What follows belongs to an exercise in optimizing a design on an open flow for small area; a production flow would make more cautious choices.
RTL that was checked went through simulation tests only; none was proved equivalent to the original.
Some runs may be left out. An edit can pass the tests and still lose a function that they never use.
No functional check of the RTL was part of runs 2 to 4.

--- config.mk ---
export PLATFORM = sky130hd
export DESIGN_NAME = dis_sound
export DESIGN_NICKNAME = dis_sound
export VERILOG_FILES = /design/flow/design.v
export SDC_FILE = /design/flow/constraint.sdc
export NUM_CORES = 4
export LEC_CHECK = 0
export CAP_MARGIN = 20
export CORE_MARGIN = 2
export CORE_UTILIZATION = 40
export SLEW_MARGIN = 20
--- constraint.sdc ---
create_clock -name core_clock -period 25.0 [get_ports {CLK}]
set_input_delay 5.0000 -clock core_clock [delete_from_list [all_inputs] [get_ports {CLK}]]
set_output_delay 5.0000 -clock core_clock [all_outputs]
set_load 0.01 [all_outputs]
--- design.v ---
module My_Distance_Count
(
	CLK, RTSn, test_count, Hundred, Ten, One, D_Ten, D_Hundred,LED_Out
);
	input CLK;
	input RTSn;
	input test_count;
	output reg [3:0]Hundred;
	output reg [3:0]Ten;
	output reg [3:0]One;
	output reg [3:0]D_Ten;
	output reg [3:0]D_Hundred;
	output reg [7:0]LED_Out; 
	reg [23:0] led_case;
	reg [23:0]pulse;
	reg [23:0]count1;
	reg [23:0]count2;
	reg [23:0]count3;
	reg [23:0]count4;
	reg [23:0]count5;
	reg [23:0]count6;
	reg [23:0]count_f;
	reg [23:0]count_l;
	reg t1,t2;
	parameter eee = 24'd10294;
	parameter led_30 = 24'd88235;
	parameter H = 24'd294118;
	parameter T = 24'd29412;
	parameter O = 24'd2941;
	parameter DT = 24'd294;
	parameter DH = 24'd29;
	reg [23:0]Count_5HZ;
	reg CLK_5HZ;
	parameter T5HZ = 24'd4_999_999;
	wire tick = (Count_5HZ == T5HZ) && !CLK_5HZ;
	always @ ( posedge CLK )
		begin 
			if(!RTSn)
				begin
					Count_5HZ <= 0;
					CLK_5HZ <= 0;
				end
			else if( Count_5HZ == T5HZ )
				begin
					Count_5HZ <= 0;
					CLK_5HZ <= ~CLK_5HZ;
				end
			else
				Count_5HZ <= Count_5HZ + 1;
		end
	always @ (posedge CLK)begin
		if(!RTSn)
		begin
			t1 <= 0;
			t2 <= 0;
		end
		else 
		begin
			t1 <= test_count;
			t2 <= t1;
		end
	end
	always @ (posedge CLK)begin
		if(!RTSn)
		begin
			pulse <= 0;
			count1 <= 0;
			count2 <= 0;
			count3 <= 0;
			count4 <= 0;
			count5 <= 0;
			count6 <= 0;
		end
		else if(test_count== 1)begin
			if(pulse >= 24'd750000)
				begin					
					pulse <= 0;
				end
			else
				begin
					pulse <= pulse + 1;
				end
		end
		else if({t1,t2}==2'b01)begin			
			count1 <= pulse;
			count2 <= count1;
			count3 <= count2;
			count4 <= count3;
			count5 <= count4;
			count6 <= count5;
			pulse <= 0;
		end
	end
	always @ (posedge CLK)begin
		if(!RTSn)
		begin
			count_f <= 0;
			Hundred <= 0;
			Ten <= 0;
			One <= 0;
			D_Ten <= 0;
			D_Hundred <= 0;
		end
		else if(tick) begin
			count_f <= (count1+count2+count3+count4+count5+count6)/6;
			if(count_f <= eee)
				begin
					Hundred <= 0;
					Ten <= 0;
					One <= 0;
					D_Ten <= 0;
					D_Hundred <= 0;
				end
			else
				begin
					Hundred <= (count_f - eee)/H;
					Ten <= ((count_f - eee)%H)/T;
					One <= (((count_f - eee)%H)%T)/O;
					D_Ten <= ((((count_f - eee)%H)%T)%O)/DT;
					D_Hundred <= (((((count_f - eee)%H)%T)%O)%DT)/DH;
				end
		end
	end
	always @ (posedge CLK)begin
		if(!RTSn)
		begin
			count_l <= 0;
			led_case <= 0;
			LED_Out <= 8'b0;
		end
		else if(tick) begin
			count_l <= (count1+count2+count3+count4+count5+count6)/6;
			if(count_l <= eee)
				begin
					LED_Out <= 8'b0;
				end
			else
				begin
					led_case <= (count_l - eee)/led_30;
					case(led_case)
						24'd0:	LED_Out <= 8'b00000001;
						24'd1:	LED_Out <= 8'b00000011;
						24'd2:	LED_Out <= 8'b00000111;
						24'd3:	LED_Out <= 8'b00001111;
						24'd4:	LED_Out <= 8'b00011111;
						24'd5:	LED_Out <= 8'b00111111;
						24'd6:	LED_Out <= 8'b01111111;
						24'd7:	LED_Out <= 8'b11111111;				
						default:	LED_Out <= 8'b11111111;
					endcase
				end	
		end
	end
endmodule
module My_Dig
(
	CLK, RSTn, Hundred, Ten, One, D_Ten, D_Hundred, Digitron_Out, DigitronCS_Out
);
	 input CLK;
	 input RSTn;
	 input [3:0] Hundred;
	 input [3:0] Ten;
	 input [3:0] One;
	 input [3:0] D_Ten;
	 input [3:0] D_Hundred;
	 output [7:0]Digitron_Out; 
	 output [5:0]DigitronCS_Out;
    parameter T250K = 24'd200000;
	 reg [23:0]Count;
	 reg [3:0]SingleNum;
	 reg [7:0]W_Digitron_Out;
	 reg [5:0]W_DigitronCS_Out;
	 parameter _0 = 8'b0011_1111, _1 = 8'b0000_0110, _2 = 8'b0101_1011,
			 	  _3 = 8'b0100_1111, _4 = 8'b0110_0110, _5 = 8'b0110_1101,
			 	  _6 = 8'b0111_1101, _7 = 8'b0000_0111, _8 = 8'b0111_1111,
				  _9 = 8'b0110_1111;
	always @ ( posedge CLK )
		begin	
			 if(!RSTn)
				begin
					Count <= 24'd0;
					SingleNum = 4'd0;
					W_Digitron_Out = 8'd0;
					W_DigitronCS_Out = 6'd0;
				end
			 else if( Count == T250K )
				begin
					Count <= 16'd0;
					W_DigitronCS_Out = {1'b1,W_DigitronCS_Out[0],W_DigitronCS_Out[4:1]};
					case(W_DigitronCS_Out)
						6'b11_1110: SingleNum = D_Hundred;		
						6'b11_1101: SingleNum = D_Ten;		
						6'b11_1011: SingleNum = One;	
						6'b11_0111: SingleNum = Ten;		
						6'b10_1111: SingleNum = Hundred;		
						default:	W_DigitronCS_Out = 6'b11_1110;
					endcase
					case(SingleNum)
						0:  W_Digitron_Out = _0;
						1:  W_Digitron_Out = _1;
						2:  W_Digitron_Out = _2;
						3:  W_Digitron_Out = _3;
						4:  W_Digitron_Out = _4;
						5:  W_Digitron_Out = _5;
						6:  W_Digitron_Out = _6;
						7:  W_Digitron_Out = _7;
						8:  W_Digitron_Out = _8;
						9:  W_Digitron_Out = _9;
					endcase
				end
			else
				Count <= Count + 1'b1;
	end
	 assign Digitron_Out = (W_DigitronCS_Out == 6'b11_1011) ? {1'b1,W_Digitron_Out[6:0]} : W_Digitron_Out;
	 assign DigitronCS_Out = W_DigitronCS_Out;
endmodule
module dis_sound(
 CLK, RSTn, pulse_r, pulse_t, test_count, Digitron_Out, DigitronCS_Out,LED_Out
);
	input CLK;
	input RSTn; 
	input pulse_r;
	input pulse_t;
	output reg test_count;
	output [7:0]Digitron_Out;
	output [5:0]DigitronCS_Out;
	output [7:0]LED_Out;
	parameter headshoulders=12'd100;
	reg [11:0] count_hs;
	reg R1,R2;
	reg T1,T2;
	wire [3:0]Hundred;
	wire [3:0]Ten;
	wire [3:0]One;
	wire [3:0]D_Ten;
	wire [3:0]D_Hundred;
	always @ (posedge CLK) begin
		if(!RSTn)
			begin
				R1 <= 0;
				R2 <= 0;
				T1 <= 0;
				T2 <= 0;				
			end
		else
			begin
				R1 <= pulse_r;
				R2 <= R1;
				T1 <= pulse_t;
				T2 <= T1;	
			end
	end
	always @ (posedge CLK) begin
		if(!RSTn)
			begin
				test_count <= 0;
				count_hs <= 0;
			end
		else if({T1,T2}==2'b10) begin		 
				test_count <= 1;
			end
		else if(count_hs >= 12'd100) 		 
			begin				
				if({R1,R2}==2'b10)			 
					test_count <= 0;
				else if({R1,R2}==2'b01)     
					count_hs <= 0;	
			end
		else 
			count_hs <= count_hs + 1;
	end
	My_Distance_Count #(.T5HZ(24'd4095)) U1
(
	.CLK(CLK) ,	 
	.RTSn(RSTn) ,	 
	.test_count(test_count) ,	 
	.Hundred(Hundred) ,	 
	.Ten(Ten) ,	 
	.One(One) ,	 
	.D_Ten(D_Ten) ,	 
	.D_Hundred(D_Hundred) ,	 
	.LED_Out(LED_Out) 	 
);
	My_Dig #(.T250K(24'd15)) U2
(
	.CLK(CLK) ,	 
	.RSTn(RSTn) ,	 
	.Hundred(Hundred) ,	 
	.Ten(Ten) ,	 
	.One(One) ,	 
	.D_Ten(D_Ten) ,	 
	.D_Hundred(D_Hundred) ,	 
	.Digitron_Out(Digitron_Out) ,	 
	.DigitronCS_Out(DigitronCS_Out) 	 
);
endmodule
--- run.sh ---
#!/bin/bash
# synth_recipe.tcl (not shown) runs the flow's synth.tcl, then flattens the netlist and writes it again
# the make line also repeats each setting of config.mk as NAME=value (left out here)
make -C /OpenROAD-flow-scripts/flow DESIGN_CONFIG=/design/flow/config.mk WORK_HOME=/design/flow/orfs CLKGATE_MAP_FILE= SYNTH_SCRIPT=/design/flow/synth_recipe.tcl finish
Fig. 1: run 1, pin map
The bar under the picture is 100 um long. Pins as bars across the die edge, other pins in gray.
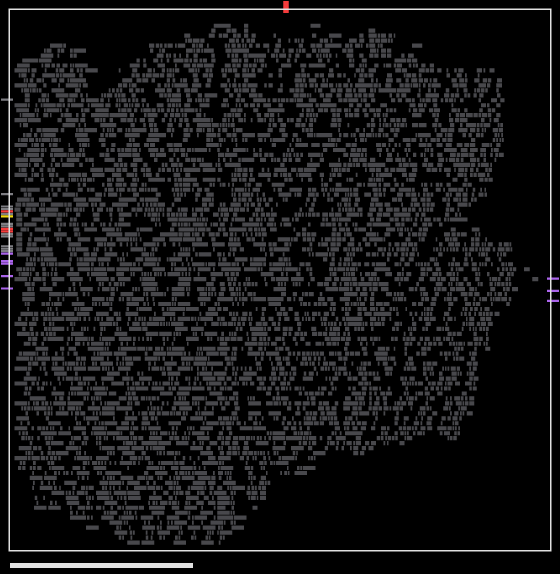
purple -> LED_Out  # pins 8, direction output, edge 5 left, 3 right
red -> DigitronCS_Out  # pins 6, direction output, edge 3 left, 3 top
yellow -> test_count  # pins 1, direction output, edge left
all pins by edge = 21 left, 3 top, 3 right

Fig. 2: run 1, the metal 2 layer
The bar under the picture is 100 um long.
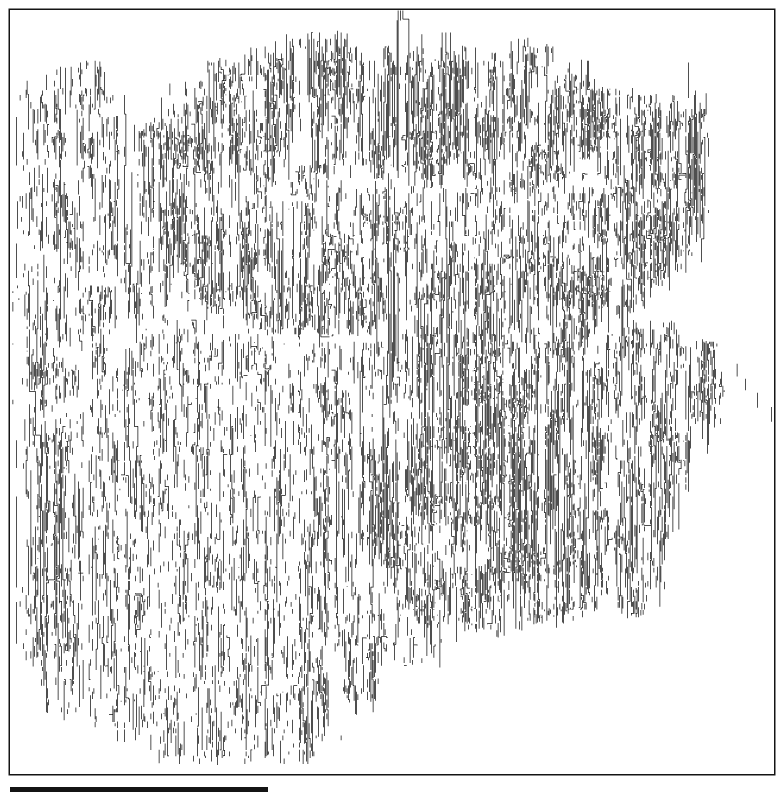
wire length on this layer = 42.7 mm
nets with wire on the layer = 3,840
longest straight run = 81.6 um
share of all routed wire = 44%
via count of the routed design: 33,200
met2 demand-to-capacity share in global routing: 0.336
Routed Wire Length: 97.0 mm

Fig. 3: run 1, wiring by layer
The bar under the picture is 100 um long. Two of the layers only.
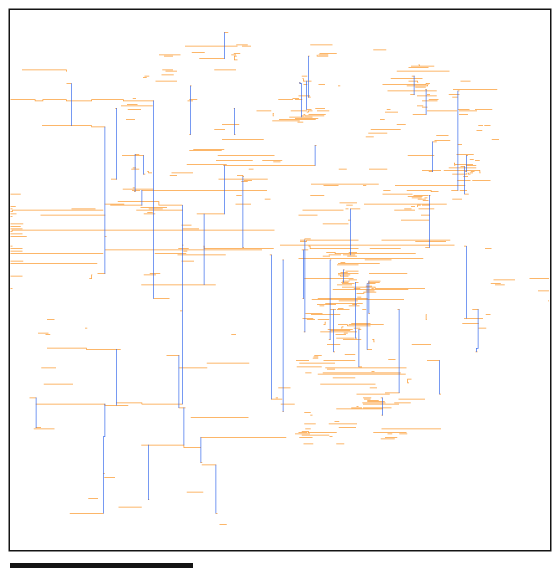
orange -> met3  # wire length 4,660 um
blue -> met4  # wire length 1,580 um
total routing resource utilization after global routing: 0.213
routed len/inst: 16.9 um

==> PnR_summary.wiki, run 1 <==
{| class="wikitable"
! Metric !! Value
|-
| Result of the run || no timing/DRC/antenna violations
|-
| Dominant combinational cell family by area after synthesis || compound AO/OA/AOI/OAI gates
|-
| Clock latency on the worst-skew pair || roughly 520 ps
|-
| Final GP Congestion || between 0.9 and 1
|-
| Pin count of the biggest net entering global routing || a little over 100
|-
| Cell Area, Synth || roughly 0.034 mm^2
|-
| Final setup vio count || 0
|-
| Detailed-router iteration count before antenna repair || 5
|-
| Count of pins over their slew limit || 0
|-
| Final Cycle Share || 0.960
|-
| Startpoint of the worst-slack reg-to-reg timing path || U1.count_l[7]
|-
| Simple logic cell fraction of the synthesized area || 0.261
|-
| Remaining Overflow, GRT || 0
|-
| Area enclosed by the die boundary || between 0.08 and 0.09 mm^2
|-
| Summed area of non-filler cells in the final layout || approximately 0.038 mm^2
|-
| XOR/XNOR share of the synthesized area || 0.0939
|-
| DRC violation total after the first TritonRoute iteration || 2,798
|-
| Post-Route Skew || roughly 14 ps
|-
| Register area share after synthesis || 0.188
|-
| Row count || approximately 110
|-
| Startpoint Class || register
|-
| Hold WS || approximately 450 ps
|-
| Worst slew slack as a fraction of its limit || 0.304
|-
| Number of warnings issued by yosys || 3
|-
| Area share of the leading cell type in the synthesized netlist || 0.188
|-
| Uppermost layer routed || met4
|-
| Syn avg cell area || about 7.5 um^2
|-
| Number of instances in the synthesized netlist || 4,538
|-
| First-pass GRT wire length || roughly 160 mm
|-
| Category of the most critical setup path || reg -> reg
|-
| Cell accounting for the most synthesized area || sky130_fd_sc_hd__dfxtp_1
|-
| Slew at the pin with the worst max-slew slack || a little over 1000 ps
|-
| Crit path time final || between 20,000 and 25,000 ps
|-
| Clock Path Buffers || 3
|-
| Vias in the first global route || between 30,000 and 40,000
|-
| CP max FO || 13
|-
| Area of the core || around 0.084 mm^2
|-
| CTS tree || done
|-
| Starting utilization of the core area || 0.405
|-
| Startpoint of the worst setup timing path || U1.count_l[7]
|-
| Class of the tightest hold or removal check || reg -> reg
|-
| Clock buffer count from CTS || 35
|-
| Crit-path slowest cell || sky130_fd_sc_hd__or4_4
|-
| Cell area after placement || about 0.036 mm^2
|-
| Share of synthesized flip-flops with an asynchronous set or reset || 0
|-
| Antenna violations before repair || 1
|-
| PortBufs || 26
|-
| Area added between synthesis and finish || 10.8%
|-
| Post-CTS clock slew at the launch and capture registers of the worst setup and hold paths || around 60 ps
|-
| Ratio of cells with drive above 1 in the final layout || 0.146
|-
| Multiplexer area fraction after synthesis || 0.0226
|-
| Hpwl dp || ~73 mm
|-
| EDFF count, synth || 0
|-
| Adder and majority cell fraction of the synthesized area || 0.0751
|-
| Horizontal die dimension || 296 um
|-
| Most frequent standard cell in the layout excluding fill and tap cells || sky130_fd_sc_hd__nand2_1
|-
| I/O pin count || 27
|-
| Routed Antenna Nets || 0
|-
| Worst Min Path Start || T1
|-
| Total DRC errors in the routed layout || 0
|-
| Synth unique cells || around 190
|-
| Final hold violations || 0
|-
| CP endpoint kind || register
|-
| Met3 routed wirelength || about 4.7 mm
|-
| Max Fclk || 41.7 MHz
|-
| CP max stage delay || 610 ps
|-
| Nets in the synthesized netlist || between 4,000 and 5,000
|-
| Most Frequent Cell on Critical Path || sky130_fd_sc_hd__buf_4
|-
| Final-stage net count || ~4,700
|-
| Level count of the clock H-tree || 2
|-
| Most used flip-flop cell after synthesis || sky130_fd_sc_hd__dfxtp_1
|-
| Met1 layer wirelength in the final routing || approximately 48 mm
|-
| Largest cells by area after synthesis || sky130_fd_sc_hd__dfxtp_1 19%, sky130_fd_sc_hd__nand2_1 6.9%, sky130_fd_sc_hd__a21oi_1 6.8%
|-
| Data required time at the worst endpoint || between 20,000 and 30,000 ps
|-
| Routed via count divided by cell count || approximately 5.8
|-
| Number of buffers inserted for hold repair after clock tree synthesis || 0
|-
| Top library cells by usage in the layout, fill and taps aside || 627 x sky130_fd_sc_hd__nand2_1, 457 x sky130_fd_sc_hd__a21oi_1, 405 x sky130_fd_sc_hd__nor2_1, 318 x sky130_fd_sc_hd__dfxtp_1, 229 x sky130_fd_sc_hd__inv_1
|-
| WP data arrival || 24,380 ps
|-
| Die height || around 300 um
|-
| CTS Root Buffer Type || sky130_fd_sc_hd__clkbuf_16
|}
run 1: what timing repair did:
| action | 4_1_cts | 5_1_grt |
|---|---|---|
| gates resized for setup | 0 | 99 |
| setup endpoints to repair | 0 | 4 |
| buffers inserted | 0 | 35 |
run 1: area by class of cell:
class / instances / area [um^2]
flip-flops and latches: 320 / 6410
fillers: 8522 / 46300
inverters: 235 / 890
diodes: 1 / 2.50
clock buffers: 46 / 1020
repair buffers: 209 / 1650
well taps: 1134 / 1420
multi-input cells: 3792 / 26200
clock inverters: 15 / 119
run 1: per-layer routing:
| layer | global-route usage | vias up |
|---|---|---|
| met5 | 0 | - |
| met3 | 0.0214 | 113 |
| met1 | 0.316 | 15700 |
| li1 | - | 16500 |
| met2 | 0.336 | 841 |
| met4 | 0.0392 | 0 |
run 1: sequential cells by signal, summed over array words and instances (netlist names), 4 cells and up, named ones only:
| register | count |
|---|---|
| U1.pulse | 24 |
| U1.count2 | 24 |
| U1.Count_5HZ | 24 |
| U2.SingleNum | 4 |
| U2.W_Digitron_Out | 7 |
| U1.count4 | 24 |
| U1.Hundred | 4 |
| U1.count1 | 24 |
| U1.count_l | 24 |
| U1.D_Ten | 4 |
| U2.Count | 24 |
| U1.count5 | 24 |
| U1.One | 4 |
| U1.D_Hundred | 4 |
| U1.led_case | 8 |
| U1.LED_Out | 8 |
| U1.count6 | 24 |
| U1.count3 | 24 |
| count_hs | 12 |
| U1.Ten | 4 |
| U2.W_DigitronCS_Out | 6 |
run 1: stage by stage:
step	utilization	instances	setup TNS (ps)	setup WS (ps)
final	0.449	5752	0	1010
after CTS	0.439	5712	0	76.9
after global routing	0.449	5751	-262	-137
after floorplan	-	4538	0	2270
after detailed placement	0.426	5651	0	217
after global placement	0.426	5651	0	519
run 1: worst paths after layout:
check / end / slack, ps / cells after the start
min: T2 / 450 / 1
max reg2reg: U1.D_Hundred[0] / 1010 / 88
min reg2reg: T2 / 450 / 1
max: U1.D_Hundred[0] / 1010 / 88
run 1: cells in the mapped netlist, types with 25 or more instances:
master and n:
sky130_fd_sc_hd__nor2_1 411, sky130_fd_sc_hd__o21bai_1 48, sky130_fd_sc_hd__o21a_1 38, sky130_fd_sc_hd__xor2_1 96, sky130_fd_sc_hd__o21ai_1 34, sky130_fd_sc_hd__nand2b_1 34, sky130_fd_sc_hd__o211ai_1 45, sky130_fd_sc_hd__a21o_1 33
sky130_fd_sc_hd__clkbuf_1 114, sky130_fd_sc_hd__ha_1 69, sky130_fd_sc_hd__nor4_1 41, sky130_fd_sc_hd__inv_1 229, sky130_fd_sc_hd__and2_1 43, sky130_fd_sc_hd__o21ai_0 182, sky130_fd_sc_hd__dfxtp_1 320, sky130_fd_sc_hd__a211oi_1 43
sky130_fd_sc_hd__buf_6 29, sky130_fd_sc_hd__nand3_1 141, sky130_fd_sc_hd__mux2i_1 40, sky130_fd_sc_hd__a22oi_1 25, sky130_fd_sc_hd__and3_1 51, sky130_fd_sc_hd__xnor2_1 233, sky130_fd_sc_hd__a31oi_1 54, sky130_fd_sc_hd__nand2_1 627
sky130_fd_sc_hd__nor2b_1 27, sky130_fd_sc_hd__or3_1 39, sky130_fd_sc_hd__nor3_1 105, sky130_fd_sc_hd__a21oi_1 464, sky130_fd_sc_hd__fa_1 73, sky130_fd_sc_hd__nand4_1 51
run 1: critical path, delay by kind of cell, from the launching register on:
family                   cells  cell delay (ps)
multiplexers                 3             1320
buffers and inverters        6             1100
XOR/XNOR                     4              800
AND/OR/NAND/NOR             26             6740
adder cells (fa/ha/maj)      2              480
flip-flops                   1              400
AO/OA/AOI/OAI               47            12950
run 1: kinds of logic after synthesis:
| kind of cell | after synthesis |
|---|---|
| compound gates | 1410 |
| xor+xnor | 343 |
| fa+ha+maj | 165 |
| buf+inv | 430 |
| flops | 320 |
| mux | 68 |
| simple gates | 1802 |
==> run 2: a larger rewrite; changed files in full <==
==> design.v <==
module My_Distance_Count(CLK, RTSn, test_count, tick, digits, on, LED_Out);
	input CLK;
	input RTSn;
	input test_count;
	input tick;
	output [17:0] digits;
	output reg on;
	output [7:0] LED_Out;
	function [23:0] radd;
		input [22:0] x;
		input [22:0] y;
		input ci;
		integer i;
		reg cc;
		begin
			cc = ci;
			for (i = 0; i < 23; i = i + 1) begin
				radd[i] = x[i] ^ y[i] ^ cc;
				cc = (x[i] & y[i]) | (x[i] & cc) | (y[i] & cc);
			end
			radd[23] = cc;
		end
	endfunction
	function [19:0] rinc20;
		input [19:0] x;
		integer i;
		reg cc;
		begin
			cc = 1'b1;
			for (i = 0; i < 20; i = i + 1) begin
				rinc20[i] = x[i] ^ cc;
				cc = x[i] & cc;
			end
		end
	endfunction
	reg t1, t2;
	reg [19:0] pulse;
	reg [19:0] c1, c2, c3, c4, c5, c6;
	reg [2:0] vc;                  
	wire shift = ~test_count & ~t1 & t2;
	wire wrap = pulse[19] & pulse[17] & pulse[16] & pulse[14] & pulse[13] &
	            pulse[12] & pulse[8] & pulse[7] & pulse[5] & pulse[4];
	always @ (posedge CLK) begin
		if(!RTSn) begin
			t1 <= 0; t2 <= 0;
		end else begin
			t1 <= test_count; t2 <= t1;
		end
	end
	always @ (posedge CLK) begin
		if(!RTSn)
			pulse <= 0;
		else if(test_count)
			pulse <= wrap ? 20'd0 : rinc20(pulse);
		else if(shift)
			pulse <= 0;
	end
	always @ (posedge CLK) begin
		if(RTSn & shift) begin
			c1 <= pulse; c2 <= c1; c3 <= c2; c4 <= c3; c5 <= c4; c6 <= c5;
		end
	end
	always @ (posedge CLK) begin
		if(!RTSn)
			vc <= 0;
		else if(shift && vc != 3'd6)
			vc <= vc + 1'b1;
	end
	localparam S_IDLE = 5'd0, S_SUB0 = 5'd6, S_ADD6 = 5'd7,
	           S_LED1 = 5'd9, S_LED7 = 5'd15, S_DH = 5'd16, S_DDH = 5'd20;
	reg [4:0] st;
	reg [2:0] pos;                 
	reg [22:0] W;
	reg [17:0] N;                  
	reg [2:0] q;                   
	reg cond;                      
	reg [17:0] D;                  
	reg [2:0] led_case, led_show;
	wire cap = (st == S_IDLE && tick) || (st >= 5'd1 && st <= 5'd5);
	wire [5:0] sel;
	assign sel[0] = cap && pos == 3'd1 && vc >= 3'd1;
	assign sel[1] = cap && pos == 3'd2 && vc >= 3'd2;
	assign sel[2] = cap && pos == 3'd3 && vc >= 3'd3;
	assign sel[3] = cap && pos == 3'd4 && vc >= 3'd4;
	assign sel[4] = cap && pos == 3'd5 && vc >= 3'd5;
	assign sel[5] = cap && pos == 3'd6 && vc >= 3'd6;
	wire [19:0] entry = ({20{sel[0]}} & c1) | ({20{sel[1]}} & c2) | ({20{sel[2]}} & c3) |
	                    ({20{sel[3]}} & c4) | ({20{sel[4]}} & c5) | ({20{sel[5]}} & c6);
	function [22:0] k;
		input [4:0] s;
		input [4:0] v;
		input [22:0] c;
		k = (s == v) ? c : 23'd0;
	endfunction
	wire [22:0] kc = k(st, S_SUB0, ~23'd61770) | k(st, S_ADD6, 23'd6) |
		k(st, 5'd9, ~23'd529410) | k(st, 5'd10, ~23'd1058820) | k(st, 5'd11, ~23'd1588230) |
		k(st, 5'd12, ~23'd2117640) | k(st, 5'd13, ~23'd2647050) | k(st, 5'd14, ~23'd3176460) |
		k(st, 5'd15, ~23'd3705870) | k(st, 5'd16, ~23'd1764708) | k(st, 5'd17, ~23'd176472) |
		k(st, 5'd18, ~23'd17646) | k(st, 5'd19, ~23'd1764) | k(st, 5'd20, ~23'd174);
	wire cin = st >= S_SUB0 && st != S_ADD6;
	wire [22:0] A = {W[22:8], (st == S_IDLE) ? 8'd0 : W[7:0]};
	wire [23:0] sum = radd(A, kc | {3'b000, entry}, cin);
	wire ok = sum[23];             
	wire is_dig = (st >= S_DH && st <= S_DDH);
	wire is_led = (st >= S_LED1 && st <= S_LED7);
	wire upd = cap || st == S_ADD6 || ((st == S_SUB0 || is_dig) && ok);
	always @ (posedge CLK) begin
		if(upd) W <= sum[22:0];
	end
	always @ (posedge CLK) begin
		if(!RTSn) begin
			st <= S_DH;
			pos <= 3'd6;
		end else begin
			if(cap)
				pos <= (st == 5'd5) ? 3'd6 : pos - 1'b1 + shift;
			case(st)
				S_IDLE:  if(tick) st <= 5'd1;
				S_ADD6:  st <= S_LED1;
				S_DDH:   if(!ok) st <= S_IDLE;
				default: if(!(is_dig && ok)) st <= st + 1'b1;
			endcase
		end
	end
	always @ (posedge CLK) begin
		if(!RTSn)
			cond <= 0;
		else if(st == S_SUB0)
			cond <= ok;
	end
	always @ (posedge CLK) begin
		if(st == S_ADD6)
			q <= 0;
		else if(is_led && ok)
			q <= st[2:0];
	end
	always @ (posedge CLK) begin
		if(st == S_ADD6)
			N <= {N[13:0], 4'd0};
		else if(is_dig) begin
			if(ok)
				N[3:0] <= N[3:0] + 1'b1;
			else if(st != S_DDH)
				N <= {N[13:0], 4'd0};
		end
	end
	always @ (posedge CLK) begin
		if(tick) begin
			D <= N;
			led_show <= led_case;
		end
	end
	always @ (posedge CLK) begin
		if(!RTSn) begin
			on <= 0;
			led_case <= 0;
		end else if(tick) begin
			on <= cond;
			if(cond) led_case <= q;
		end
	end
	assign digits = D;
	assign LED_Out = {8{on}} & {led_show == 3'd7, led_show >= 3'd6, led_show >= 3'd5,
	                  led_show >= 3'd4, led_show >= 3'd3, led_show >= 3'd2,
	                  led_show >= 3'd1, 1'b1};
endmodule
module My_Dig(CLK, RSTn, step, digits, on, Digitron_Out, DigitronCS_Out);
	input CLK;
	input RSTn;
	input step;
	input [17:0] digits;
	input on;
	output [7:0] Digitron_Out;
	output [5:0] DigitronCS_Out;
	reg [2:0] st;
	reg [3:0] shown;        
	reg [3:0] sel;
	always @* begin
		case(st)
			3'd1: sel = {2'b00, digits[17:16]};
			3'd2: sel = digits[15:12];
			3'd3: sel = digits[11:8];
			3'd4: sel = digits[7:4];
			default: sel = digits[3:0];
		endcase
	end
	wire [3:0] val = (on && st != 3'd0) ? sel : 4'd0;
	always @ (posedge CLK) begin
		if(!RSTn) begin
			st <= 0;
			shown <= 4'd15;
		end else if(step) begin
			st <= (st == 3'd5 || st == 3'd0) ? 3'd1 : st + 1'b1;
			if(!(val[3] & val[1]))
				shown <= val;
		end
	end
	function [6:0] p;
		input [3:0] v;
		input [3:0] d;
		input [6:0] c;
		p = (v == d) ? c : 7'd0;
	endfunction
	wire [6:0] seg = p(shown, 0, 7'b011_1111) | p(shown, 1, 7'b000_0110) | p(shown, 2, 7'b101_1011) |
		p(shown, 3, 7'b100_1111) | p(shown, 4, 7'b110_0110) | p(shown, 5, 7'b110_1101) |
		p(shown, 6, 7'b111_1101) | p(shown, 7, 7'b000_0111) | p(shown, 8, 7'b111_1111) |
		p(shown, 9, 7'b110_1111);
	assign Digitron_Out = {st == 3'd4, seg};
	assign DigitronCS_Out = (st == 3'd0) ? 6'b000000 :
	                        (st == 3'd1) ? 6'b111110 :
	                        (st == 3'd2) ? 6'b101111 :
	                        (st == 3'd3) ? 6'b110111 :
	                        (st == 3'd4) ? 6'b111011 : 6'b111101;
endmodule
module dis_sound(
 CLK, RSTn, pulse_r, pulse_t, test_count, Digitron_Out, DigitronCS_Out,LED_Out
);
	input CLK;
	input RSTn;
	input pulse_r;
	input pulse_t;
	output reg test_count;
	output [7:0]Digitron_Out;
	output [5:0]DigitronCS_Out;
	output [7:0]LED_Out;
	reg R1,R2;
	reg T1,T2;
	reg [6:0] count_hs;           
	reg [12:0] cnt;               
	wire hs_done = count_hs[6] & count_hs[5] & count_hs[2];    
	always @ (posedge CLK) begin
		if(!RSTn) begin
			R1 <= 0; R2 <= 0; T1 <= 0; T2 <= 0;
		end else begin
			R1 <= pulse_r; R2 <= R1; T1 <= pulse_t; T2 <= T1;
		end
	end
	always @ (posedge CLK) begin
		if(!RSTn) begin
			test_count <= 0;
			count_hs <= 0;
		end else if(T1 & ~T2)
			test_count <= 1;
		else if(hs_done) begin
			if(R1 & ~R2)
				test_count <= 0;
			else if(~R1 & R2)
				count_hs <= 0;
		end else
			count_hs <= count_hs + 1'b1;
	end
	function [12:0] rinc13;
		input [12:0] x;
		integer i;
		reg cc;
		begin
			cc = 1'b1;
			for (i = 0; i < 13; i = i + 1) begin
				rinc13[i] = x[i] ^ cc;
				cc = x[i] & cc;
			end
		end
	endfunction
	always @ (posedge CLK)
		if(!RSTn) cnt <= 0;
		else cnt <= rinc13(cnt);
	wire step = &cnt[3:0];                  
	wire tick = (cnt == 13'h0FFF);          
	wire [17:0] digits;
	wire on;
	My_Distance_Count U1 (
		.CLK(CLK), .RTSn(RSTn), .test_count(test_count), .tick(tick),
		.digits(digits), .on(on), .LED_Out(LED_Out));
	My_Dig U2 (
		.CLK(CLK), .RSTn(RSTn), .step(step), .digits(digits), .on(on),
		.Digitron_Out(Digitron_Out), .DigitronCS_Out(DigitronCS_Out));
endmodule
==> config.mk <==
export PLATFORM = sky130hd
export DESIGN_NAME = dis_sound
export DESIGN_NICKNAME = dis_sound
export VERILOG_FILES = /design/flow/design.v
export SDC_FILE = /design/flow/constraint.sdc
export NUM_CORES = 4
export LEC_CHECK = 0
export CAP_MARGIN = 20
export CORE_MARGIN = 2
export CORE_UTILIZATION = 40
export CTS_CLUSTER_DIAMETER = 80
export CTS_CLUSTER_SIZE = 30
export SLEW_MARGIN = 20
Fig. 4: run 2, the metal 2 layer
The bar under the picture is 50 um long.
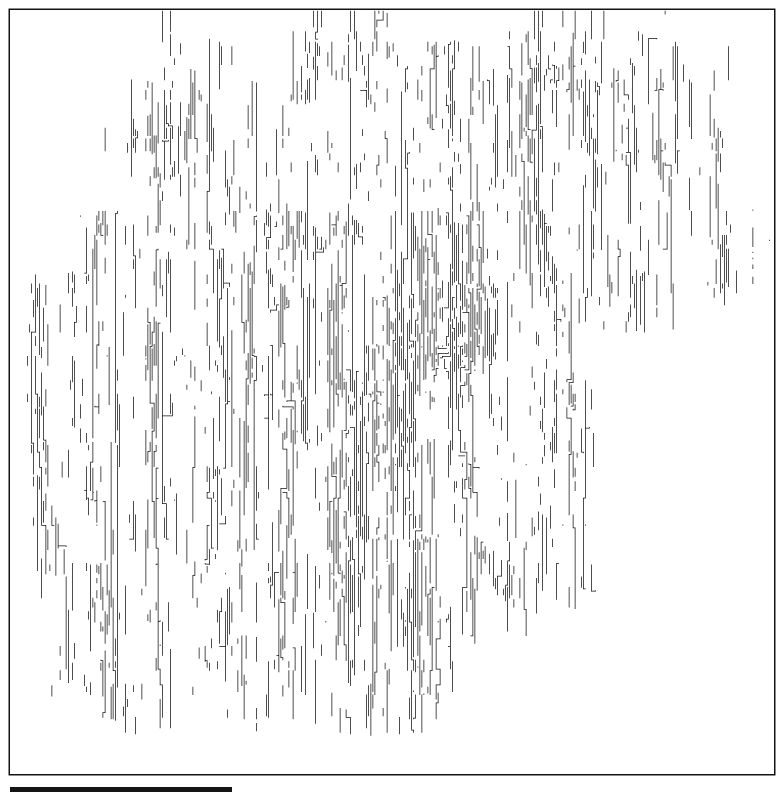
wire length on this layer = 9,440 um
nets with wire on the layer = 788
main direction = vertical
share of all routed wire = 44%

Fig. 5: run 2, placement view
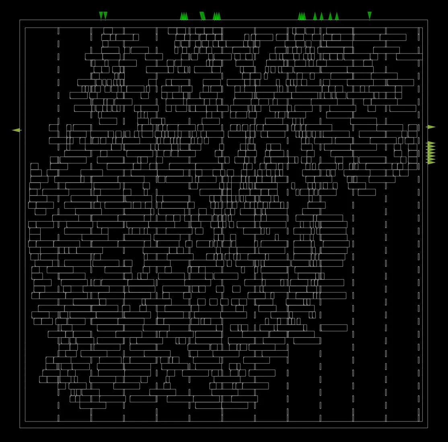
Seq area share: 0.557
area of the core: 0.0278 mm^2
row count: 61
Fill cells: 2,582

==> run 2 against run 1 <==
  * First-iteration DRC count down 77%
  * Cell count shrank 78%
  * Die area is 66% lower
  * Sequential share of layout area up 39 points
  * Routed wire length is 78% lower
  * Global-route usage is 6.2 points lower
  * Setup slack better by 11000 ps
  * Synthesized cell count is 81% lower
  * Still clean on timing, DRC and antenna
  * Area after synthesis fell by 67%
==> PnR_summary.wiki, run 2 <==
{| class="wikitable"
! Metric !! Value
|-
| Most common cell in the netlist || sky130_fd_sc_hd__edfxtp_1
|-
| Routed via count divided by cell count || 5.30
|-
| Ratio of cells with drive above 1 in the final layout || 0.0616
|-
| CP endpoint kind || register
|-
| Routed len/inst || 17.0 um
|-
| Antenna violations before repair || 0
|-
| Syn avg cell area || about 13 um^2
|-
| PortBufs || 26
|-
| CTS Root Buffer Type || sky130_fd_sc_hd__clkbuf_16
|-
| Share of synthesized flip-flops with an asynchronous set or reset || 0
|-
| Largest cells by area after synthesis || sky130_fd_sc_hd__edfxtp_1 47%, sky130_fd_sc_hd__dfxtp_1 14%, sky130_fd_sc_hd__ha_1 5.3%
|-
| Total routing resource utilization after global routing || 0.151
|-
| CTS resizes || 0
|-
| Most frequent standard cell in the layout excluding fill and tap cells || sky130_fd_sc_hd__edfxtp_1
|-
| Final std cells w/o fill || ~1,300
|-
| Horizontal die dimension || approximately 170 um
|-
| Number of buffers inserted for hold repair after clock tree synthesis || 0
|-
| Level count of the clock H-tree || 1
|-
| Buffers inserted by post-CTS timing repair || 0
|-
| Most used flip-flop cell after synthesis || sky130_fd_sc_hd__edfxtp_1
|-
| Final setup vio count || 0
|-
| Setup slack on the worst flop-to-flop path || approximately 12,000 ps
|-
| Synth unique cells || 76
|-
| Class of the tightest hold or removal check || reg -> reg
|-
| Routed Antenna Nets || 0
|-
| CTS tree || done
|-
| Number of cell instances on the worst register-to-register path || 33
|-
| I/O pin count || 27
|-
| Final hold violations || 0
|-
| Crit path time final || approximately 13,000 ps
|-
| Via count of the routed design || roughly 6,700
|-
| Post-CTS clock slew at the launch and capture registers of the worst setup and hold paths || around 100 ps
|-
| CP max stage delay || about 730 ps
|-
| Max FFs per register || 23
|-
| EDFF count, synth || between 150 and 200
|-
| Placed cell count || approximately 1,200
|-
| Clock sink count || approximately 260
|-
| Register bank with the most flops || U1.W
|-
| Routed Wire Length || around 22 mm
|-
| Die height || 172 um
|-
| Clock buffer count from CTS || 14
|-
| Data required time at the worst endpoint || between 20,000 and 30,000 ps
|-
| Vias in the first global route || about 6,500
|-
| Crit-path slowest cell || sky130_fd_sc_hd__or3_1
|-
| Result of the run || no timing/DRC/antenna violations
|-
| Final GP Congestion || around 0.89
|-
| Startpoint Class || register
|-
| Nets in the synthesized netlist || 953
|-
| Remaining Overflow, GRT || 0
|-
| Worst slew slack as a fraction of its limit || 0.296
|-
| Total DRC errors in the routed layout || 0
|-
| Slew at the pin with the worst max-slew slack || around 1100 ps
|-
| Register area share after synthesis || 0.610
|-
| Number of instances in the synthesized netlist || just under 900
|-
| Count of pins over their slew limit || 0
|-
| CP Depth || 33
|-
| Category of the most critical setup path || reg -> reg
|-
| Detailed-router iteration count before antenna repair || 5
|-
| Post-Route Skew || ~36 ps
|-
| Area share of the leading cell type in the synthesized netlist || 0.474
|-
| Top cell family by delay on the critical path || adder cells
|-
| Cell Area, Synth || approximately 0.011 mm^2
|-
| TNS Setup || 0 ps
|-
| Hpwl dp || roughly 15 mm
|-
| Final Cycle Share || 0.522
|-
| Cell accounting for the most synthesized area || sky130_fd_sc_hd__edfxtp_1
|-
| Clock Path Buffers || 3
|-
| WP data arrival || ~13,000 ps
|-
| Clock latency on the worst-skew pair || around 500 ps
|-
| Number of warnings issued by yosys || 3
|-
| Number of antenna cells inserted || 0
|-
| First-pass GRT wire length || ~36 mm
|-
| Top library cells by usage in the layout, fill and taps aside || 178 x sky130_fd_sc_hd__edfxtp_1, 77 x sky130_fd_sc_hd__dfxtp_1, 57 x sky130_fd_sc_hd__nand2_1, 56 x sky130_fd_sc_hd__inv_1, 48 x sky130_fd_sc_hd__ha_1
|-
| Most Frequent Cell on Critical Path || sky130_fd_sc_hd__fa_1
|-
| Unrepaired setup endpoints after global routing || false
|-
| Flip-flop and latch count after synthesis || between 200 and 300
|-
| DRC violation total after the first TritonRoute iteration || between 600 and 700
|-
| Max Fclk || about 77 MHz
|-
| Count of cells along the worst hold path || 0
|-
| Buffering stage count on the worst path with inverters included || 3
|-
| CP max FO || 28
|-
| Area enclosed by the die boundary || 0.0296 mm^2
|-
| Area added between synthesis and finish || 9.62%
|-
| Number of max-cap violations || 0
|-
| Pin count of the biggest net entering global routing || 86
|-
| Starting utilization of the core area || 0.406
|-
| Final-stage net count || 960
|-
| Post-synth top cells || 178 x sky130_fd_sc_hd__edfxtp_1, 77 x sky130_fd_sc_hd__dfxtp_1, 57 x sky130_fd_sc_hd__nand2_1, 56 x sky130_fd_sc_hd__inv_1
|}
Fig. 6: run 2, clock wires, drivers and flops
The bar under the picture is 50 um long.
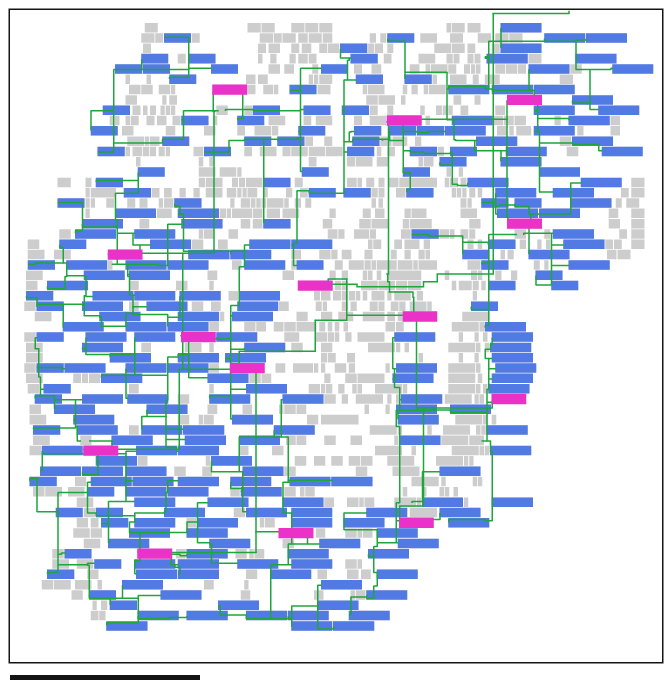
blue -> flip-flops  # count 255
magenta -> cells driving clock nets  # count 14
green -> clock wires  # length 2,830 um
flops lie = widely spread
routed clock nets = 15

Fig. 7: run 2, wiring by layer
The bar under the picture is 50 um long. Two of the layers only.
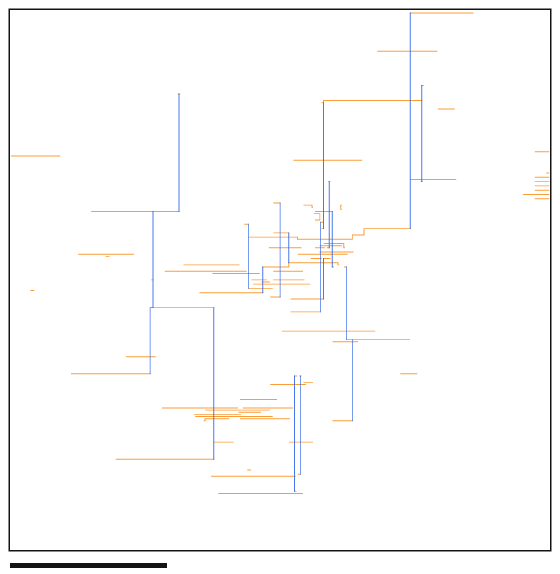
blue -> met4  # wire length 543 um
orange -> met3  # wire length 908 um

run 2: cell count changes after synthesis, moves of 82 or more:
cell / delta
sky130_fd_sc_hd__inv_1: -173
sky130_fd_sc_hd__a21oi_1: -429
sky130_fd_sc_hd__xnor2_1: -231
sky130_fd_sc_hd__nand3_1: -125
sky130_fd_sc_hd__clkbuf_1: -82
sky130_fd_sc_hd__xor2_1: -92
sky130_fd_sc_hd__nand2_1: -570
sky130_fd_sc_hd__nor2_1: -363
sky130_fd_sc_hd__dfxtp_1: -243
sky130_fd_sc_hd__o21ai_0: -157
sky130_fd_sc_hd__nor3_1: -94
sky130_fd_sc_hd__edfxtp_1: +178
run 2: area by class of cell:
class / instances / area [um^2] / share of cell area
Clock buffer: 17 / 383 / 0.0310
Clock inverter: 7 / 71.3 / 0.00577
Inverter: 58 / 219 / 0.0177
Multi-Input combinational cell: 519 / 3990 / 0.323
Sequential cell: 255 / 6890 / 0.557
Tap cell: 378 / 473 / 0.0382
Timing Repair Buffer: 37 / 343 / 0.0277
run 2: cell families after synthesis:
kind of cell | Yosys count | share of synthesized area
and+or+nand+nor | 217 | 0.100
xor gates and xnor gates | 6 | 0.00466
buffers and inverters | 104 | 0.0381
DFF | 255 | 0.610
adders and majority gates | 71 | 0.0940
muxes | 7 | 0.00643
AOI/OAI and AO/OA | 218 | 0.146
run 2: per-layer routing:
metal	track usage	wire length, um
met5	0	0
met4	0.0395	542
met3	0.0211	907
met2	0.224	9440
met1	0.232	10700
run 2: worst paths after layout:
path	startpoint	endpoint
setup / recovery	U1.st[0]	U1.W[15]
hold / removal	U1.N[16]	U1.D[16]
setup reg to reg	U1.st[0]	U1.W[15]
hold reg to reg	U1.N[16]	U1.D[16]
run 2: worst register-to-register path, delay by kind of cell (launching register included):
family,cells,cell delay [ps]
AO/OA/AOI/OAI,3,490
adder cells (fa/ha/maj),24,9390
buffers and inverters,3,650
flip-flops,1,430
AND/OR/NAND/NOR,3,1740
run 2: through the flow:
step	utilization	hold slack (ps)	instance area (um^2)	setup slack, ps
after CTS	0.445	437	12400	11910
after global routing	0.445	439	12400	11250
after detailed placement	0.429	419	11900	11940
final	0.445	425	12400	11950
after floorplan	-	400	11300	13060
after global placement	0.429	402	11900	12240
==> run 3: changes to the inputs <==
--- a/config.mk
+++ b/config.mk
@@ -8,6 +8,6 @@
 export CAP_MARGIN = 20
 export CORE_MARGIN = 2
 export CORE_UTILIZATION = 40
-export CTS_CLUSTER_DIAMETER = 80
-export CTS_CLUSTER_SIZE = 30
+export CTS_CLUSTER_DIAMETER = 60
+export CTS_CLUSTER_SIZE = 22
 export SLEW_MARGIN = 20
Fig. 8: run 3, clock wires, drivers and flops
The bar under the picture is 50 um long.
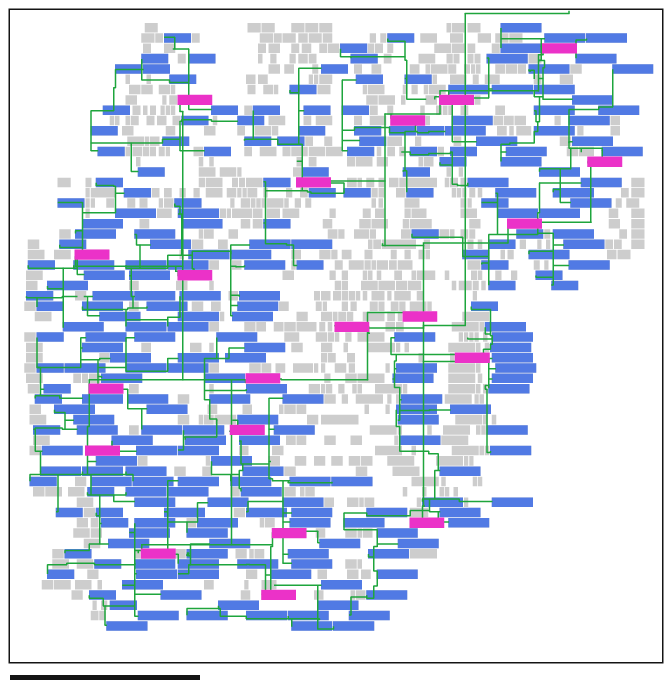
blue -> flip-flops  # count 255
green -> clock wires  # length 2,880 um
magenta -> cells driving clock nets  # count 20
routed clock nets = 21

Fig. 9: run 3, wiring by layer
The bar under the picture is 50 um long. Two of the layers only.
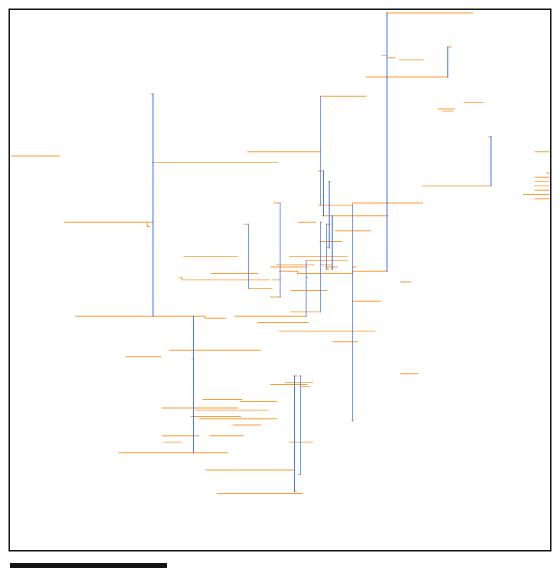
blue -> met4  # wire length 556 um
orange -> met3  # wire length 995 um

==> run 3 against run 2 <==
  * Routed wire length increased by 0.33%
  * Sequential share of layout area decreased by 0.86 points
  * Maximum frequency about the same
  * Synthesized cell count unchanged
  * Highest routed layer unchanged
  * Final area increased by 1.6%
  * Sequential cell count unchanged
==> PnR_summary.wiki, run 3 <==
{| class="wikitable"
! Metric !! Value
|-
| Remaining Overflow, GRT || 0
|-
| Row count || 61
|-
| Largest cells by area after synthesis || sky130_fd_sc_hd__edfxtp_1 47%, sky130_fd_sc_hd__dfxtp_1 14%, sky130_fd_sc_hd__ha_1 5.3%
|-
| Utilization after layout || 0.452
|-
| Detailed-router iteration count before antenna repair || 6
|-
| Worst Min Path Start || U1.N[14]
|-
| Register bank with the most flops || U1.W
|-
| Max Fclk || between 70 and 80 MHz
|-
| Worst slew slack as a fraction of its limit || 0.297
|-
| Routed len/inst || ~17 um
|-
| WP data arrival || 13,190 ps
|-
| Most Frequent Cell on Critical Path || sky130_fd_sc_hd__fa_1
|-
| Number of cell instances on the worst register-to-register path || 33
|-
| Startpoint Class || register
|-
| Crit-path slowest cell || sky130_fd_sc_hd__or3_1
|-
| Area share of the leading cell type in the synthesized netlist || 0.474
|-
| Hpwl dp || roughly 15 mm
|-
| Data required time at the worst endpoint || around 25,000 ps
|-
| CP max stage delay || approximately 740 ps
|-
| Number of antenna cells inserted || 0
|-
| Most frequent standard cell in the layout excluding fill and tap cells || sky130_fd_sc_hd__edfxtp_1
|-
| Worst hold path endpoint || U1.D[14]
|-
| Clock sink count || between 200 and 300
|-
| Category of the most critical setup path || reg -> reg
|-
| Number of warnings issued by yosys || 3
|-
| Cell accounting for the most synthesized area || sky130_fd_sc_hd__edfxtp_1
|-
| Startpoint of the worst-slack reg-to-reg timing path || U1.st[0]
|-
| First-pass GRT wire length || between 30 and 40 mm
|-
| Post-Route Skew || roughly 15 ps
|-
| Result of the run || no timing/DRC/antenna violations
|-
| Nets in the synthesized netlist || about 950
|-
| TNS Setup || 0 ps
|-
| Top cell family by delay on the critical path || adder cells
|-
| Cell Area, Synth || roughly 0.011 mm^2
|-
| Class of the tightest hold or removal check || reg -> reg
|-
| Final-stage net count || around 970
|-
| Top library cells by usage in the layout, fill and taps aside || 178 x sky130_fd_sc_hd__edfxtp_1, 77 x sky130_fd_sc_hd__dfxtp_1, 57 x sky130_fd_sc_hd__nand2_1, 56 x sky130_fd_sc_hd__inv_1, 48 x sky130_fd_sc_hd__ha_1
|-
| Clock Path Buffers || 3
|-
| Count of pins over their slew limit || 0
|-
| CP endpoint kind || register
|-
| Final setup vio count || 0
|-
| Area of the core || between 0.02 and 0.03 mm^2
|-
| Number of buffers inserted for hold repair after clock tree synthesis || 0
|-
| Starting utilization of the core area || 0.406
|-
| DRC violation total after the first TritonRoute iteration || between 700 and 800
|-
| Buffers inserted by post-CTS timing repair || 0
|-
| Vias in the first global route || between 6,000 and 7,000
|-
| Count of cells along the worst hold path || 0
|-
| Most common cell in the netlist || sky130_fd_sc_hd__edfxtp_1
|-
| Setup slack on the worst flop-to-flop path || approximately 12,000 ps
|-
| EDFF count, synth || 178
|-
| Flip-flop and latch count after synthesis || 255
|-
| Clock latency on the worst-skew pair || roughly 500 ps
|-
| Register area share after synthesis || 0.610
|-
| Synth unique cells || 76
|-
| I/O pin count || 27
|-
| PortBufs || 26
|-
| Slew at the pin with the worst max-slew slack || ~1100 ps
|-
| Area added between synthesis and finish || 11.3%
|-
| CTS tree || done
|-
| Level count of the clock H-tree || 1
|}
Fig. 10: run 3, the metal 2 layer
The bar under the picture is 50 um long.
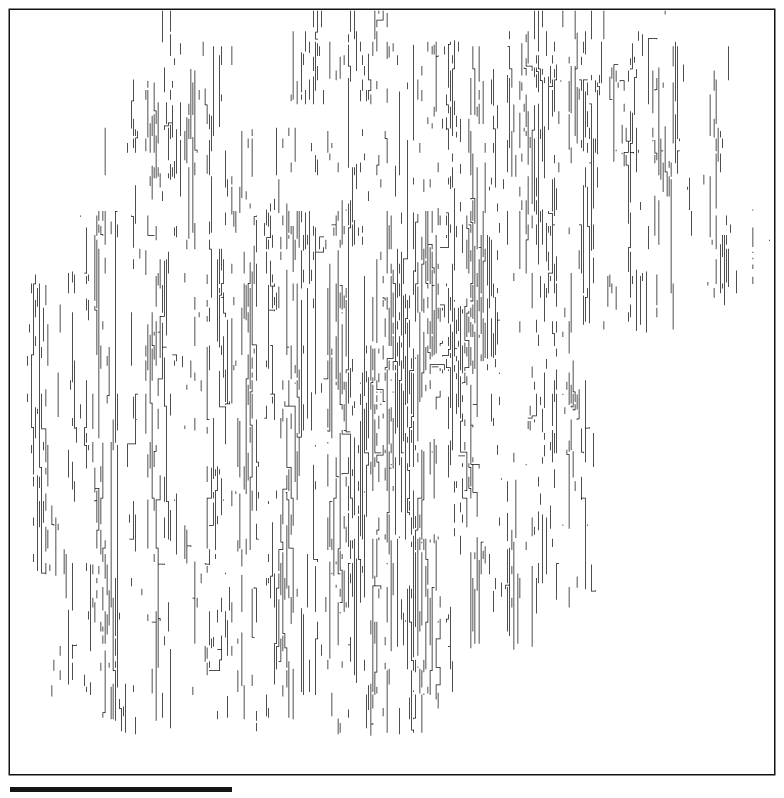
main direction = vertical
share of all routed wire = 43%
via count of the routed design: 6,740
met2 demand-to-capacity share in global routing: 0.224
Routed Wire Length: 21.7 mm

Fig. 11: run 3, placement view
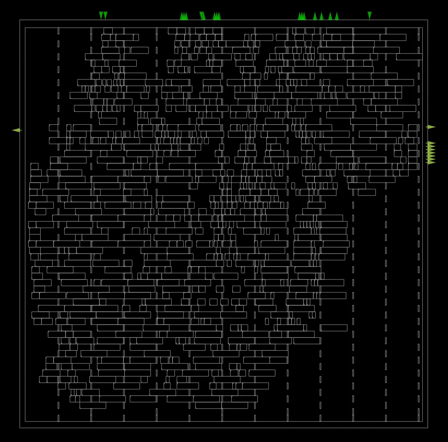
Fill cells: 2,564
tap cell instance count: 378
Seq area share: 0.548

[run 3: metal layers]
layer | vias up | GRT usage | part of all wire
met3 | 40 | 0.0231 | 0.046
met5 | - | 0 | 0
li1 | 3299 | - | -
met1 | 3258 | 0.230 | 0.49
met2 | 143 | 0.224 | 0.43
met4 | 0 | 0.0457 | 0.026
[run 3: layout make-up]
cell class              instances  area, um^2
multi-input cells             519        3990
fillers                      2564       15200
clock buffers                  24         547
well taps                     378         473
clock inverters                12         103
repair buffers                 37         343
flip-flops and latches        255        6890
inverters                      58         219
[run 3: logic make-up (layout without fill, tap and decap cells)]
| logic type | after synthesis | after routing | share of synthesized area |
|---|---|---|---|
| adders and majority gates | 71 | 71 | 0.0940 |
| buffers and inverters | 104 | 131 | 0.0381 |
| AOI/OAI and AO/OA | 218 | 218 | 0.146 |
| xor gates and xnor gates | 6 | 6 | 0.00466 |
| muxes | 7 | 7 | 0.00643 |
| DFF | 255 | 255 | 0.610 |
| and+or+nand+nor | 217 | 217 | 0.100 |
[run 3: how the worst max path moves through the flow]
| stage | startpoint | slack, ps | cells after the start | end |
|---|---|---|---|---|
| finish | U1.st[0] | 11940 | 33 | U1.W[12] |
| global route | U1.st[0] | 11240 | 33 | U1.W[3] |
| CTS | U1.st[0] | 11890 | 33 | U1.W[11] |
| detailed placement | U1.st[0] | 11940 | 33 | U1.W[12] |
| global placement | U1.st[0] | 12240 | 33 | U1.W[13] |
| floorplan | U1.st[1] | 13060 | 35 | U1.W[0] |
[run 3: stage by stage]
| step | cells | area, um^2 | hold slack [ps] | setup slack (ps) |
|---|---|---|---|---|
| finish | 1283 | 12600 | 426 | 11940 |
| global route | 1283 | 12600 | 437 | 11240 |
| CTS | 1283 | 12600 | 435 | 11890 |
| detailed placement | 1247 | 11900 | 419 | 11940 |
| global placement | 1247 | 11900 | 402 | 12240 |
| floorplan | 878 | 11300 | 400 | 13060 |
==> run 4: changes to the inputs <==
--- a/config.mk
+++ b/config.mk
@@ -8,6 +8,7 @@
 export CAP_MARGIN = 20
 export CORE_MARGIN = 2
 export CORE_UTILIZATION = 40
-export CTS_CLUSTER_DIAMETER = 60
-export CTS_CLUSTER_SIZE = 22
+export CTS_BUF_LIST = sky130_fd_sc_hd__clkbuf_8
+export CTS_CLUSTER_DIAMETER = 50
+export CTS_CLUSTER_SIZE = 16
 export SLEW_MARGIN = 20
Fig. 12: run 4, pin map
The bar under the picture is 50 um long. Pins as bars across the die edge, other pins in gray.
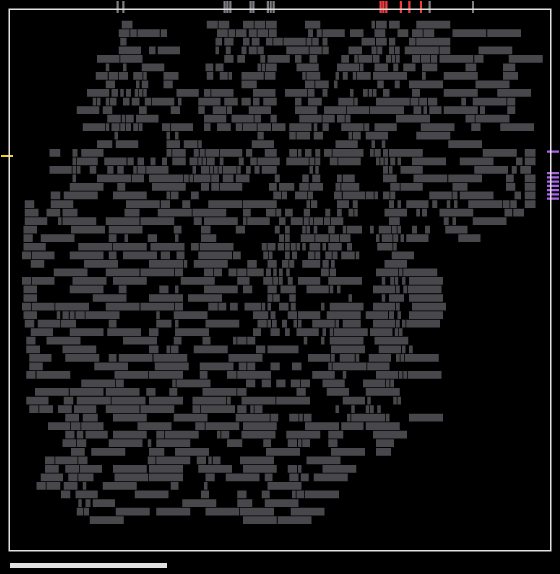
red -> DigitronCS_Out  # pins 6, direction output, edge top
purple -> LED_Out  # pins 8, direction output, edge right
yellow -> test_count  # pins 1, direction output, edge left
all pins by edge = 18 top, 8 right, 1 left

Fig. 13: run 4, wiring by layer
The bar under the picture is 50 um long. Two of the layers only.
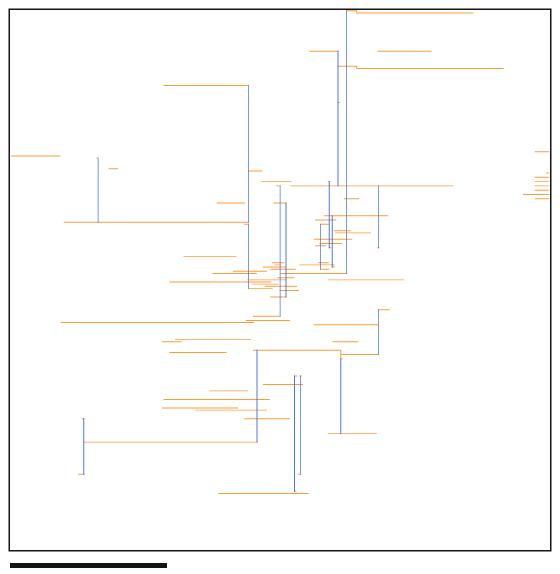
blue -> met4  # wire length 507 um
orange -> met3  # wire length 1,050 um
routed len/inst: 16.9 um
total routing resource utilization after global routing: 0.152
via count of the routed design: 6,812
Routed Wire Length: 21.9 mm

==> run 4 against run 3 <==
  * Sequential cell count stayed put
  * Count of clock-buffer cells in the layout up 3
  * Synthesized cell count unchanged
  * Sequential share of layout area increased by 0.40 points
  * Core utilization fell by 0.32 points
  * Maximum frequency shrank 0.36%
  * Global-route usage is 0.062 points higher
  * Critical path type unchanged
  * Largest cell class unchanged
==> PnR_summary.wiki, run 4 <==
{| class="wikitable"
! Metric !! Value
|-
| Routed via count divided by cell count || 5.25
|-
| Synth unique cells || 76
|-
| Area of the core || ~0.028 mm^2
|-
| Horizontal die dimension || about 170 um
|-
| CP endpoint kind || register
|-
| I/O pin count || 27
|-
| Most Frequent Cell on Critical Path || sky130_fd_sc_hd__fa_1
|-
| Routed wl met2 || between 9 and 10 mm
|-
| Met3 routed wirelength || about 1.0 mm
|-
| Cell Area, Synth || 0.0113 mm^2
|-
| Number of warnings issued by yosys || 3
|-
| Vias in the first global route || roughly 6,700
|-
| Area added between synthesis and finish || 10.5%
|-
| Category of the most critical setup path || reg -> reg
|-
| Clock latency on the worst-skew pair || 590 ps
|-
| Area share of the leading cell type in the synthesized netlist || 0.474
|-
| Startpoint Class || register
|-
| Final GP Congestion || between 0.8 and 0.9
|-
| Nets in the synthesized netlist || about 950
|-
| TNS Setup || 0 ps
|-
| Area enclosed by the die boundary || 0.0296 mm^2
|-
| Register area share after synthesis || 0.610
|-
| Post-Route Skew || about 40 ps
|-
| Result of the run || no timing/DRC/antenna violations
|-
| Flip-flop and latch count after synthesis || ~260
|-
| Count of cells along the worst hold path || 0
|-
| Startpoint of the worst setup timing path || U1.st[0]
|-
| Setup slack on the worst flop-to-flop path || 11,890 ps
|-
| Antenna violations before repair || 0
|-
| Post-synth top cells || 178 x sky130_fd_sc_hd__edfxtp_1, 77 x sky130_fd_sc_hd__dfxtp_1, 57 x sky130_fd_sc_hd__nand2_1, 56 x sky130_fd_sc_hd__inv_1
|-
| Clock buffer count from CTS || 27
|-
| Hpwl dp || ~15 mm
|-
| EDFF count, synth || approximately 180
|-
| Pin count of the biggest net entering global routing || 86
|-
| DRC violation total after the first TritonRoute iteration || 637
|-
| Setup slack at placement || around 12,000 ps
|-
| PortBufs || 26
|-
| Detailed-router iteration count before antenna repair || 4
|-
| Crit-path slowest cell || sky130_fd_sc_hd__or3_1
|-
| Cell accounting for the most synthesized area || sky130_fd_sc_hd__edfxtp_1
|-
| Worst slew slack as a fraction of its limit || 0.296
|-
| Clock sink count || 255
|-
| Worst hold path endpoint || U1.D[14]
|-
| Register bank with the most flops || U1.W
|-
| Number of max-cap violations || 0
|-
| First-pass GRT wire length || 35.9 mm
|-
| Post-route worst setup slack || ~12,000 ps
|-
| Max Fclk || between 70 and 80 MHz
|-
| Final setup vio count || 0
|-
| Share of synthesized flip-flops with an asynchronous set or reset || 0
|-
| Final Cycle Share || 0.524
|-
| CP max stage delay || ~740 ps
|-
| CTS resizes || 0
|-
| Die height || 172 um
|-
| Post-CTS clock slew at the launch and capture registers of the worst setup and hold paths || ~90 ps
|-
| Clock Path Buffers || 3
|-
| Number of instances in the synthesized netlist || roughly 880
|-
| Most frequent standard cell in the layout excluding fill and tap cells || sky130_fd_sc_hd__edfxtp_1
|-
| Most used flip-flop cell after synthesis || sky130_fd_sc_hd__edfxtp_1
|-
| Startpoint of the worst-slack reg-to-reg timing path || U1.st[0]
|-
| Hold WS || ~430 ps
|-
| Top library cells by usage in the layout, fill and taps aside || 178 x sky130_fd_sc_hd__edfxtp_1, 77 x sky130_fd_sc_hd__dfxtp_1, 62 x sky130_fd_sc_hd__inv_1, 57 x sky130_fd_sc_hd__nand2_1, 48 x sky130_fd_sc_hd__ha_1
|-
| Slew at the pin with the worst max-slew slack || 1060 ps
|}
Fig. 14: run 4, the metal 2 layer
The bar under the picture is 50 um long.
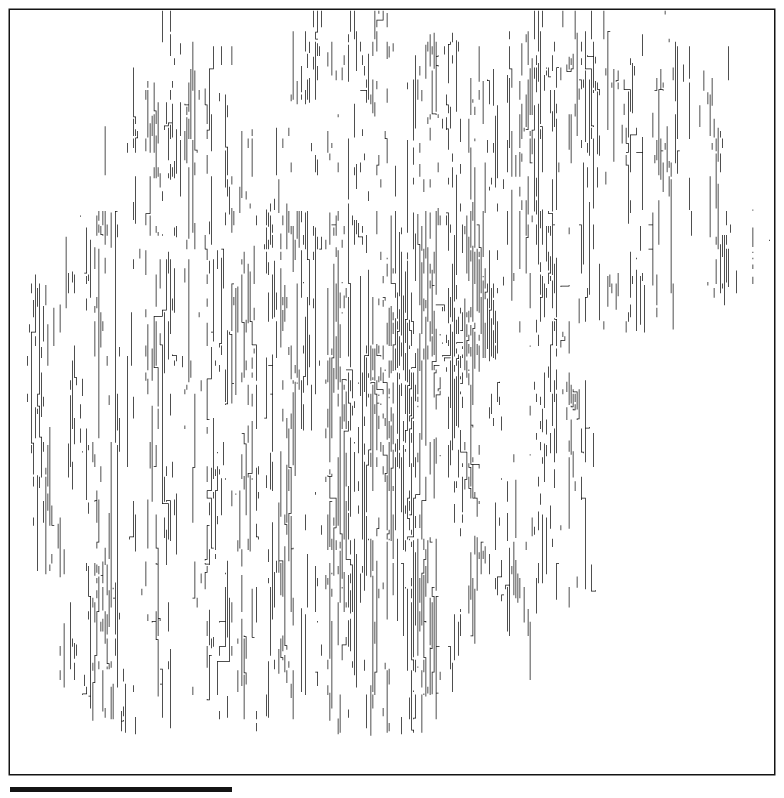
share of all routed wire = 43%
longest straight run = 54.4 um
main direction = vertical
nets with wire on the layer = 797
wire length on this layer = 9,450 um
met2 demand-to-capacity share in global routing: 0.223

Fig. 15: run 4, placement view
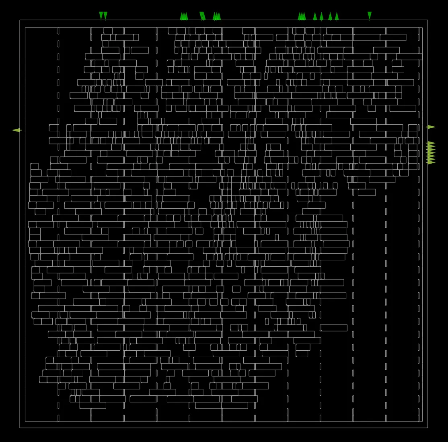
Fill cells: 2,602
sequential cell count: 255

==> run 4: critical path, delay by kind of cell, from the launching register on <==
family          cells  cell delay, ps
compound gates      3             480
fa+ha+maj          24            9390
buf+inv             3             640
simple gates        3            1740
flops               1             420
==> run 4: layer usage <==
layer | up-vias | GRT usage
met3 | 39 | 0.0247
li1 | 3316 | -
met2 | 145 | 0.223
met4 | 0 | 0.0442
met1 | 3312 | 0.232
met5 | - | 0
==> run 4: how the worst max path moves through the flow <==
stage                          end  slack (ps)  depth (start not counted)
final                     U1.W[13]       11890                         33
after global routing      U1.W[13]       11230                         33
after CTS                 U1.W[13]       11890                         33
after detailed placement  U1.W[12]       11940                         33
after global placement    U1.W[13]       12240                         33
after floorplan            U1.W[0]       13060                         35
==> run 4: cell type report <==
type,instances,share of cell area
inverters,58,0.0176
clock buffers,27,0.0298
flip-flops and latches,255,0.552
well taps,378,0.0379
repair buffers,37,0.0275
clock inverters,23,0.0150
multi-input cells,519,0.320
==> run 4: logic make-up after synthesis <==
kind of cell / after synthesis / synth area share
compound gates: 218 / 0.146
xor+xnor: 6 / 0.00466
simple gates: 217 / 0.100
mux: 7 / 0.00643
buf+inv: 104 / 0.0381
fa+ha+maj: 71 / 0.0940
flops: 255 / 0.610
==> run 4: metrics by stage <==
step,std cells,utilization,cell area (um^2)
after global routing,1297,0.449,12500
after floorplan,878,-,11300
after detailed placement,1247,0.429,11900
after global placement,1247,0.429,11900
after CTS,1297,0.449,12500
final,1297,0.449,12500
## Run 5: files that changed since run 4, shown whole
==> design.v <==
module My_Distance_Count(CLK, RTSn, test_count, tick, digits, on, LED_Out);
	input CLK;
	input RTSn;
	input test_count;
	input tick;
	output [17:0] digits;
	output reg on;
	output [7:0] LED_Out;
	reg t1, t2;
	reg [19:0] pulse;
	reg [19:0] c1, c2, c3, c4, c5, c6;
	reg [2:0] vc;                  
	wire shift = ~test_count & ~t1 & t2;
	wire wrap = pulse[19] & pulse[17] & pulse[16] & pulse[14] & pulse[13] &
	            pulse[12] & pulse[8] & pulse[7] & pulse[5] & pulse[4];
	always @ (posedge CLK) begin
		if(!RTSn) begin
			t1 <= 0; t2 <= 0;
		end else begin
			t1 <= test_count; t2 <= t1;
		end
	end
	always @ (posedge CLK) begin
		if(!RTSn)
			pulse <= 0;
		else if(test_count)
			pulse <= wrap ? 20'd0 : pulse + 1'b1;
		else if(shift)
			pulse <= 0;
	end
	always @ (posedge CLK) begin
		if(RTSn & shift) begin
			c1 <= pulse; c2 <= c1; c3 <= c2; c4 <= c3; c5 <= c4; c6 <= c5;
		end
	end
	always @ (posedge CLK) begin
		if(!RTSn)
			vc <= 0;
		else if(shift && vc != 3'd6)
			vc <= vc + 1'b1;
	end
	localparam S_IDLE = 5'd0, S_SUB0 = 5'd6, S_ADD6 = 5'd7,
	           S_LED1 = 5'd9, S_LED7 = 5'd15, S_DH = 5'd16, S_DDH = 5'd20;
	reg [4:0] st;
	reg [2:0] pos;                 
	reg [22:0] W;
	reg [17:0] N;                  
	reg [2:0] q;                   
	reg cond;                      
	reg [17:0] D;                  
	reg [2:0] led_case, led_show;
	wire cap = (st == S_IDLE && tick) || (st >= 5'd1 && st <= 5'd5);
	wire [5:0] sel;
	assign sel[0] = cap && pos == 3'd1 && vc >= 3'd1;
	assign sel[1] = cap && pos == 3'd2 && vc >= 3'd2;
	assign sel[2] = cap && pos == 3'd3 && vc >= 3'd3;
	assign sel[3] = cap && pos == 3'd4 && vc >= 3'd4;
	assign sel[4] = cap && pos == 3'd5 && vc >= 3'd5;
	assign sel[5] = cap && pos == 3'd6 && vc >= 3'd6;
	wire [19:0] entry = ({20{sel[0]}} & c1) | ({20{sel[1]}} & c2) | ({20{sel[2]}} & c3) |
	                    ({20{sel[3]}} & c4) | ({20{sel[4]}} & c5) | ({20{sel[5]}} & c6);
	reg [22:0] kc;                 
	reg cin;
	always @* begin
		cin = 1'b1;
		case(st)
			S_SUB0:  kc = ~23'd61770;
			S_ADD6:  begin kc = 23'd6; cin = 1'b0; end
			5'd9:    kc = ~23'd529410;
			5'd10:   kc = ~23'd1058820;
			5'd11:   kc = ~23'd1588230;
			5'd12:   kc = ~23'd2117640;
			5'd13:   kc = ~23'd2647050;
			5'd14:   kc = ~23'd3176460;
			5'd15:   kc = ~23'd3705870;
			5'd16:   kc = ~23'd1764708;
			5'd17:   kc = ~23'd176472;
			5'd18:   kc = ~23'd17646;
			5'd19:   kc = ~23'd1764;
			5'd20:   kc = ~23'd174;
			default: begin kc = 23'd0; cin = 1'b0; end
		endcase
	end
	wire [22:0] A = (st == S_IDLE) ? 23'd0 : W;
	wire [23:0] sum = {1'b0, A} + {1'b0, kc | {3'b000, entry}} + cin;
	wire ok = sum[23];             
	wire is_dig = (st >= S_DH && st <= S_DDH);
	wire is_led = (st >= S_LED1 && st <= S_LED7);
	wire upd = cap || st == S_ADD6 || ((st == S_SUB0 || is_dig) && ok);
	always @ (posedge CLK) begin
		if(upd) W <= sum[22:0];
	end
	always @ (posedge CLK) begin
		if(!RTSn) begin
			st <= S_IDLE;
			pos <= 3'd6;
		end else begin
			if(cap)
				pos <= (st == 5'd5) ? 3'd6 : pos - 1'b1 + shift;
			case(st)
				S_IDLE:  if(tick) st <= 5'd1;
				S_ADD6:  st <= S_LED1;
				S_DDH:   if(!ok) st <= S_IDLE;
				default: if(!(is_dig && ok)) st <= st + 1'b1;
			endcase
		end
	end
	always @ (posedge CLK) begin
		if(!RTSn)
			cond <= 0;
		else if(st == S_SUB0)
			cond <= ok;
	end
	always @ (posedge CLK) begin
		if(st == S_ADD6)
			q <= 0;
		else if(is_led && ok)
			q <= st[2:0];
	end
	always @ (posedge CLK) begin
		if(st == S_ADD6)
			N <= {N[13:0], 4'd0};
		else if(is_dig) begin
			if(ok)
				N[3:0] <= N[3:0] + 1'b1;
			else if(st != S_DDH)
				N <= {N[13:0], 4'd0};
		end
	end
	always @ (posedge CLK) begin
		if(tick) begin
			D <= N;
			led_show <= led_case;
		end
	end
	always @ (posedge CLK) begin
		if(!RTSn) begin
			on <= 0;
			led_case <= 0;
		end else if(tick) begin
			on <= cond;
			if(cond) led_case <= q;
		end
	end
	assign digits = D;
	assign LED_Out = {8{on}} & {led_show == 3'd7, led_show >= 3'd6, led_show >= 3'd5,
	                  led_show >= 3'd4, led_show >= 3'd3, led_show >= 3'd2,
	                  led_show >= 3'd1, 1'b1};
endmodule
module My_Dig(CLK, RSTn, step, digits, on, Digitron_Out, DigitronCS_Out);
	input CLK;
	input RSTn;
	input step;
	input [17:0] digits;
	input on;
	output [7:0] Digitron_Out;
	output [5:0] DigitronCS_Out;
	reg [2:0] st;
	reg [3:0] shown;        
	reg [3:0] sel;
	always @* begin
		case(st)
			3'd1: sel = {2'b00, digits[17:16]};
			3'd2: sel = digits[15:12];
			3'd3: sel = digits[11:8];
			3'd4: sel = digits[7:4];
			default: sel = digits[3:0];
		endcase
	end
	wire [3:0] val = (on && st != 3'd0) ? sel : 4'd0;
	always @ (posedge CLK) begin
		if(!RSTn) begin
			st <= 0;
			shown <= 4'd15;
		end else if(step) begin
			st <= (st == 3'd5 || st == 3'd0) ? 3'd1 : st + 1'b1;
			if(!(val[3] & val[1]))
				shown <= val;
		end
	end
	reg [6:0] seg;
	always @* begin
		case(shown)
			4'd0: seg = 7'b011_1111;
			4'd1: seg = 7'b000_0110;
			4'd2: seg = 7'b101_1011;
			4'd3: seg = 7'b100_1111;
			4'd4: seg = 7'b110_0110;
			4'd5: seg = 7'b110_1101;
			4'd6: seg = 7'b111_1101;
			4'd7: seg = 7'b000_0111;
			4'd8: seg = 7'b111_1111;
			4'd9: seg = 7'b110_1111;
			default: seg = 7'b000_0000;
		endcase
	end
	assign Digitron_Out = {st == 3'd4, seg};
	assign DigitronCS_Out = (st == 3'd0) ? 6'b000000 :
	                        (st == 3'd1) ? 6'b111110 :
	                        (st == 3'd2) ? 6'b101111 :
	                        (st == 3'd3) ? 6'b110111 :
	                        (st == 3'd4) ? 6'b111011 : 6'b111101;
endmodule
module dis_sound(
 CLK, RSTn, pulse_r, pulse_t, test_count, Digitron_Out, DigitronCS_Out,LED_Out
);
	input CLK;
	input RSTn;
	input pulse_r;
	input pulse_t;
	output reg test_count;
	output [7:0]Digitron_Out;
	output [5:0]DigitronCS_Out;
	output [7:0]LED_Out;
	reg R1,R2;
	reg T1,T2;
	reg [6:0] count_hs;           
	reg [12:0] cnt;               
	wire hs_done = count_hs[6] & count_hs[5] & count_hs[2];    
	always @ (posedge CLK) begin
		if(!RSTn) begin
			R1 <= 0; R2 <= 0; T1 <= 0; T2 <= 0;
		end else begin
			R1 <= pulse_r; R2 <= R1; T1 <= pulse_t; T2 <= T1;
		end
	end
	always @ (posedge CLK) begin
		if(!RSTn) begin
			test_count <= 0;
			count_hs <= 0;
		end else if(T1 & ~T2)
			test_count <= 1;
		else if(hs_done) begin
			if(R1 & ~R2)
				test_count <= 0;
			else if(~R1 & R2)
				count_hs <= 0;
		end else
			count_hs <= count_hs + 1'b1;
	end
	always @ (posedge CLK)
		if(!RSTn) cnt <= 0;
		else cnt <= cnt + 1'b1;
	wire step = &cnt[3:0];                  
	wire tick = (cnt == 13'h0FFF);          
	wire [17:0] digits;
	wire on;
	My_Distance_Count U1 (
		.CLK(CLK), .RTSn(RSTn), .test_count(test_count), .tick(tick),
		.digits(digits), .on(on), .LED_Out(LED_Out));
	My_Dig U2 (
		.CLK(CLK), .RSTn(RSTn), .step(step), .digits(digits), .on(on),
		.Digitron_Out(Digitron_Out), .DigitronCS_Out(DigitronCS_Out));
endmodule
==> config.mk <==
export PLATFORM = sky130hd
export DESIGN_NAME = dis_sound
export DESIGN_NICKNAME = dis_sound
export VERILOG_FILES = /design/flow/design.v
export SDC_FILE = /design/flow/constraint.sdc
export NUM_CORES = 4
export LEC_CHECK = 0
export CAP_MARGIN = 20
export CORE_MARGIN = 2
export CORE_UTILIZATION = 40
export SLEW_MARGIN = 20
Fig. 16: run 5, wiring by layer
The bar under the picture is 50 um long. Two of the layers only.
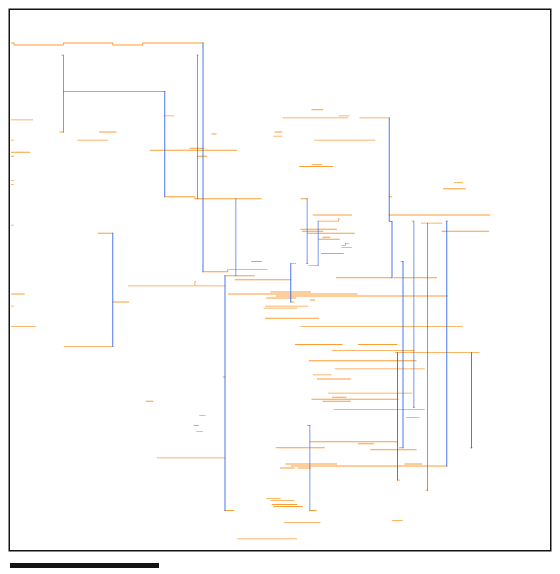
orange -> met3  # wire length 1,350 um
blue -> met4  # wire length 834 um
via count of the routed design: 8,475
Routed Wire Length: 26.5 mm

Fig. 17: run 5, pin map
The bar under the picture is 50 um long. Pins as bars across the die edge, other pins in gray.
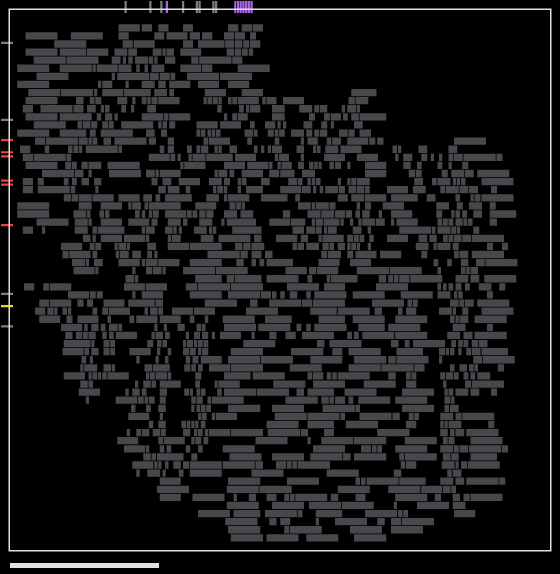
yellow -> test_count  # pins 1, direction output, edge left
purple -> LED_Out  # pins 8, direction output, edge top
red -> DigitronCS_Out  # pins 6, direction output, edge left
all pins by edge = 16 top, 11 left

==> run 5 against run 4 <==
  * Sequential cell count increased by 26
  * Critical path depth fell by 26
  * Cell count up 19%
  * Largest cell class unchanged
  * Core utilization rose by 1.7 points
  * Critical endpoint is now U1.c5[6]
  * Sequential share of layout area down 3.7 points
  * First-iteration DRC count rose by 25%
  * Synthesized cell count grew 25%
  * Hold slack worse by 14 ps
==> PnR_summary.wiki, run 5 <==
{| class="wikitable"
! Metric !! Value
|-
| Clock buffer count from CTS || 30
|-
| CP max FO || between 70 and 80
|-
| First-pass GRT wire length || about 43 mm
|-
| Area enclosed by the die boundary || approximately 0.033 mm^2
|-
| Crit-path slowest cell || sky130_fd_sc_hd__buf_4
|-
| Max Fclk || roughly 130 MHz
|-
| WP data arrival || approximately 7900 ps
|-
| Total DRC errors in the routed layout || 0
|-
| Remaining Overflow, GRT || 0
|-
| Starting utilization of the core area || 0.408
|-
| Multi-input logic area || about 0.0049 mm^2
|-
| Hpwl dp || 17.7 mm
|-
| Final-stage net count || between 1,000 and 1,500
|-
| Routed Antenna Nets || 0
|-
| Antenna violations before repair || 0
|-
| Flip-flop and latch count after synthesis || 281
|-
| Pin count of the biggest net entering global routing || between 70 and 80
|-
| Final setup vio count || 0
|-
| Buffers inserted by post-CTS timing repair || 0
|-
| Total routing resource utilization after global routing || 0.161
|-
| Count of pins over their slew limit || 0
|-
| Hold WS || about 420 ps
|-
| Startpoint of the worst setup timing path || RSTn
|-
| CP max stage delay || 800 ps
|-
| Summed area of non-filler cells in the final layout || about 0.014 mm^2
|-
| Cell Area, Synth || 0.0126 mm^2
|-
| Startpoint of the worst-slack reg-to-reg timing path || cnt[0]
|-
| I/O pin count || 27
|-
| Routed via count divided by cell count || ~5.5
|-
| Final std cells w/o fill || between 1,500 and 2,000
|-
| Setup slack at placement || about 17,000 ps
|-
| Sequential cell area || 0.00741 mm^2
|-
| Startpoint Class || input pin
|-
| Area share of the leading cell type in the synthesized netlist || 0.425
|-
| Placed cell count || 1,485
|-
| Cell area after placement || around 0.013 mm^2
|-
| Most frequent standard cell in the layout excluding fill and tap cells || sky130_fd_sc_hd__edfxtp_1
|-
| Register area share after synthesis || 0.588
|-
| Die height || roughly 180 um
|-
| Vias in the first global route || just over 8,000
|-
| Post-synth top cells || 178 x sky130_fd_sc_hd__edfxtp_1, 103 x sky130_fd_sc_hd__dfxtp_1, 94 x sky130_fd_sc_hd__nor2_1, 82 x sky130_fd_sc_hd__a21oi_1, 62 x sky130_fd_sc_hd__nand2_1
|-
| Number of max-cap violations || 0
|-
| Worst slew slack as a fraction of its limit || 0.320
|-
| Data required time at the worst endpoint || roughly 25,000 ps
|-
| CP endpoint || U1.c5[6]
|-
| DRC violation total after the first TritonRoute iteration || roughly 800
|-
| Post-Route Skew || 18.9 ps
|-
| Number of warnings issued by yosys || 3
|-
| Number of instances in the synthesized netlist || approximately 1,100
|-
| Number of cell instances on the worst register-to-register path || 22
|-
| Detailed-router iteration count before antenna repair || 8
|-
| Final Cycle Share || 0.309
|-
| Clock Path Buffers || 3
|-
| TNS Setup || 0 ps
|-
| Result of the run || no timing/DRC/antenna violations
|-
| CTS Root Buffer Type || sky130_fd_sc_hd__clkbuf_16
|-
| Unrepaired setup endpoints after global routing || false
|-
| Most common cell in the netlist || sky130_fd_sc_hd__edfxtp_1
|-
| Clock latency on the worst-skew pair || between 500 and 600 ps
|-
| Cell accounting for the most synthesized area || sky130_fd_sc_hd__edfxtp_1
|-
| Final GP Congestion || between 0.8 and 0.9
|-
| Post-CTS clock slew at the launch and capture registers of the worst setup and hold paths || 60 ps
|-
| CP endpoint kind || register
|-
| Clock sink count || approximately 280
|-
| Max FFs per register || 23
|-
| EDFF count, synth || approximately 180
|-
| Register bank with the most flops || U1.W
|-
| Final hold violations || 0
|-
| Syn avg cell area || between 10 and 15 um^2
|-
| Most Frequent Cell on Critical Path || sky130_fd_sc_hd__buf_4
|-
| CTS tree || done
|}
Fig. 18: run 5, placement view
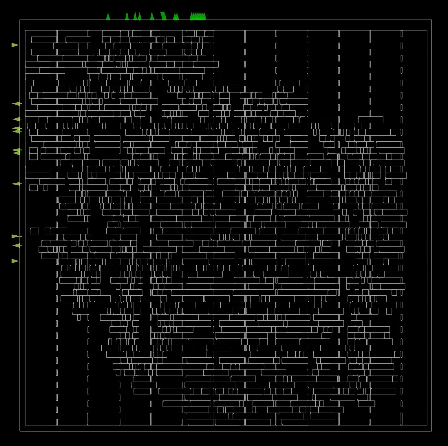
Fill cells: 2,757
area of the core: 0.0308 mm^2
row count: 64

Fig. 19: run 5, the metal 2 layer
The bar under the picture is 50 um long.
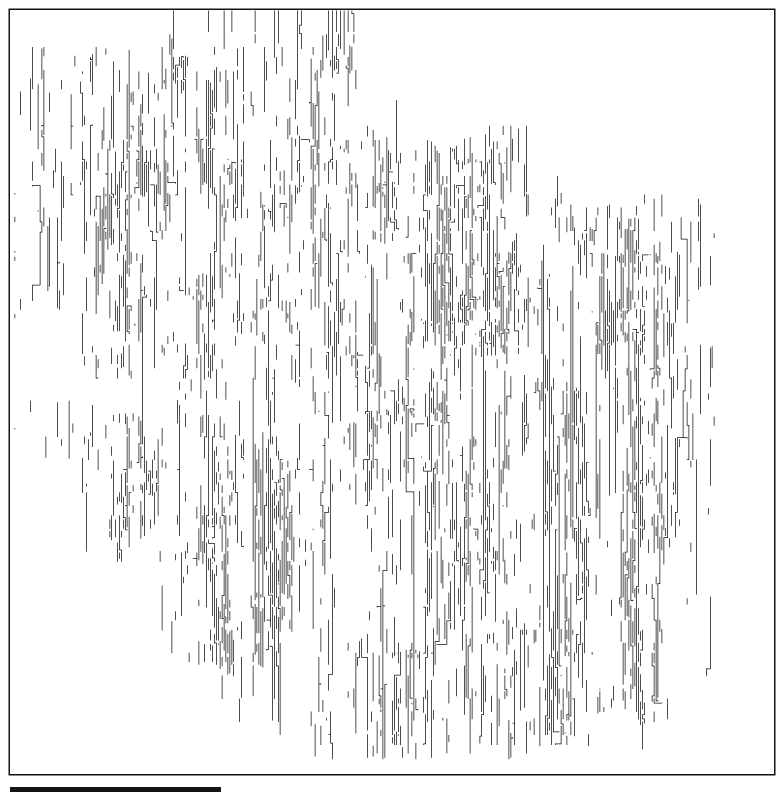
main direction = vertical
nets with wire on the layer = 938
longest straight run = 103 um
wire length on this layer = 11,700 um
share of all routed wire = 44%

run 5: worst max-delay path, delay by kind of cell:
family	cells	cell delay [ps]
simple gates	1	330
buf+inv	6	2470
run 5: worst min path at each step:
stage                     cells after the start       end  slack [ps]      from
after floorplan                               0  U1.D[14]         400  U1.N[14]
after detailed placement                      0  U1.D[14]         400  U1.N[14]
after global placement                        0  U1.D[17]         400  U1.N[17]
final                                         0  U1.D[17]         420  U1.N[17]
after global routing                          0  U1.D[17]         440  U1.N[17]
after CTS                                     0  U1.D[14]         420  U1.N[14]
run 5: kinds of logic (layout without fill, tap and decap cells):
logic type	Yosys count	in the layout	synth area share
compound gates	282	282	0.153
xor+xnor	36	36	0.0250
fa+ha+maj	58	58	0.0588
buf+inv	83	134	0.0275
flops	281	281	0.588
mux	16	16	0.0135
simple gates	338	338	0.134
run 5: layout make-up:
| class | instances | share of cell area |
|---|---|---|
| sequential | 281 | 0.515 |
| tap | 396 | 0.0345 |
| inverter | 40 | 0.0104 |
| timing repair buffer | 38 | 0.0244 |
| clock inverter | 22 | 0.0189 |
| multi-input combinational | 730 | 0.342 |
| clock buffer | 34 | 0.0548 |
run 5: metal layers:
metal,GRT usage,vias to the layer above,share of wire
li1,-,4177,-
met1,0.228,4047,0.47
met2,0.248,204,0.44
met3,0.0277,47,0.051
met4,0.0559,0,0.031
met5,0,-,0
--- run 6 (changed files replaced; the others as in run 5) ---
==> design.v <==
module fadd(a, b, c, s, co);
	input a, b, c;
	output s, co;
	assign s = a ^ b ^ c;
	assign co = (a & b) | (a & c) | (b & c);
endmodule
module My_Dig(num, seg);
	input [3:0] num;
	output [6:0] seg;
	function [6:0] p;
		input [3:0] v;
		input [3:0] d;
		input [6:0] c;
		p = (v == d) ? c : 7'd0;
	endfunction
	assign seg = p(num, 0, 7'b011_1111) | p(num, 1, 7'b000_0110) | p(num, 2, 7'b101_1011) |
		p(num, 3, 7'b100_1111) | p(num, 4, 7'b110_0110) | p(num, 5, 7'b110_1101) |
		p(num, 6, 7'b111_1101) | p(num, 7, 7'b000_0111) | p(num, 8, 7'b111_1111) |
		p(num, 9, 7'b110_1111);
endmodule
module dis_sound(
 CLK, RSTn, pulse_r, pulse_t, test_count, Digitron_Out, DigitronCS_Out,LED_Out
);
	input CLK;
	input RSTn;
	input pulse_r;
	input pulse_t;
	output reg test_count;
	output [7:0]Digitron_Out;
	output [5:0]DigitronCS_Out;
	output [7:0]LED_Out;
	function [19:0] inc20;
		input [19:0] x;
		input ci;
		integer i;
		reg cc;
		begin
			cc = ci;
			for (i = 0; i < 20; i = i + 1) begin
				inc20[i] = x[i] ^ cc;
				cc = x[i] & cc;
			end
		end
	endfunction
	reg R1, R2, T1, T2;
	reg [6:0] count_hs;           
	wire hs_done = count_hs[6] & count_hs[5] & count_hs[2];    
	always @ (posedge CLK) begin
		if(!RSTn) begin
			R1 <= 0; R2 <= 0; T1 <= 0; T2 <= 0;
		end else begin
			R1 <= pulse_r; R2 <= R1; T1 <= pulse_t; T2 <= T1;
		end
	end
	always @ (posedge CLK) begin
		if(!RSTn) begin
			test_count <= 0;
			count_hs <= 0;
		end else if(T1 & ~T2)
			test_count <= 1;
		else if(hs_done) begin
			if(R1 & ~R2)
				test_count <= 0;
			else if(~R1 & R2)
				count_hs <= 0;
		end else
			count_hs <= count_hs + 1'b1;
	end
	reg [12:0] cnt;
	always @ (posedge CLK)
		if(!RSTn) cnt <= 0;
		else cnt <= inc20({7'd0, cnt}, 1'b1);
	wire step = &cnt[3:0];
	wire tick = (cnt == 13'h0FFF);
	reg t1, t2;
	reg [19:0] pulse;
	reg [19:0] c1, c2, c3, c4, c5, c6;
	reg [2:0] vc;                  
	wire shift = ~test_count & ~t1 & t2;
	wire wrap = pulse[19] & pulse[17] & pulse[16] & pulse[14] & pulse[13] &
	            pulse[12] & pulse[8] & pulse[7] & pulse[5] & pulse[4];
	wire pclr = ~RSTn | (test_count ? wrap : shift);
	always @ (posedge CLK) begin
		if(!RSTn) begin
			t1 <= 0; t2 <= 0;
		end else begin
			t1 <= test_count; t2 <= t1;
		end
	end
	always @ (posedge CLK)
		pulse <= inc20(pulse, test_count) & ~{20{pclr}};
	always @ (posedge CLK)
		if(RSTn & shift) begin
			c1 <= pulse; c2 <= c1; c3 <= c2; c4 <= c3; c5 <= c4; c6 <= c5;
		end
	always @ (posedge CLK)
		if(!RSTn)
			vc <= 0;
		else if(shift && vc != 3'd6)
			vc <= vc + 1'b1;
	localparam S_IDLE = 5'd0, S_SUB0 = 5'd6, S_ADD6 = 5'd7,
	           S_LED1 = 5'd9, S_LED7 = 5'd15, S_H = 5'd16, S_DH = 5'd20;
	reg [4:0] st;
	reg [2:0] pos;                 
	reg [22:0] W;
	reg [17:0] N;                  
	reg [2:0] q;                   
	reg cond;                      
	wire cap = (st == S_IDLE && tick) || (st >= 5'd1 && st <= 5'd5);
	wire [5:0] sel;
	assign sel[0] = cap && pos == 3'd1 && vc >= 3'd1;
	assign sel[1] = cap && pos == 3'd2 && vc >= 3'd2;
	assign sel[2] = cap && pos == 3'd3 && vc >= 3'd3;
	assign sel[3] = cap && pos == 3'd4 && vc >= 3'd4;
	assign sel[4] = cap && pos == 3'd5 && vc >= 3'd5;
	assign sel[5] = cap && pos == 3'd6 && vc >= 3'd6;
	wire [19:0] entry = ({20{sel[0]}} & c1) | ({20{sel[1]}} & c2) | ({20{sel[2]}} & c3) |
	                    ({20{sel[3]}} & c4) | ({20{sel[4]}} & c5) | ({20{sel[5]}} & c6);
	function [22:0] k;
		input [4:0] s;
		input [4:0] v;
		input [22:0] c;
		k = (s == v) ? c : 23'd0;
	endfunction
	wire [22:0] kc = k(st, S_SUB0, ~23'd61770) | k(st, S_ADD6, 23'd6) |
		k(st, 5'd9, ~23'd529410) | k(st, 5'd10, ~23'd1058820) | k(st, 5'd11, ~23'd1588230) |
		k(st, 5'd12, ~23'd2117640) | k(st, 5'd13, ~23'd2647050) | k(st, 5'd14, ~23'd3176460) |
		k(st, 5'd15, ~23'd3705870) | k(st, 5'd16, ~23'd1764708) | k(st, 5'd17, ~23'd176472) |
		k(st, 5'd18, ~23'd17646) | k(st, 5'd19, ~23'd1764) | k(st, 5'd20, ~23'd174);
	wire cin = st >= S_SUB0 && st != S_ADD6;
	wire [22:0] A = {W[22:8], (st == S_IDLE) ? 8'd0 : W[7:0]};
	wire [22:0] B = kc | {3'b000, entry};
	wire [23:0] cy;
	wire [22:0] sum;
	assign cy[0] = cin;
	genvar gi;
	generate for (gi = 0; gi < 23; gi = gi + 1) begin : g_add
		fadd fa (.a(A[gi]), .b(B[gi]), .c(cy[gi]), .s(sum[gi]), .co(cy[gi+1]));
	end endgenerate
	wire ok = cy[23];              
	wire is_dig = (st >= S_H && st <= S_DH);
	wire is_led = (st >= S_LED1 && st <= S_LED7);
	wire upd = cap || st == S_ADD6 || ((st == S_SUB0 || is_dig) && ok);
	always @ (posedge CLK)
		if(upd) W <= sum;
	always @ (posedge CLK) begin
		if(!RSTn) begin
			st <= S_H;             
			pos <= 3'd6;
		end else begin
			if(cap)
				pos <= (st == 5'd5) ? 3'd6 : pos - 1'b1 + shift;
			case(st)
				S_IDLE:  if(tick) st <= 5'd1;
				S_ADD6:  st <= S_LED1;
				S_DH:    if(!ok) st <= S_IDLE;
				default: if(!(is_dig && ok)) st <= st + 1'b1;
			endcase
		end
	end
	always @ (posedge CLK)
		if(!RSTn)
			cond <= 0;
		else if(st == S_SUB0)
			cond <= ok;
	always @ (posedge CLK)
		if(st == S_ADD6)
			q <= 0;
		else if(is_led && ok)
			q <= st[2:0];
	always @ (posedge CLK)
		if(st == S_ADD6)
			N <= {N[13:0], 4'd0};
		else if(is_dig) begin
			if(ok)
				N[3:0] <= N[3:0] + 1'b1;
			else if(st != S_DH)
				N <= {N[13:0], 4'd0};
		end
	reg [17:0] D;                  
	reg [2:0] led_case, led_show;
	reg on;                        
	always @ (posedge CLK)
		if(tick) begin
			D <= N;
			led_show <= led_case;
		end
	always @ (posedge CLK)
		if(!RSTn) begin
			on <= 0;
			led_case <= 0;
		end else if(tick) begin
			on <= cond;
			if(cond) led_case <= q;
		end
	assign LED_Out = {8{on}} & {led_show == 3'd7, led_show >= 3'd6, led_show >= 3'd5,
	                  led_show >= 3'd4, led_show >= 3'd3, led_show >= 3'd2,
	                  led_show >= 3'd1, 1'b1};
	reg [2:0] ds;
	reg [3:0] shown;               
	reg [3:0] dsel;
	always @* begin
		case(ds)
			3'd1: dsel = {2'b00, D[17:16]};
			3'd2: dsel = D[15:12];
			3'd3: dsel = D[11:8];
			3'd4: dsel = D[7:4];
			default: dsel = D[3:0];
		endcase
	end
	wire [3:0] val = (on && ds != 3'd0) ? dsel : 4'd0;
	always @ (posedge CLK)
		if(!RSTn) begin
			ds <= 0;
			shown <= 4'd15;
		end else if(step) begin
			ds <= (ds == 3'd5 || ds == 3'd0) ? 3'd1 : ds + 1'b1;
			if(!(val[3] & val[1]))         
				shown <= val;
		end
	wire [6:0] seg;
	My_Dig U2 (.num(shown), .seg(seg));
	assign Digitron_Out = {ds == 3'd4, seg};
	assign DigitronCS_Out = (ds == 3'd0) ? 6'b000000 :
	                        (ds == 3'd1) ? 6'b111110 :
	                        (ds == 3'd2) ? 6'b101111 :
	                        (ds == 3'd3) ? 6'b110111 :
	                        (ds == 3'd4) ? 6'b111011 : 6'b111101;
endmodule
==> config.mk <==
export PLATFORM = sky130hd
export DESIGN_NAME = dis_sound
export DESIGN_NICKNAME = dis_sound
export VERILOG_FILES = /design/flow/design.v
export SDC_FILE = /design/flow/constraint.sdc
export NUM_CORES = 4
export LEC_CHECK = 0
export CAP_MARGIN = 20
export CORE_MARGIN = 2
export CORE_UTILIZATION = 70
export CTS_CLUSTER_DIAMETER = 80
export CTS_CLUSTER_SIZE = 30
export PLACE_DENSITY = 0.8
export SLEW_MARGIN = 20
Fig. 20: run 6, pin map
The bar under the picture is 50 um long. Pins as bars across the die edge, other pins in gray.
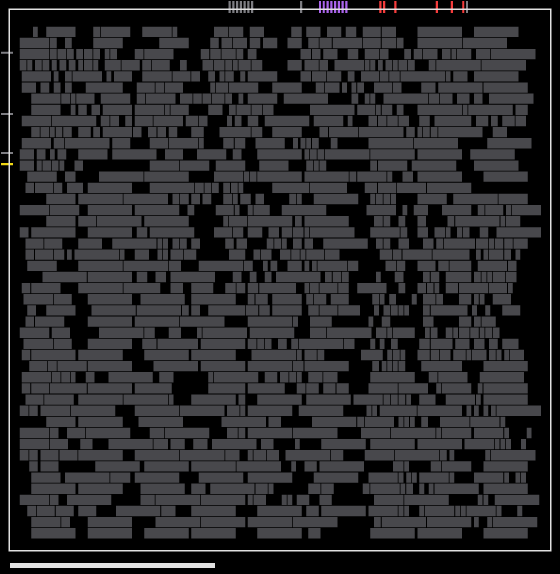
red -> DigitronCS_Out  # pins 6, direction output, edge top
yellow -> test_count  # pins 1, direction output, edge left
purple -> LED_Out  # pins 8, direction output, edge top

Fig. 21: run 6, clock wires, drivers and flops
The bar under the picture is 50 um long.
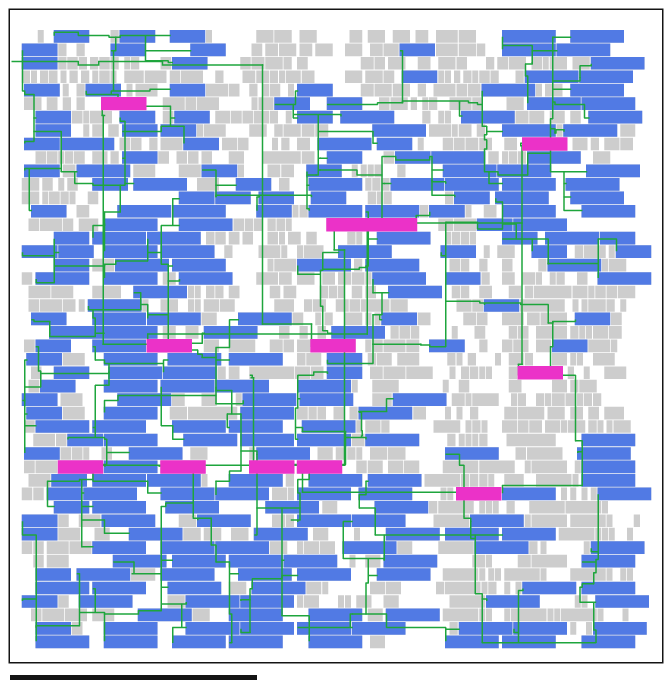
green -> clock wires  # length 2,410 um
blue -> flip-flops  # count 255
magenta -> cells driving clock nets  # count 12
routed clock nets = 13
Post-Route Skew: 34.3 ps
clock latency on the worst-skew pair: 490 ps

==> run 6 against run 5 <==
  * Routed wire length decreased by 10%
  * Area after synthesis decreased by 9.2%
  * Synthesized cell count decreased by 17%
  * Highest routed layer unchanged
==> PnR_summary.wiki, run 6 <==
{| class="wikitable"
! Metric !! Value
|-
| Result of the run || no timing/DRC/antenna violations
|-
| Final-stage net count || approximately 990
|-
| Area enclosed by the die boundary || between 0.015 and 0.02 mm^2
|-
| Cell area after placement || about 0.012 mm^2
|-
| Post-route worst setup slack || around 12,000 ps
|-
| Number of warnings issued by yosys || 2
|-
| Post-synth top cells || 178 x sky130_fd_sc_hd__edfxtp_1, 77 x sky130_fd_sc_hd__dfxtp_1, 69 x sky130_fd_sc_hd__nand2_1, 51 x sky130_fd_sc_hd__inv_1, 49 x sky130_fd_sc_hd__and2_1
|-
| DRC violation total after the first TritonRoute iteration || 915
|-
| Level count of the clock H-tree || 1
|-
| Register area share after synthesis || 0.602
|-
| Startpoint Class || register
|-
| Hpwl dp || around 17 mm
|-
| Register bank with the most flops || W
|-
| CP endpoint kind || register
|-
| Most used flip-flop cell after synthesis || sky130_fd_sc_hd__edfxtp_1
|-
| CP max FO || 17
|-
| Total routing resource utilization after global routing || 0.276
|-
| Data required time at the worst endpoint || around 25,000 ps
|-
| Number of buffers inserted for hold repair after clock tree synthesis || 0
|-
| Nets in the synthesized netlist || between 900 and 1,000
|-
| Cell Area, Synth || 0.0114 mm^2
|-
| Max FFs per register || 23
|-
| CTS Root Buffer Type || sky130_fd_sc_hd__clkbuf_16
|-
| Horizontal die dimension || between 100 and 150 um
|-
| Class of the tightest hold or removal check || reg -> reg
|-
| Clock sink count || 255
|-
| Crit-path slowest cell || sky130_fd_sc_hd__dfxtp_1
|-
| Final hold violations || 0
|-
| Row count || between 40 and 50
|-
| I/O pin count || 27
|-
| CP endpoint || W[11]
|-
| Largest cells by area after synthesis || sky130_fd_sc_hd__edfxtp_1 47%, sky130_fd_sc_hd__dfxtp_1 13%, sky130_fd_sc_hd__ha_1 5.1%
|-
| Unrepaired setup endpoints after global routing || false
|-
| Most frequent standard cell in the layout excluding fill and tap cells || sky130_fd_sc_hd__edfxtp_1
|-
| Number of antenna cells inserted || 0
|-
| Routed via count divided by cell count || 6.47
|-
| Summed area of non-filler cells in the final layout || approximately 0.012 mm^2
|-
| Number of instances in the synthesized netlist || between 900 and 1,000
|-
| Routed len/inst || 21.0 um
|-
| Number of cell instances on the worst register-to-register path || 34
|-
| Final setup vio count || 0
|-
| CTS tree || done
|-
| Slew at the pin with the worst max-slew slack || 864 ps
|-
| First-pass GRT wire length || approximately 38 mm
|-
| Syn avg cell area || 12.6 um^2
|-
| TNS Setup || 0 ps
|-
| Worst Min Path Start || N[16]
|-
| Count of pins over their slew limit || 0
|-
| Ratio of cells with drive above 1 in the final layout || 0.0643
|-
| Buffering stage count on the worst path with inverters included || 2
|-
| Startpoint of the worst-slack reg-to-reg timing path || vc[1]
|-
| Share of synthesized flip-flops with an asynchronous set or reset || 0
|-
| Routed Antenna Nets || 0
|-
| Area share of the leading cell type in the synthesized netlist || 0.467
|-
| Worst slew slack as a fraction of its limit || 0.416
|-
| Category of the most critical setup path || reg -> reg
|-
| Area added between synthesis and finish || 7.08%
|-
| Antenna violations before repair || 0
|-
| Top cell family by delay on the critical path || adder cells
|-
| Setup slack at placement || approximately 12,000 ps
|-
| Post-CTS clock slew at the launch and capture registers of the worst setup and hold paths || 110 ps
|}
Fig. 22: run 6, placement view
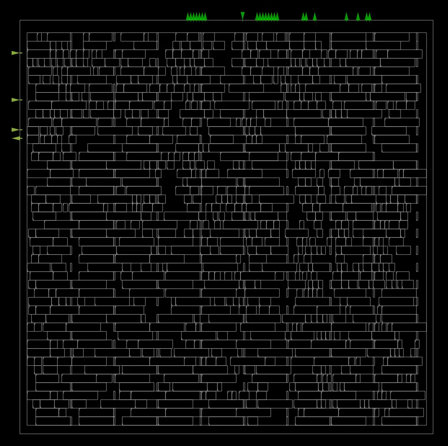
area of the core: 0.0159 mm^2
tap cell instance count: 216
utilization after layout: 0.768
Fill cells: 984

Fig. 23: run 6, the metal 2 layer
The bar under the picture is 50 um long.
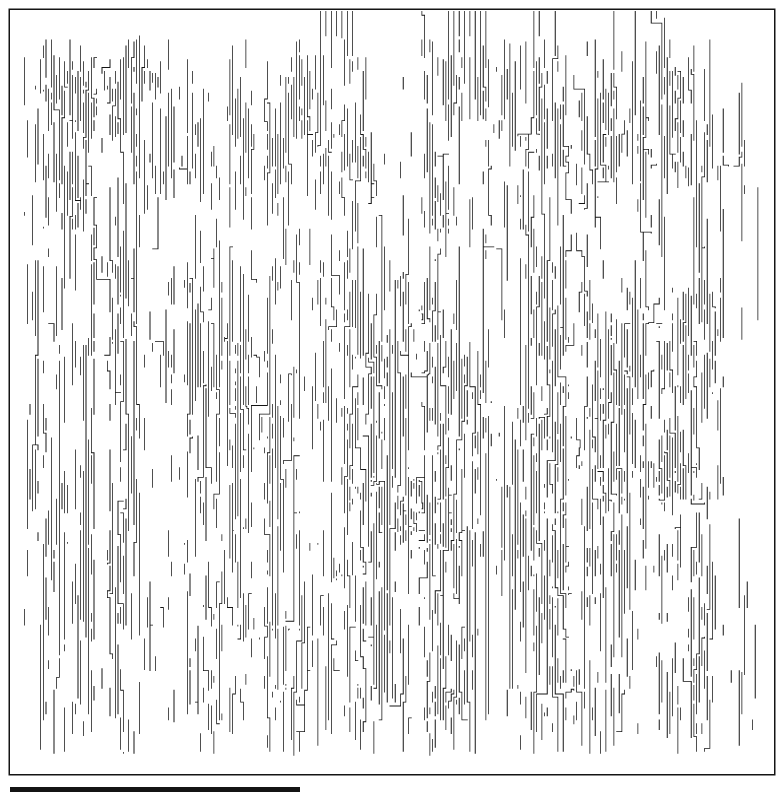
share of all routed wire = 49%
wire length on this layer = 11,600 um
met2 demand-to-capacity share in global routing: 0.452
via count of the routed design: 7,336
Routed Wire Length: 23.9 mm

-- run 6: cell type report --
class                   instances  area, um^2  share of cell area
inverters                      53         199              0.0162
clock buffers                  18         379              0.0310
flip-flops and latches        255        6890               0.562
multi-input cells             554        4140               0.338
clock inverters                 2        11.3            0.000920
well taps                     216         270              0.0221
repair buffers                 36         359              0.0293
-- run 6: worst min-delay path by stage --
stage / to / cells past startpoint
after global placement: cnt[0] / 1
after floorplan: cnt[0] / 1
after detailed placement: D[16] / 0
final: D[16] / 0
after global routing: D[16] / 0
after CTS: D[16] / 0
-- run 6: routing by layer --
metal	vias to the layer above	track usage	routed length [um]
li1	3374	-	-
met1	3588	0.404	10200
met2	335	0.452	11600
met3	39	0.0304	1600
met4	0	0.0652	489
met5	-	0	0
-- run 6: cells by family (layout without fill, tap and decap cells) --
group | Yosys count | after routing | share of synthesized area
AND/OR/NAND/NOR | 265 | 265 | 0.124
flip-flops | 255 | 255 | 0.602
AO/OA/AOI/OAI | 207 | 207 | 0.135
buffers and inverters | 97 | 109 | 0.0371
adder cells (fa/ha/maj) | 70 | 70 | 0.0917
multiplexers | 8 | 8 | 0.00722
XOR/XNOR | 4 | 4 | 0.00306
-- run 6: stage by stage --
step | hold slack (ps) | instances | utilization
after floorplan | 398 | 906 | -
after global placement | 413 | 1112 | 0.741
after detailed placement | 405 | 1113 | 0.741
after CTS | 430 | 1133 | 0.766
after global routing | 447 | 1134 | 0.768
final | 430 | 1134 | 0.768
-- run 6: worst register-to-register path, delay by kind of cell, from the launching register on --
family | cells | cell delay [ps]
adders and majority gates | 25 | 9540
DFF | 1 | 650
buffers and inverters | 2 | 340
AOI/OAI and AO/OA | 4 | 920
and+or+nand+nor | 3 | 1340
==> run 7: changes to the inputs <==
--- a/config.mk
+++ b/config.mk
@@ -7,8 +7,7 @@
 export LEC_CHECK = 0
 export CAP_MARGIN = 20
 export CORE_MARGIN = 2
-export CORE_UTILIZATION = 70
+export CORE_UTILIZATION = 40
 export CTS_CLUSTER_DIAMETER = 80
 export CTS_CLUSTER_SIZE = 30
-export PLACE_DENSITY = 0.8
 export SLEW_MARGIN = 20
Fig. 24: run 7, clock wires, drivers and flops
The bar under the picture is 50 um long.
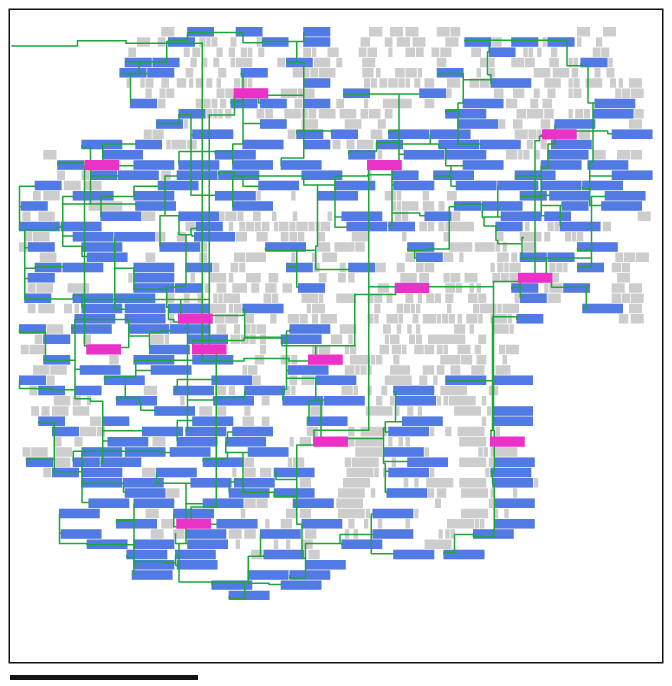
magenta -> cells driving clock nets  # count 13
blue -> flip-flops  # count 255
green -> clock wires  # length 2,860 um
routed clock nets = 14

Fig. 25: run 7, placement view
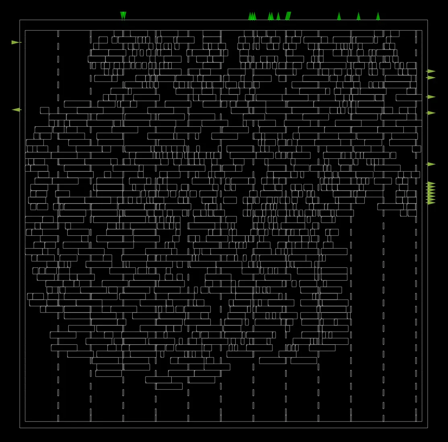
row count: 61
Seq area share: 0.553

==> run 7 against run 6 <==
  * Sequential share of layout area down 0.90 points
  * Hold slack about the same
  * Non-clock buffer count is the same
  * Sequential cell count did not move
  * Die area rose by 72%
  * Count of clock-buffer cells in the layout fell by 1
  * Critical path depth unchanged
==> PnR_summary.wiki, run 7 <==
{| class="wikitable"
! Metric !! Value
|-
| Routed Wire Length || ~23 mm
|-
| Count of cells along the worst hold path || 0
|-
| Post-Route Skew || 20.6 ps
|-
| Remaining Overflow, GRT || 0
|-
| Result of the run || no timing/DRC/antenna violations
|-
| Nets in the synthesized netlist || between 900 and 1,000
|-
| CP max stage delay || 660 ps
|-
| CP Depth || 34
|-
| Post-route worst setup slack || between 10,000 and 15,000 ps
|-
| Level count of the clock H-tree || 1
|-
| Worst Min Path Start || N[15]
|-
| Area of the core || 0.0279 mm^2
|-
| CP endpoint kind || register
|-
| PortBufs || 26
|-
| Syn avg cell area || ~13 um^2
|-
| Area enclosed by the die boundary || 0.0300 mm^2
|-
| CTS tree || done
|-
| Cell accounting for the most synthesized area || sky130_fd_sc_hd__edfxtp_1
|-
| CP max FO || 23
|-
| Slew at the pin with the worst max-slew slack || a little over 1000 ps
|-
| Clock sink count || ~260
|-
| Largest cells by area after synthesis || sky130_fd_sc_hd__edfxtp_1 47%, sky130_fd_sc_hd__dfxtp_1 13%, sky130_fd_sc_hd__ha_1 5.1%
|-
| EDFF count, synth || ~180
|-
| Buffering stage count on the worst path with inverters included || 2
|-
| Hpwl dp || ~16 mm
|-
| Final hold violations || 0
|-
| Startpoint Class || register
|-
| Number of cell instances on the worst register-to-register path || 34
|-
| Horizontal die dimension || around 170 um
|-
| Clock Path Buffers || 3
|-
| Starting utilization of the core area || 0.409
|-
| Crit-path slowest cell || sky130_fd_sc_hd__dfxtp_1
|-
| Pin count of the biggest net entering global routing || between 70 and 80
|-
| WP data arrival || roughly 13,000 ps
|-
| Routed via count divided by cell count || between 5 and 6
|-
| Crit path time final || 12,710 ps
|-
| Routed Antenna Nets || 0
|-
| Via count of the routed design || between 6,000 and 7,000
|-
| Vias in the first global route || approximately 6,600
|-
| CTS Root Buffer Type || sky130_fd_sc_hd__clkbuf_16
|-
| Data required time at the worst endpoint || roughly 25,000 ps
|-
| Category of the most critical setup path || reg -> reg
|-
| First-pass GRT wire length || roughly 37 mm
|-
| Total routing resource utilization after global routing || 0.152
|-
| Startpoint of the worst-slack reg-to-reg timing path || vc[1]
|-
| Utilization after layout || 0.445
|}
Fig. 26: run 7, pin map
The bar under the picture is 50 um long. Pins as bars across the die edge, other pins in gray.
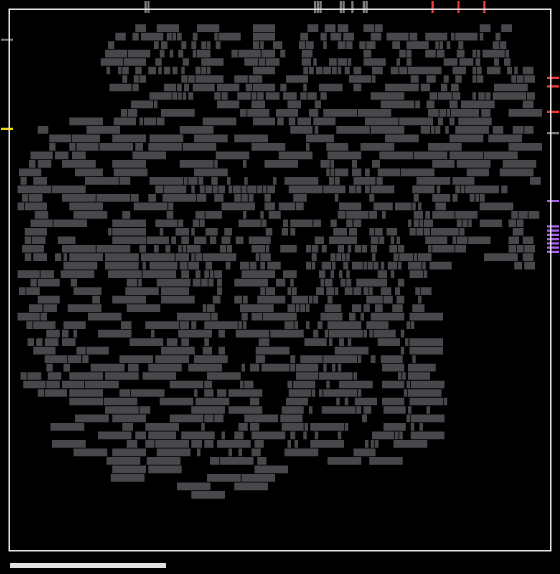
red -> DigitronCS_Out  # pins 6, direction output, edge 3 top, 3 right
yellow -> test_count  # pins 1, direction output, edge left
purple -> LED_Out  # pins 8, direction output, edge right
all pins by edge = 13 top, 12 right, 2 left

Fig. 27: run 7, wiring by layer
The bar under the picture is 50 um long. Two of the layers only.
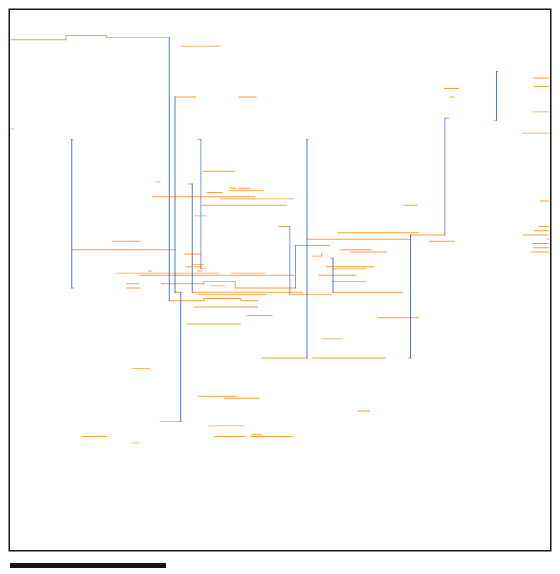
blue -> met4  # wire length 521 um
orange -> met3  # wire length 956 um

-- run 7: worst max-delay path by stage --
stage / startpoint / endpoint / slack, ps
6_report: vc[1] / W[12] / 12290
5_1_grt: vc[1] / W[12] / 11780
2_1_floorplan: cnt[0] / W[0] / 12710
3_3_place_gp: vc[1] / W[11] / 12630
3_5_place_dp: vc[1] / W[12] / 12470
4_1_cts: vc[1] / W[12] / 12420
-- run 7: per-layer routing --
| layer | GRT usage | up-vias | part of all wire | wire (um) |
|---|---|---|---|---|
| li1 | - | 3376 | - | - |
| met1 | 0.226 | 3415 | 0.49 | 11100 |
| met2 | 0.231 | 154 | 0.45 | 10300 |
| met3 | 0.0229 | 31 | 0.042 | 955 |
| met4 | 0.0399 | 0 | 0.023 | 520 |
| met5 | 0 | - | 0 | 0 |
-- run 7: final cells by class --
type	count	area (um^2)	share of cell area
clock buffers	17	362	0.0291
multi-input cells	554	4140	0.333
repair buffers	36	335	0.0269
inverters	53	199	0.0160
well taps	378	473	0.0380
clock inverters	4	48.8	0.00392
flip-flops and latches	255	6890	0.553
-- run 7: kinds of logic (layout without fill, tap and decap cells) --
group / after synthesis / after routing / synth area share
XOR/XNOR: 4 / 4 / 0.00306
multiplexers: 8 / 8 / 0.00722
flip-flops: 255 / 255 / 0.602
adder cells (fa/ha/maj): 70 / 70 / 0.0917
buffers and inverters: 97 / 110 / 0.0371
AND/OR/NAND/NOR: 265 / 265 / 0.124
AO/OA/AOI/OAI: 207 / 207 / 0.135
-- run 7: metrics by stage --
step	hold WS, ps	std cells	instance area (um^2)
after floorplan	398	906	11400
after global placement	403	1276	12000
after detailed placement	406	1276	12000
after CTS	436	1297	12400
after global routing	433	1297	12400
final	430	1297	12400
==> run 8: changes to the inputs <==
==> flow/run.sh (new file) <==
#!/bin/bash
# Layout flow: the standard ORFS flow (standard.sh, unchanged synthesis,
# floorplan, power grid and routing) with two changes to how buffers are
# chosen: ports get the smallest buffer cell, and clock tree synthesis uses
# larger sink clusters without dummy loads. The full output of the run goes
# to flow_run.log here, and the ORFS logs are copied to orfs_logs/.
set -euo pipefail
export BUFFER_PORTS_ARGS="-buffer_cell sky130_fd_sc_hd__buf_1"
export CTS_ARGS="-sink_clustering_enable -repair_clock_nets -sink_clustering_size 30 -sink_clustering_max_diameter 80 -dont_use_dummy_load"
status=0
bash standard.sh > flow_run.log 2>&1 || status=$?
mkdir -p orfs_logs
cp -r orfs/logs/. orfs_logs/ 2>/dev/null || true
exit $status
==> standard.sh (new file) <==
#!/bin/bash
# synth_recipe.tcl (not shown) runs the flow's synth.tcl, then flattens the netlist and writes it again
# the make line also repeats each setting of config.mk as NAME=value (left out here)
make -C /OpenROAD-flow-scripts/flow DESIGN_CONFIG=/design/flow/config.mk WORK_HOME=/design/flow/orfs CLKGATE_MAP_FILE= SYNTH_SCRIPT=/design/flow/synth_recipe.tcl "${@:-finish}"
--- a/config.mk
+++ b/config.mk
@@ -10,4 +10,5 @@
 export CORE_UTILIZATION = 40
 export CTS_CLUSTER_DIAMETER = 80
 export CTS_CLUSTER_SIZE = 30
+export GPL_TIMING_DRIVEN = 0
 export SLEW_MARGIN = 20
removed: run.sh
Fig. 28: run 8, clock wires, drivers and flops
The bar under the picture is 50 um long.
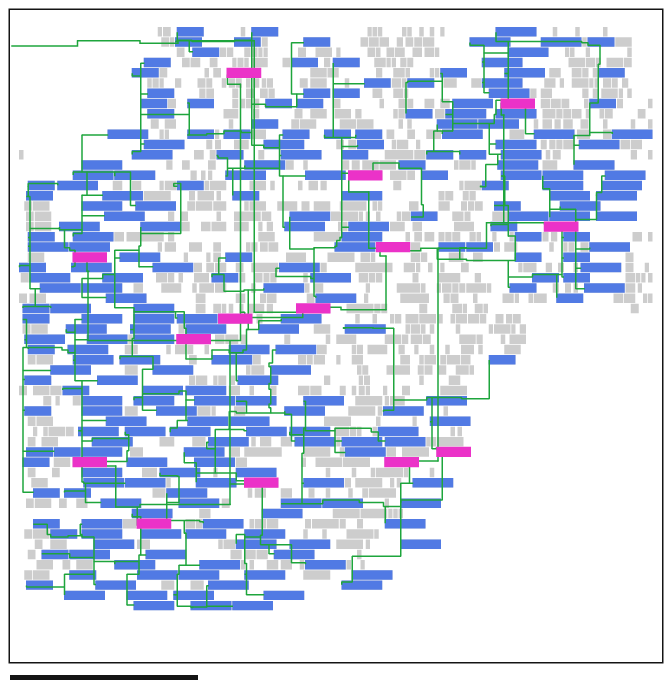
magenta -> cells driving clock nets  # count 14
green -> clock wires  # length 2,810 um
blue -> flip-flops  # count 255
routed clock nets = 15
clock latency on the worst-skew pair: 510 ps
Post-Route Skew: 80.8 ps

Fig. 29: run 8, pin map
The bar under the picture is 50 um long. Pins as bars across the die edge, other pins in gray.
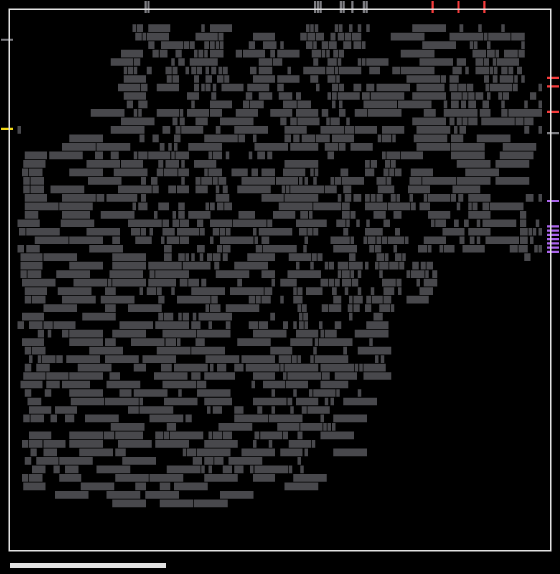
purple -> LED_Out  # pins 8, direction output, edge right
red -> DigitronCS_Out  # pins 6, direction output, edge 3 top, 3 right
yellow -> test_count  # pins 1, direction output, edge left

==> run 8 against run 7 <==
  * First-iteration DRC count decreased by 2.7%
  * Die area unchanged
  * Synthesized cell count unchanged
  * Sequential cell count unchanged
  * Core utilization increased by 0.33 points
  * Hold slack improved by 1.3 ps
  * Critical path type unchanged
==> PnR_summary.wiki, run 8 <==
{| class="wikitable"
! Metric !! Value
|-
| Routed via count divided by cell count || approximately 5.4
|-
| Vias in the first global route || 6,974
|-
| Final GP Congestion || 0.815
|-
| Hpwl dp || around 17 mm
|-
| Result of the run || no timing/DRC/antenna violations
|-
| CP max stage delay || between 600 and 700 ps
|-
| Summed area of non-filler cells in the final layout || between 0.01 and 0.015 mm^2
|-
| Uppermost layer routed || met4
|-
| Pin count of the biggest net entering global routing || 31
|-
| Number of warnings issued by yosys || 2
|-
| Startpoint Class || register
|-
| Cell accounting for the most synthesized area || sky130_fd_sc_hd__edfxtp_1
|-
| Top cell family by delay on the critical path || adder cells
|-
| Max Fclk || approximately 76 MHz
|-
| Hold WS || 431 ps
|-
| Met3 GRT Util || 0.0174
|-
| Clock buffer count from CTS || 14
|}
Fig. 30: run 8, wiring by layer
The bar under the picture is 50 um long. Two of the layers only.
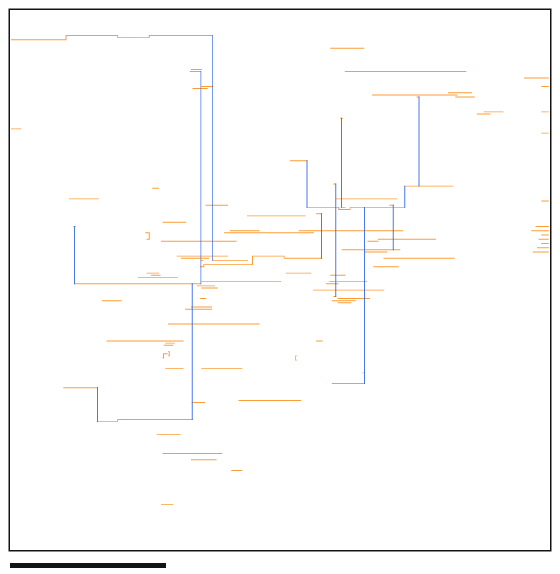
blue -> met4  # wire length 413 um
orange -> met3  # wire length 996 um

Fig. 31: run 8, the metal 2 layer
The bar under the picture is 50 um long.
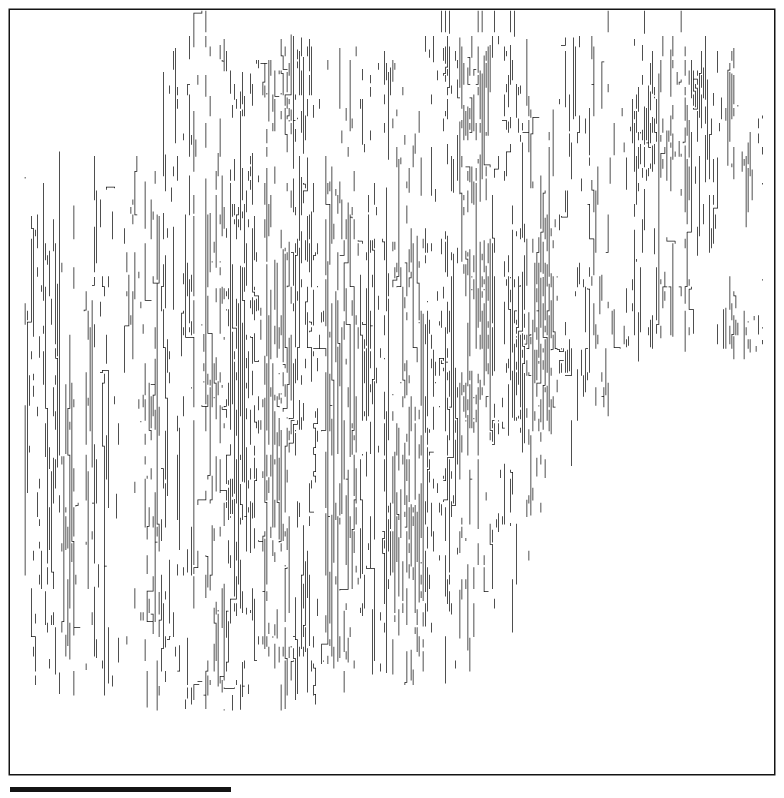
longest straight run = 86.7 um
nets with wire on the layer = 849

==> run 8: cells by family (layout without fill, tap and decap cells) <==
family	after synthesis	after routing	share of synthesized area
buf+inv	97	147	0.0371
xor+xnor	4	4	0.00306
simple gates	265	265	0.124
flops	255	255	0.602
compound gates	207	207	0.135
mux	8	8	0.00722
fa+ha+maj	70	70	0.0917
==> run 8: area by class of cell <==
type | instances | area share
multi-input cells | 554 | 0.330
flip-flops and latches | 255 | 0.549
inverters | 53 | 0.0159
plain buffers | 44 | 0.0180
repair buffers | 36 | 0.0208
clock buffers | 14 | 0.0279
well taps | 378 | 0.0377
==> run 8: path summary, 6_finish.rpt <==
kind | cells past startpoint | start | to | slack, ps
setup / recovery | 34 | pos[1] | W[12] | 11920
setup reg to reg | 34 | pos[1] | W[12] | 11920
hold / removal | 0 | c2[14] | c3[14] | 430
hold reg to reg | 0 | c2[14] | c3[14] | 430

==> gallery <==
Clock wires, drivers and flops.
shot_01.png
The bar under the picture is 50 um long.
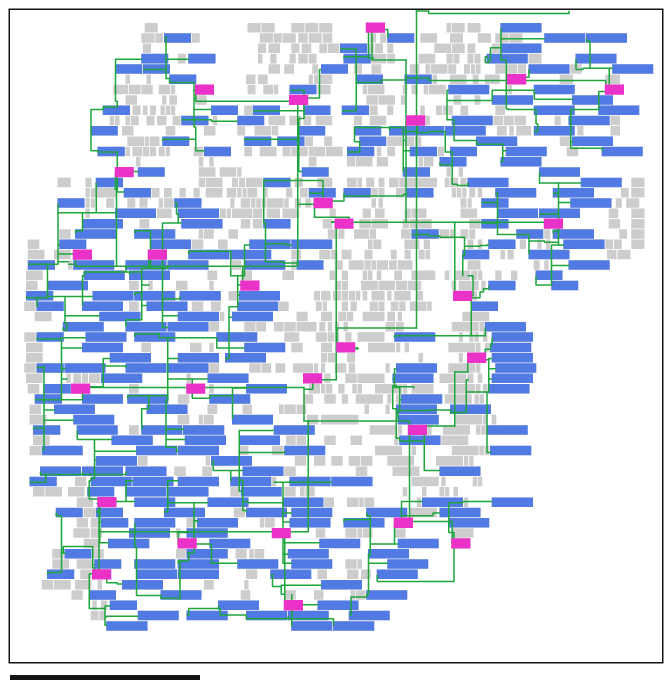
shot_02.png
The bar under the picture is 100 um long.
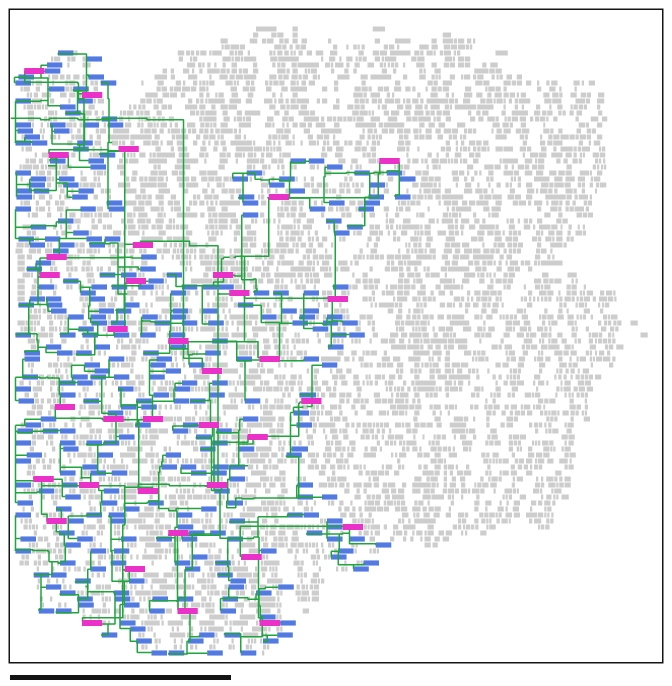
shot_03.png
The bar under the picture is 50 um long.
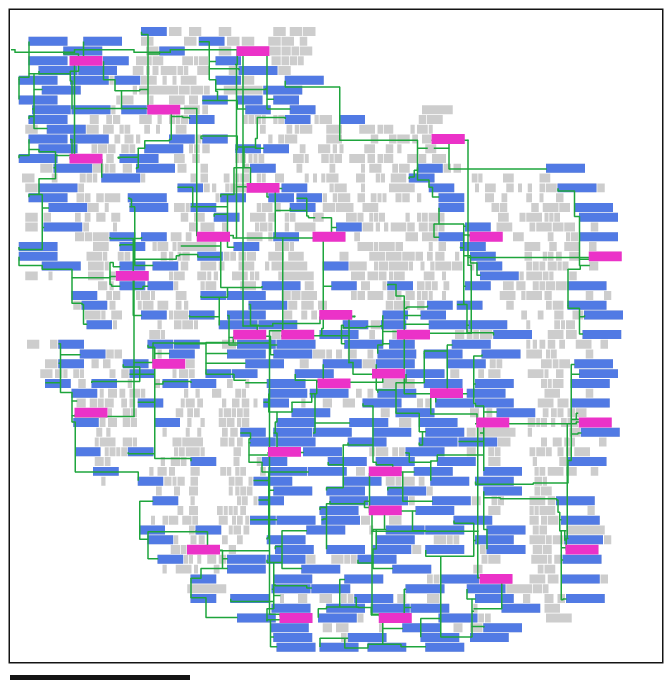
- largest die: shot_02.png
- shot_01.png = run 4
- shot_03.png = run 5
- shot_02.png = run 1

Key to shot_01.png:
magenta -> cells driving clock nets  # count 27
green -> clock wires  # length 3,090 um
blue -> flip-flops  # count 255
flops lie = widely spread

-- what the ideal ports hide --
In the flow no input, the clock included, has a driving cell. The finished layouts below were timed again as built, in two steps.
Step 1: set_driving_cell puts a clkbuf_16 on CLK and a buf_2 on each other input, an assumption about the parent block.
Step 2 also shifts input and output timing later by t, the mid clock arrival at the registers, as if the neighbouring blocks saw the same clock.
a / b / c = ideal / step 1 / step 2; a / b = the first two.
run | shift t [ns] | setup slack, ns | slew at the worst register clock pin (ns)
run 1 | 0.575 | 1.006 / 1.006 / 1.006 | 0.06 / 0.06
run 2 | 0.538 | 11.951 / 11.951 / 11.951 | 0.11 / 0.11
run 3 | 0.550 | 11.940 / 11.940 / 11.940 | 0.09 / 0.09
run 4 | 0.608 | 11.892 / 11.892 / 11.892 | 0.10 / 0.10
run 5 | 0.588 | 17.265 / 17.285 / 16.697 | 0.06 / 0.06
run 6 | 0.519 | 11.907 / 11.907 / 11.907 | 0.11 / 0.11
run 7 | 0.538 | 12.287 / 12.287 / 12.287 | 0.11 / 0.11
run 8 | 0.520 | 11.922 / 11.922 / 11.922 | 0.12 / 0.12
After both steps setup and hold are still met in every run listed. The setup slack of run 5, which loses most, moves by +0.020 ns with the drivers and by -0.568 ns with both steps.
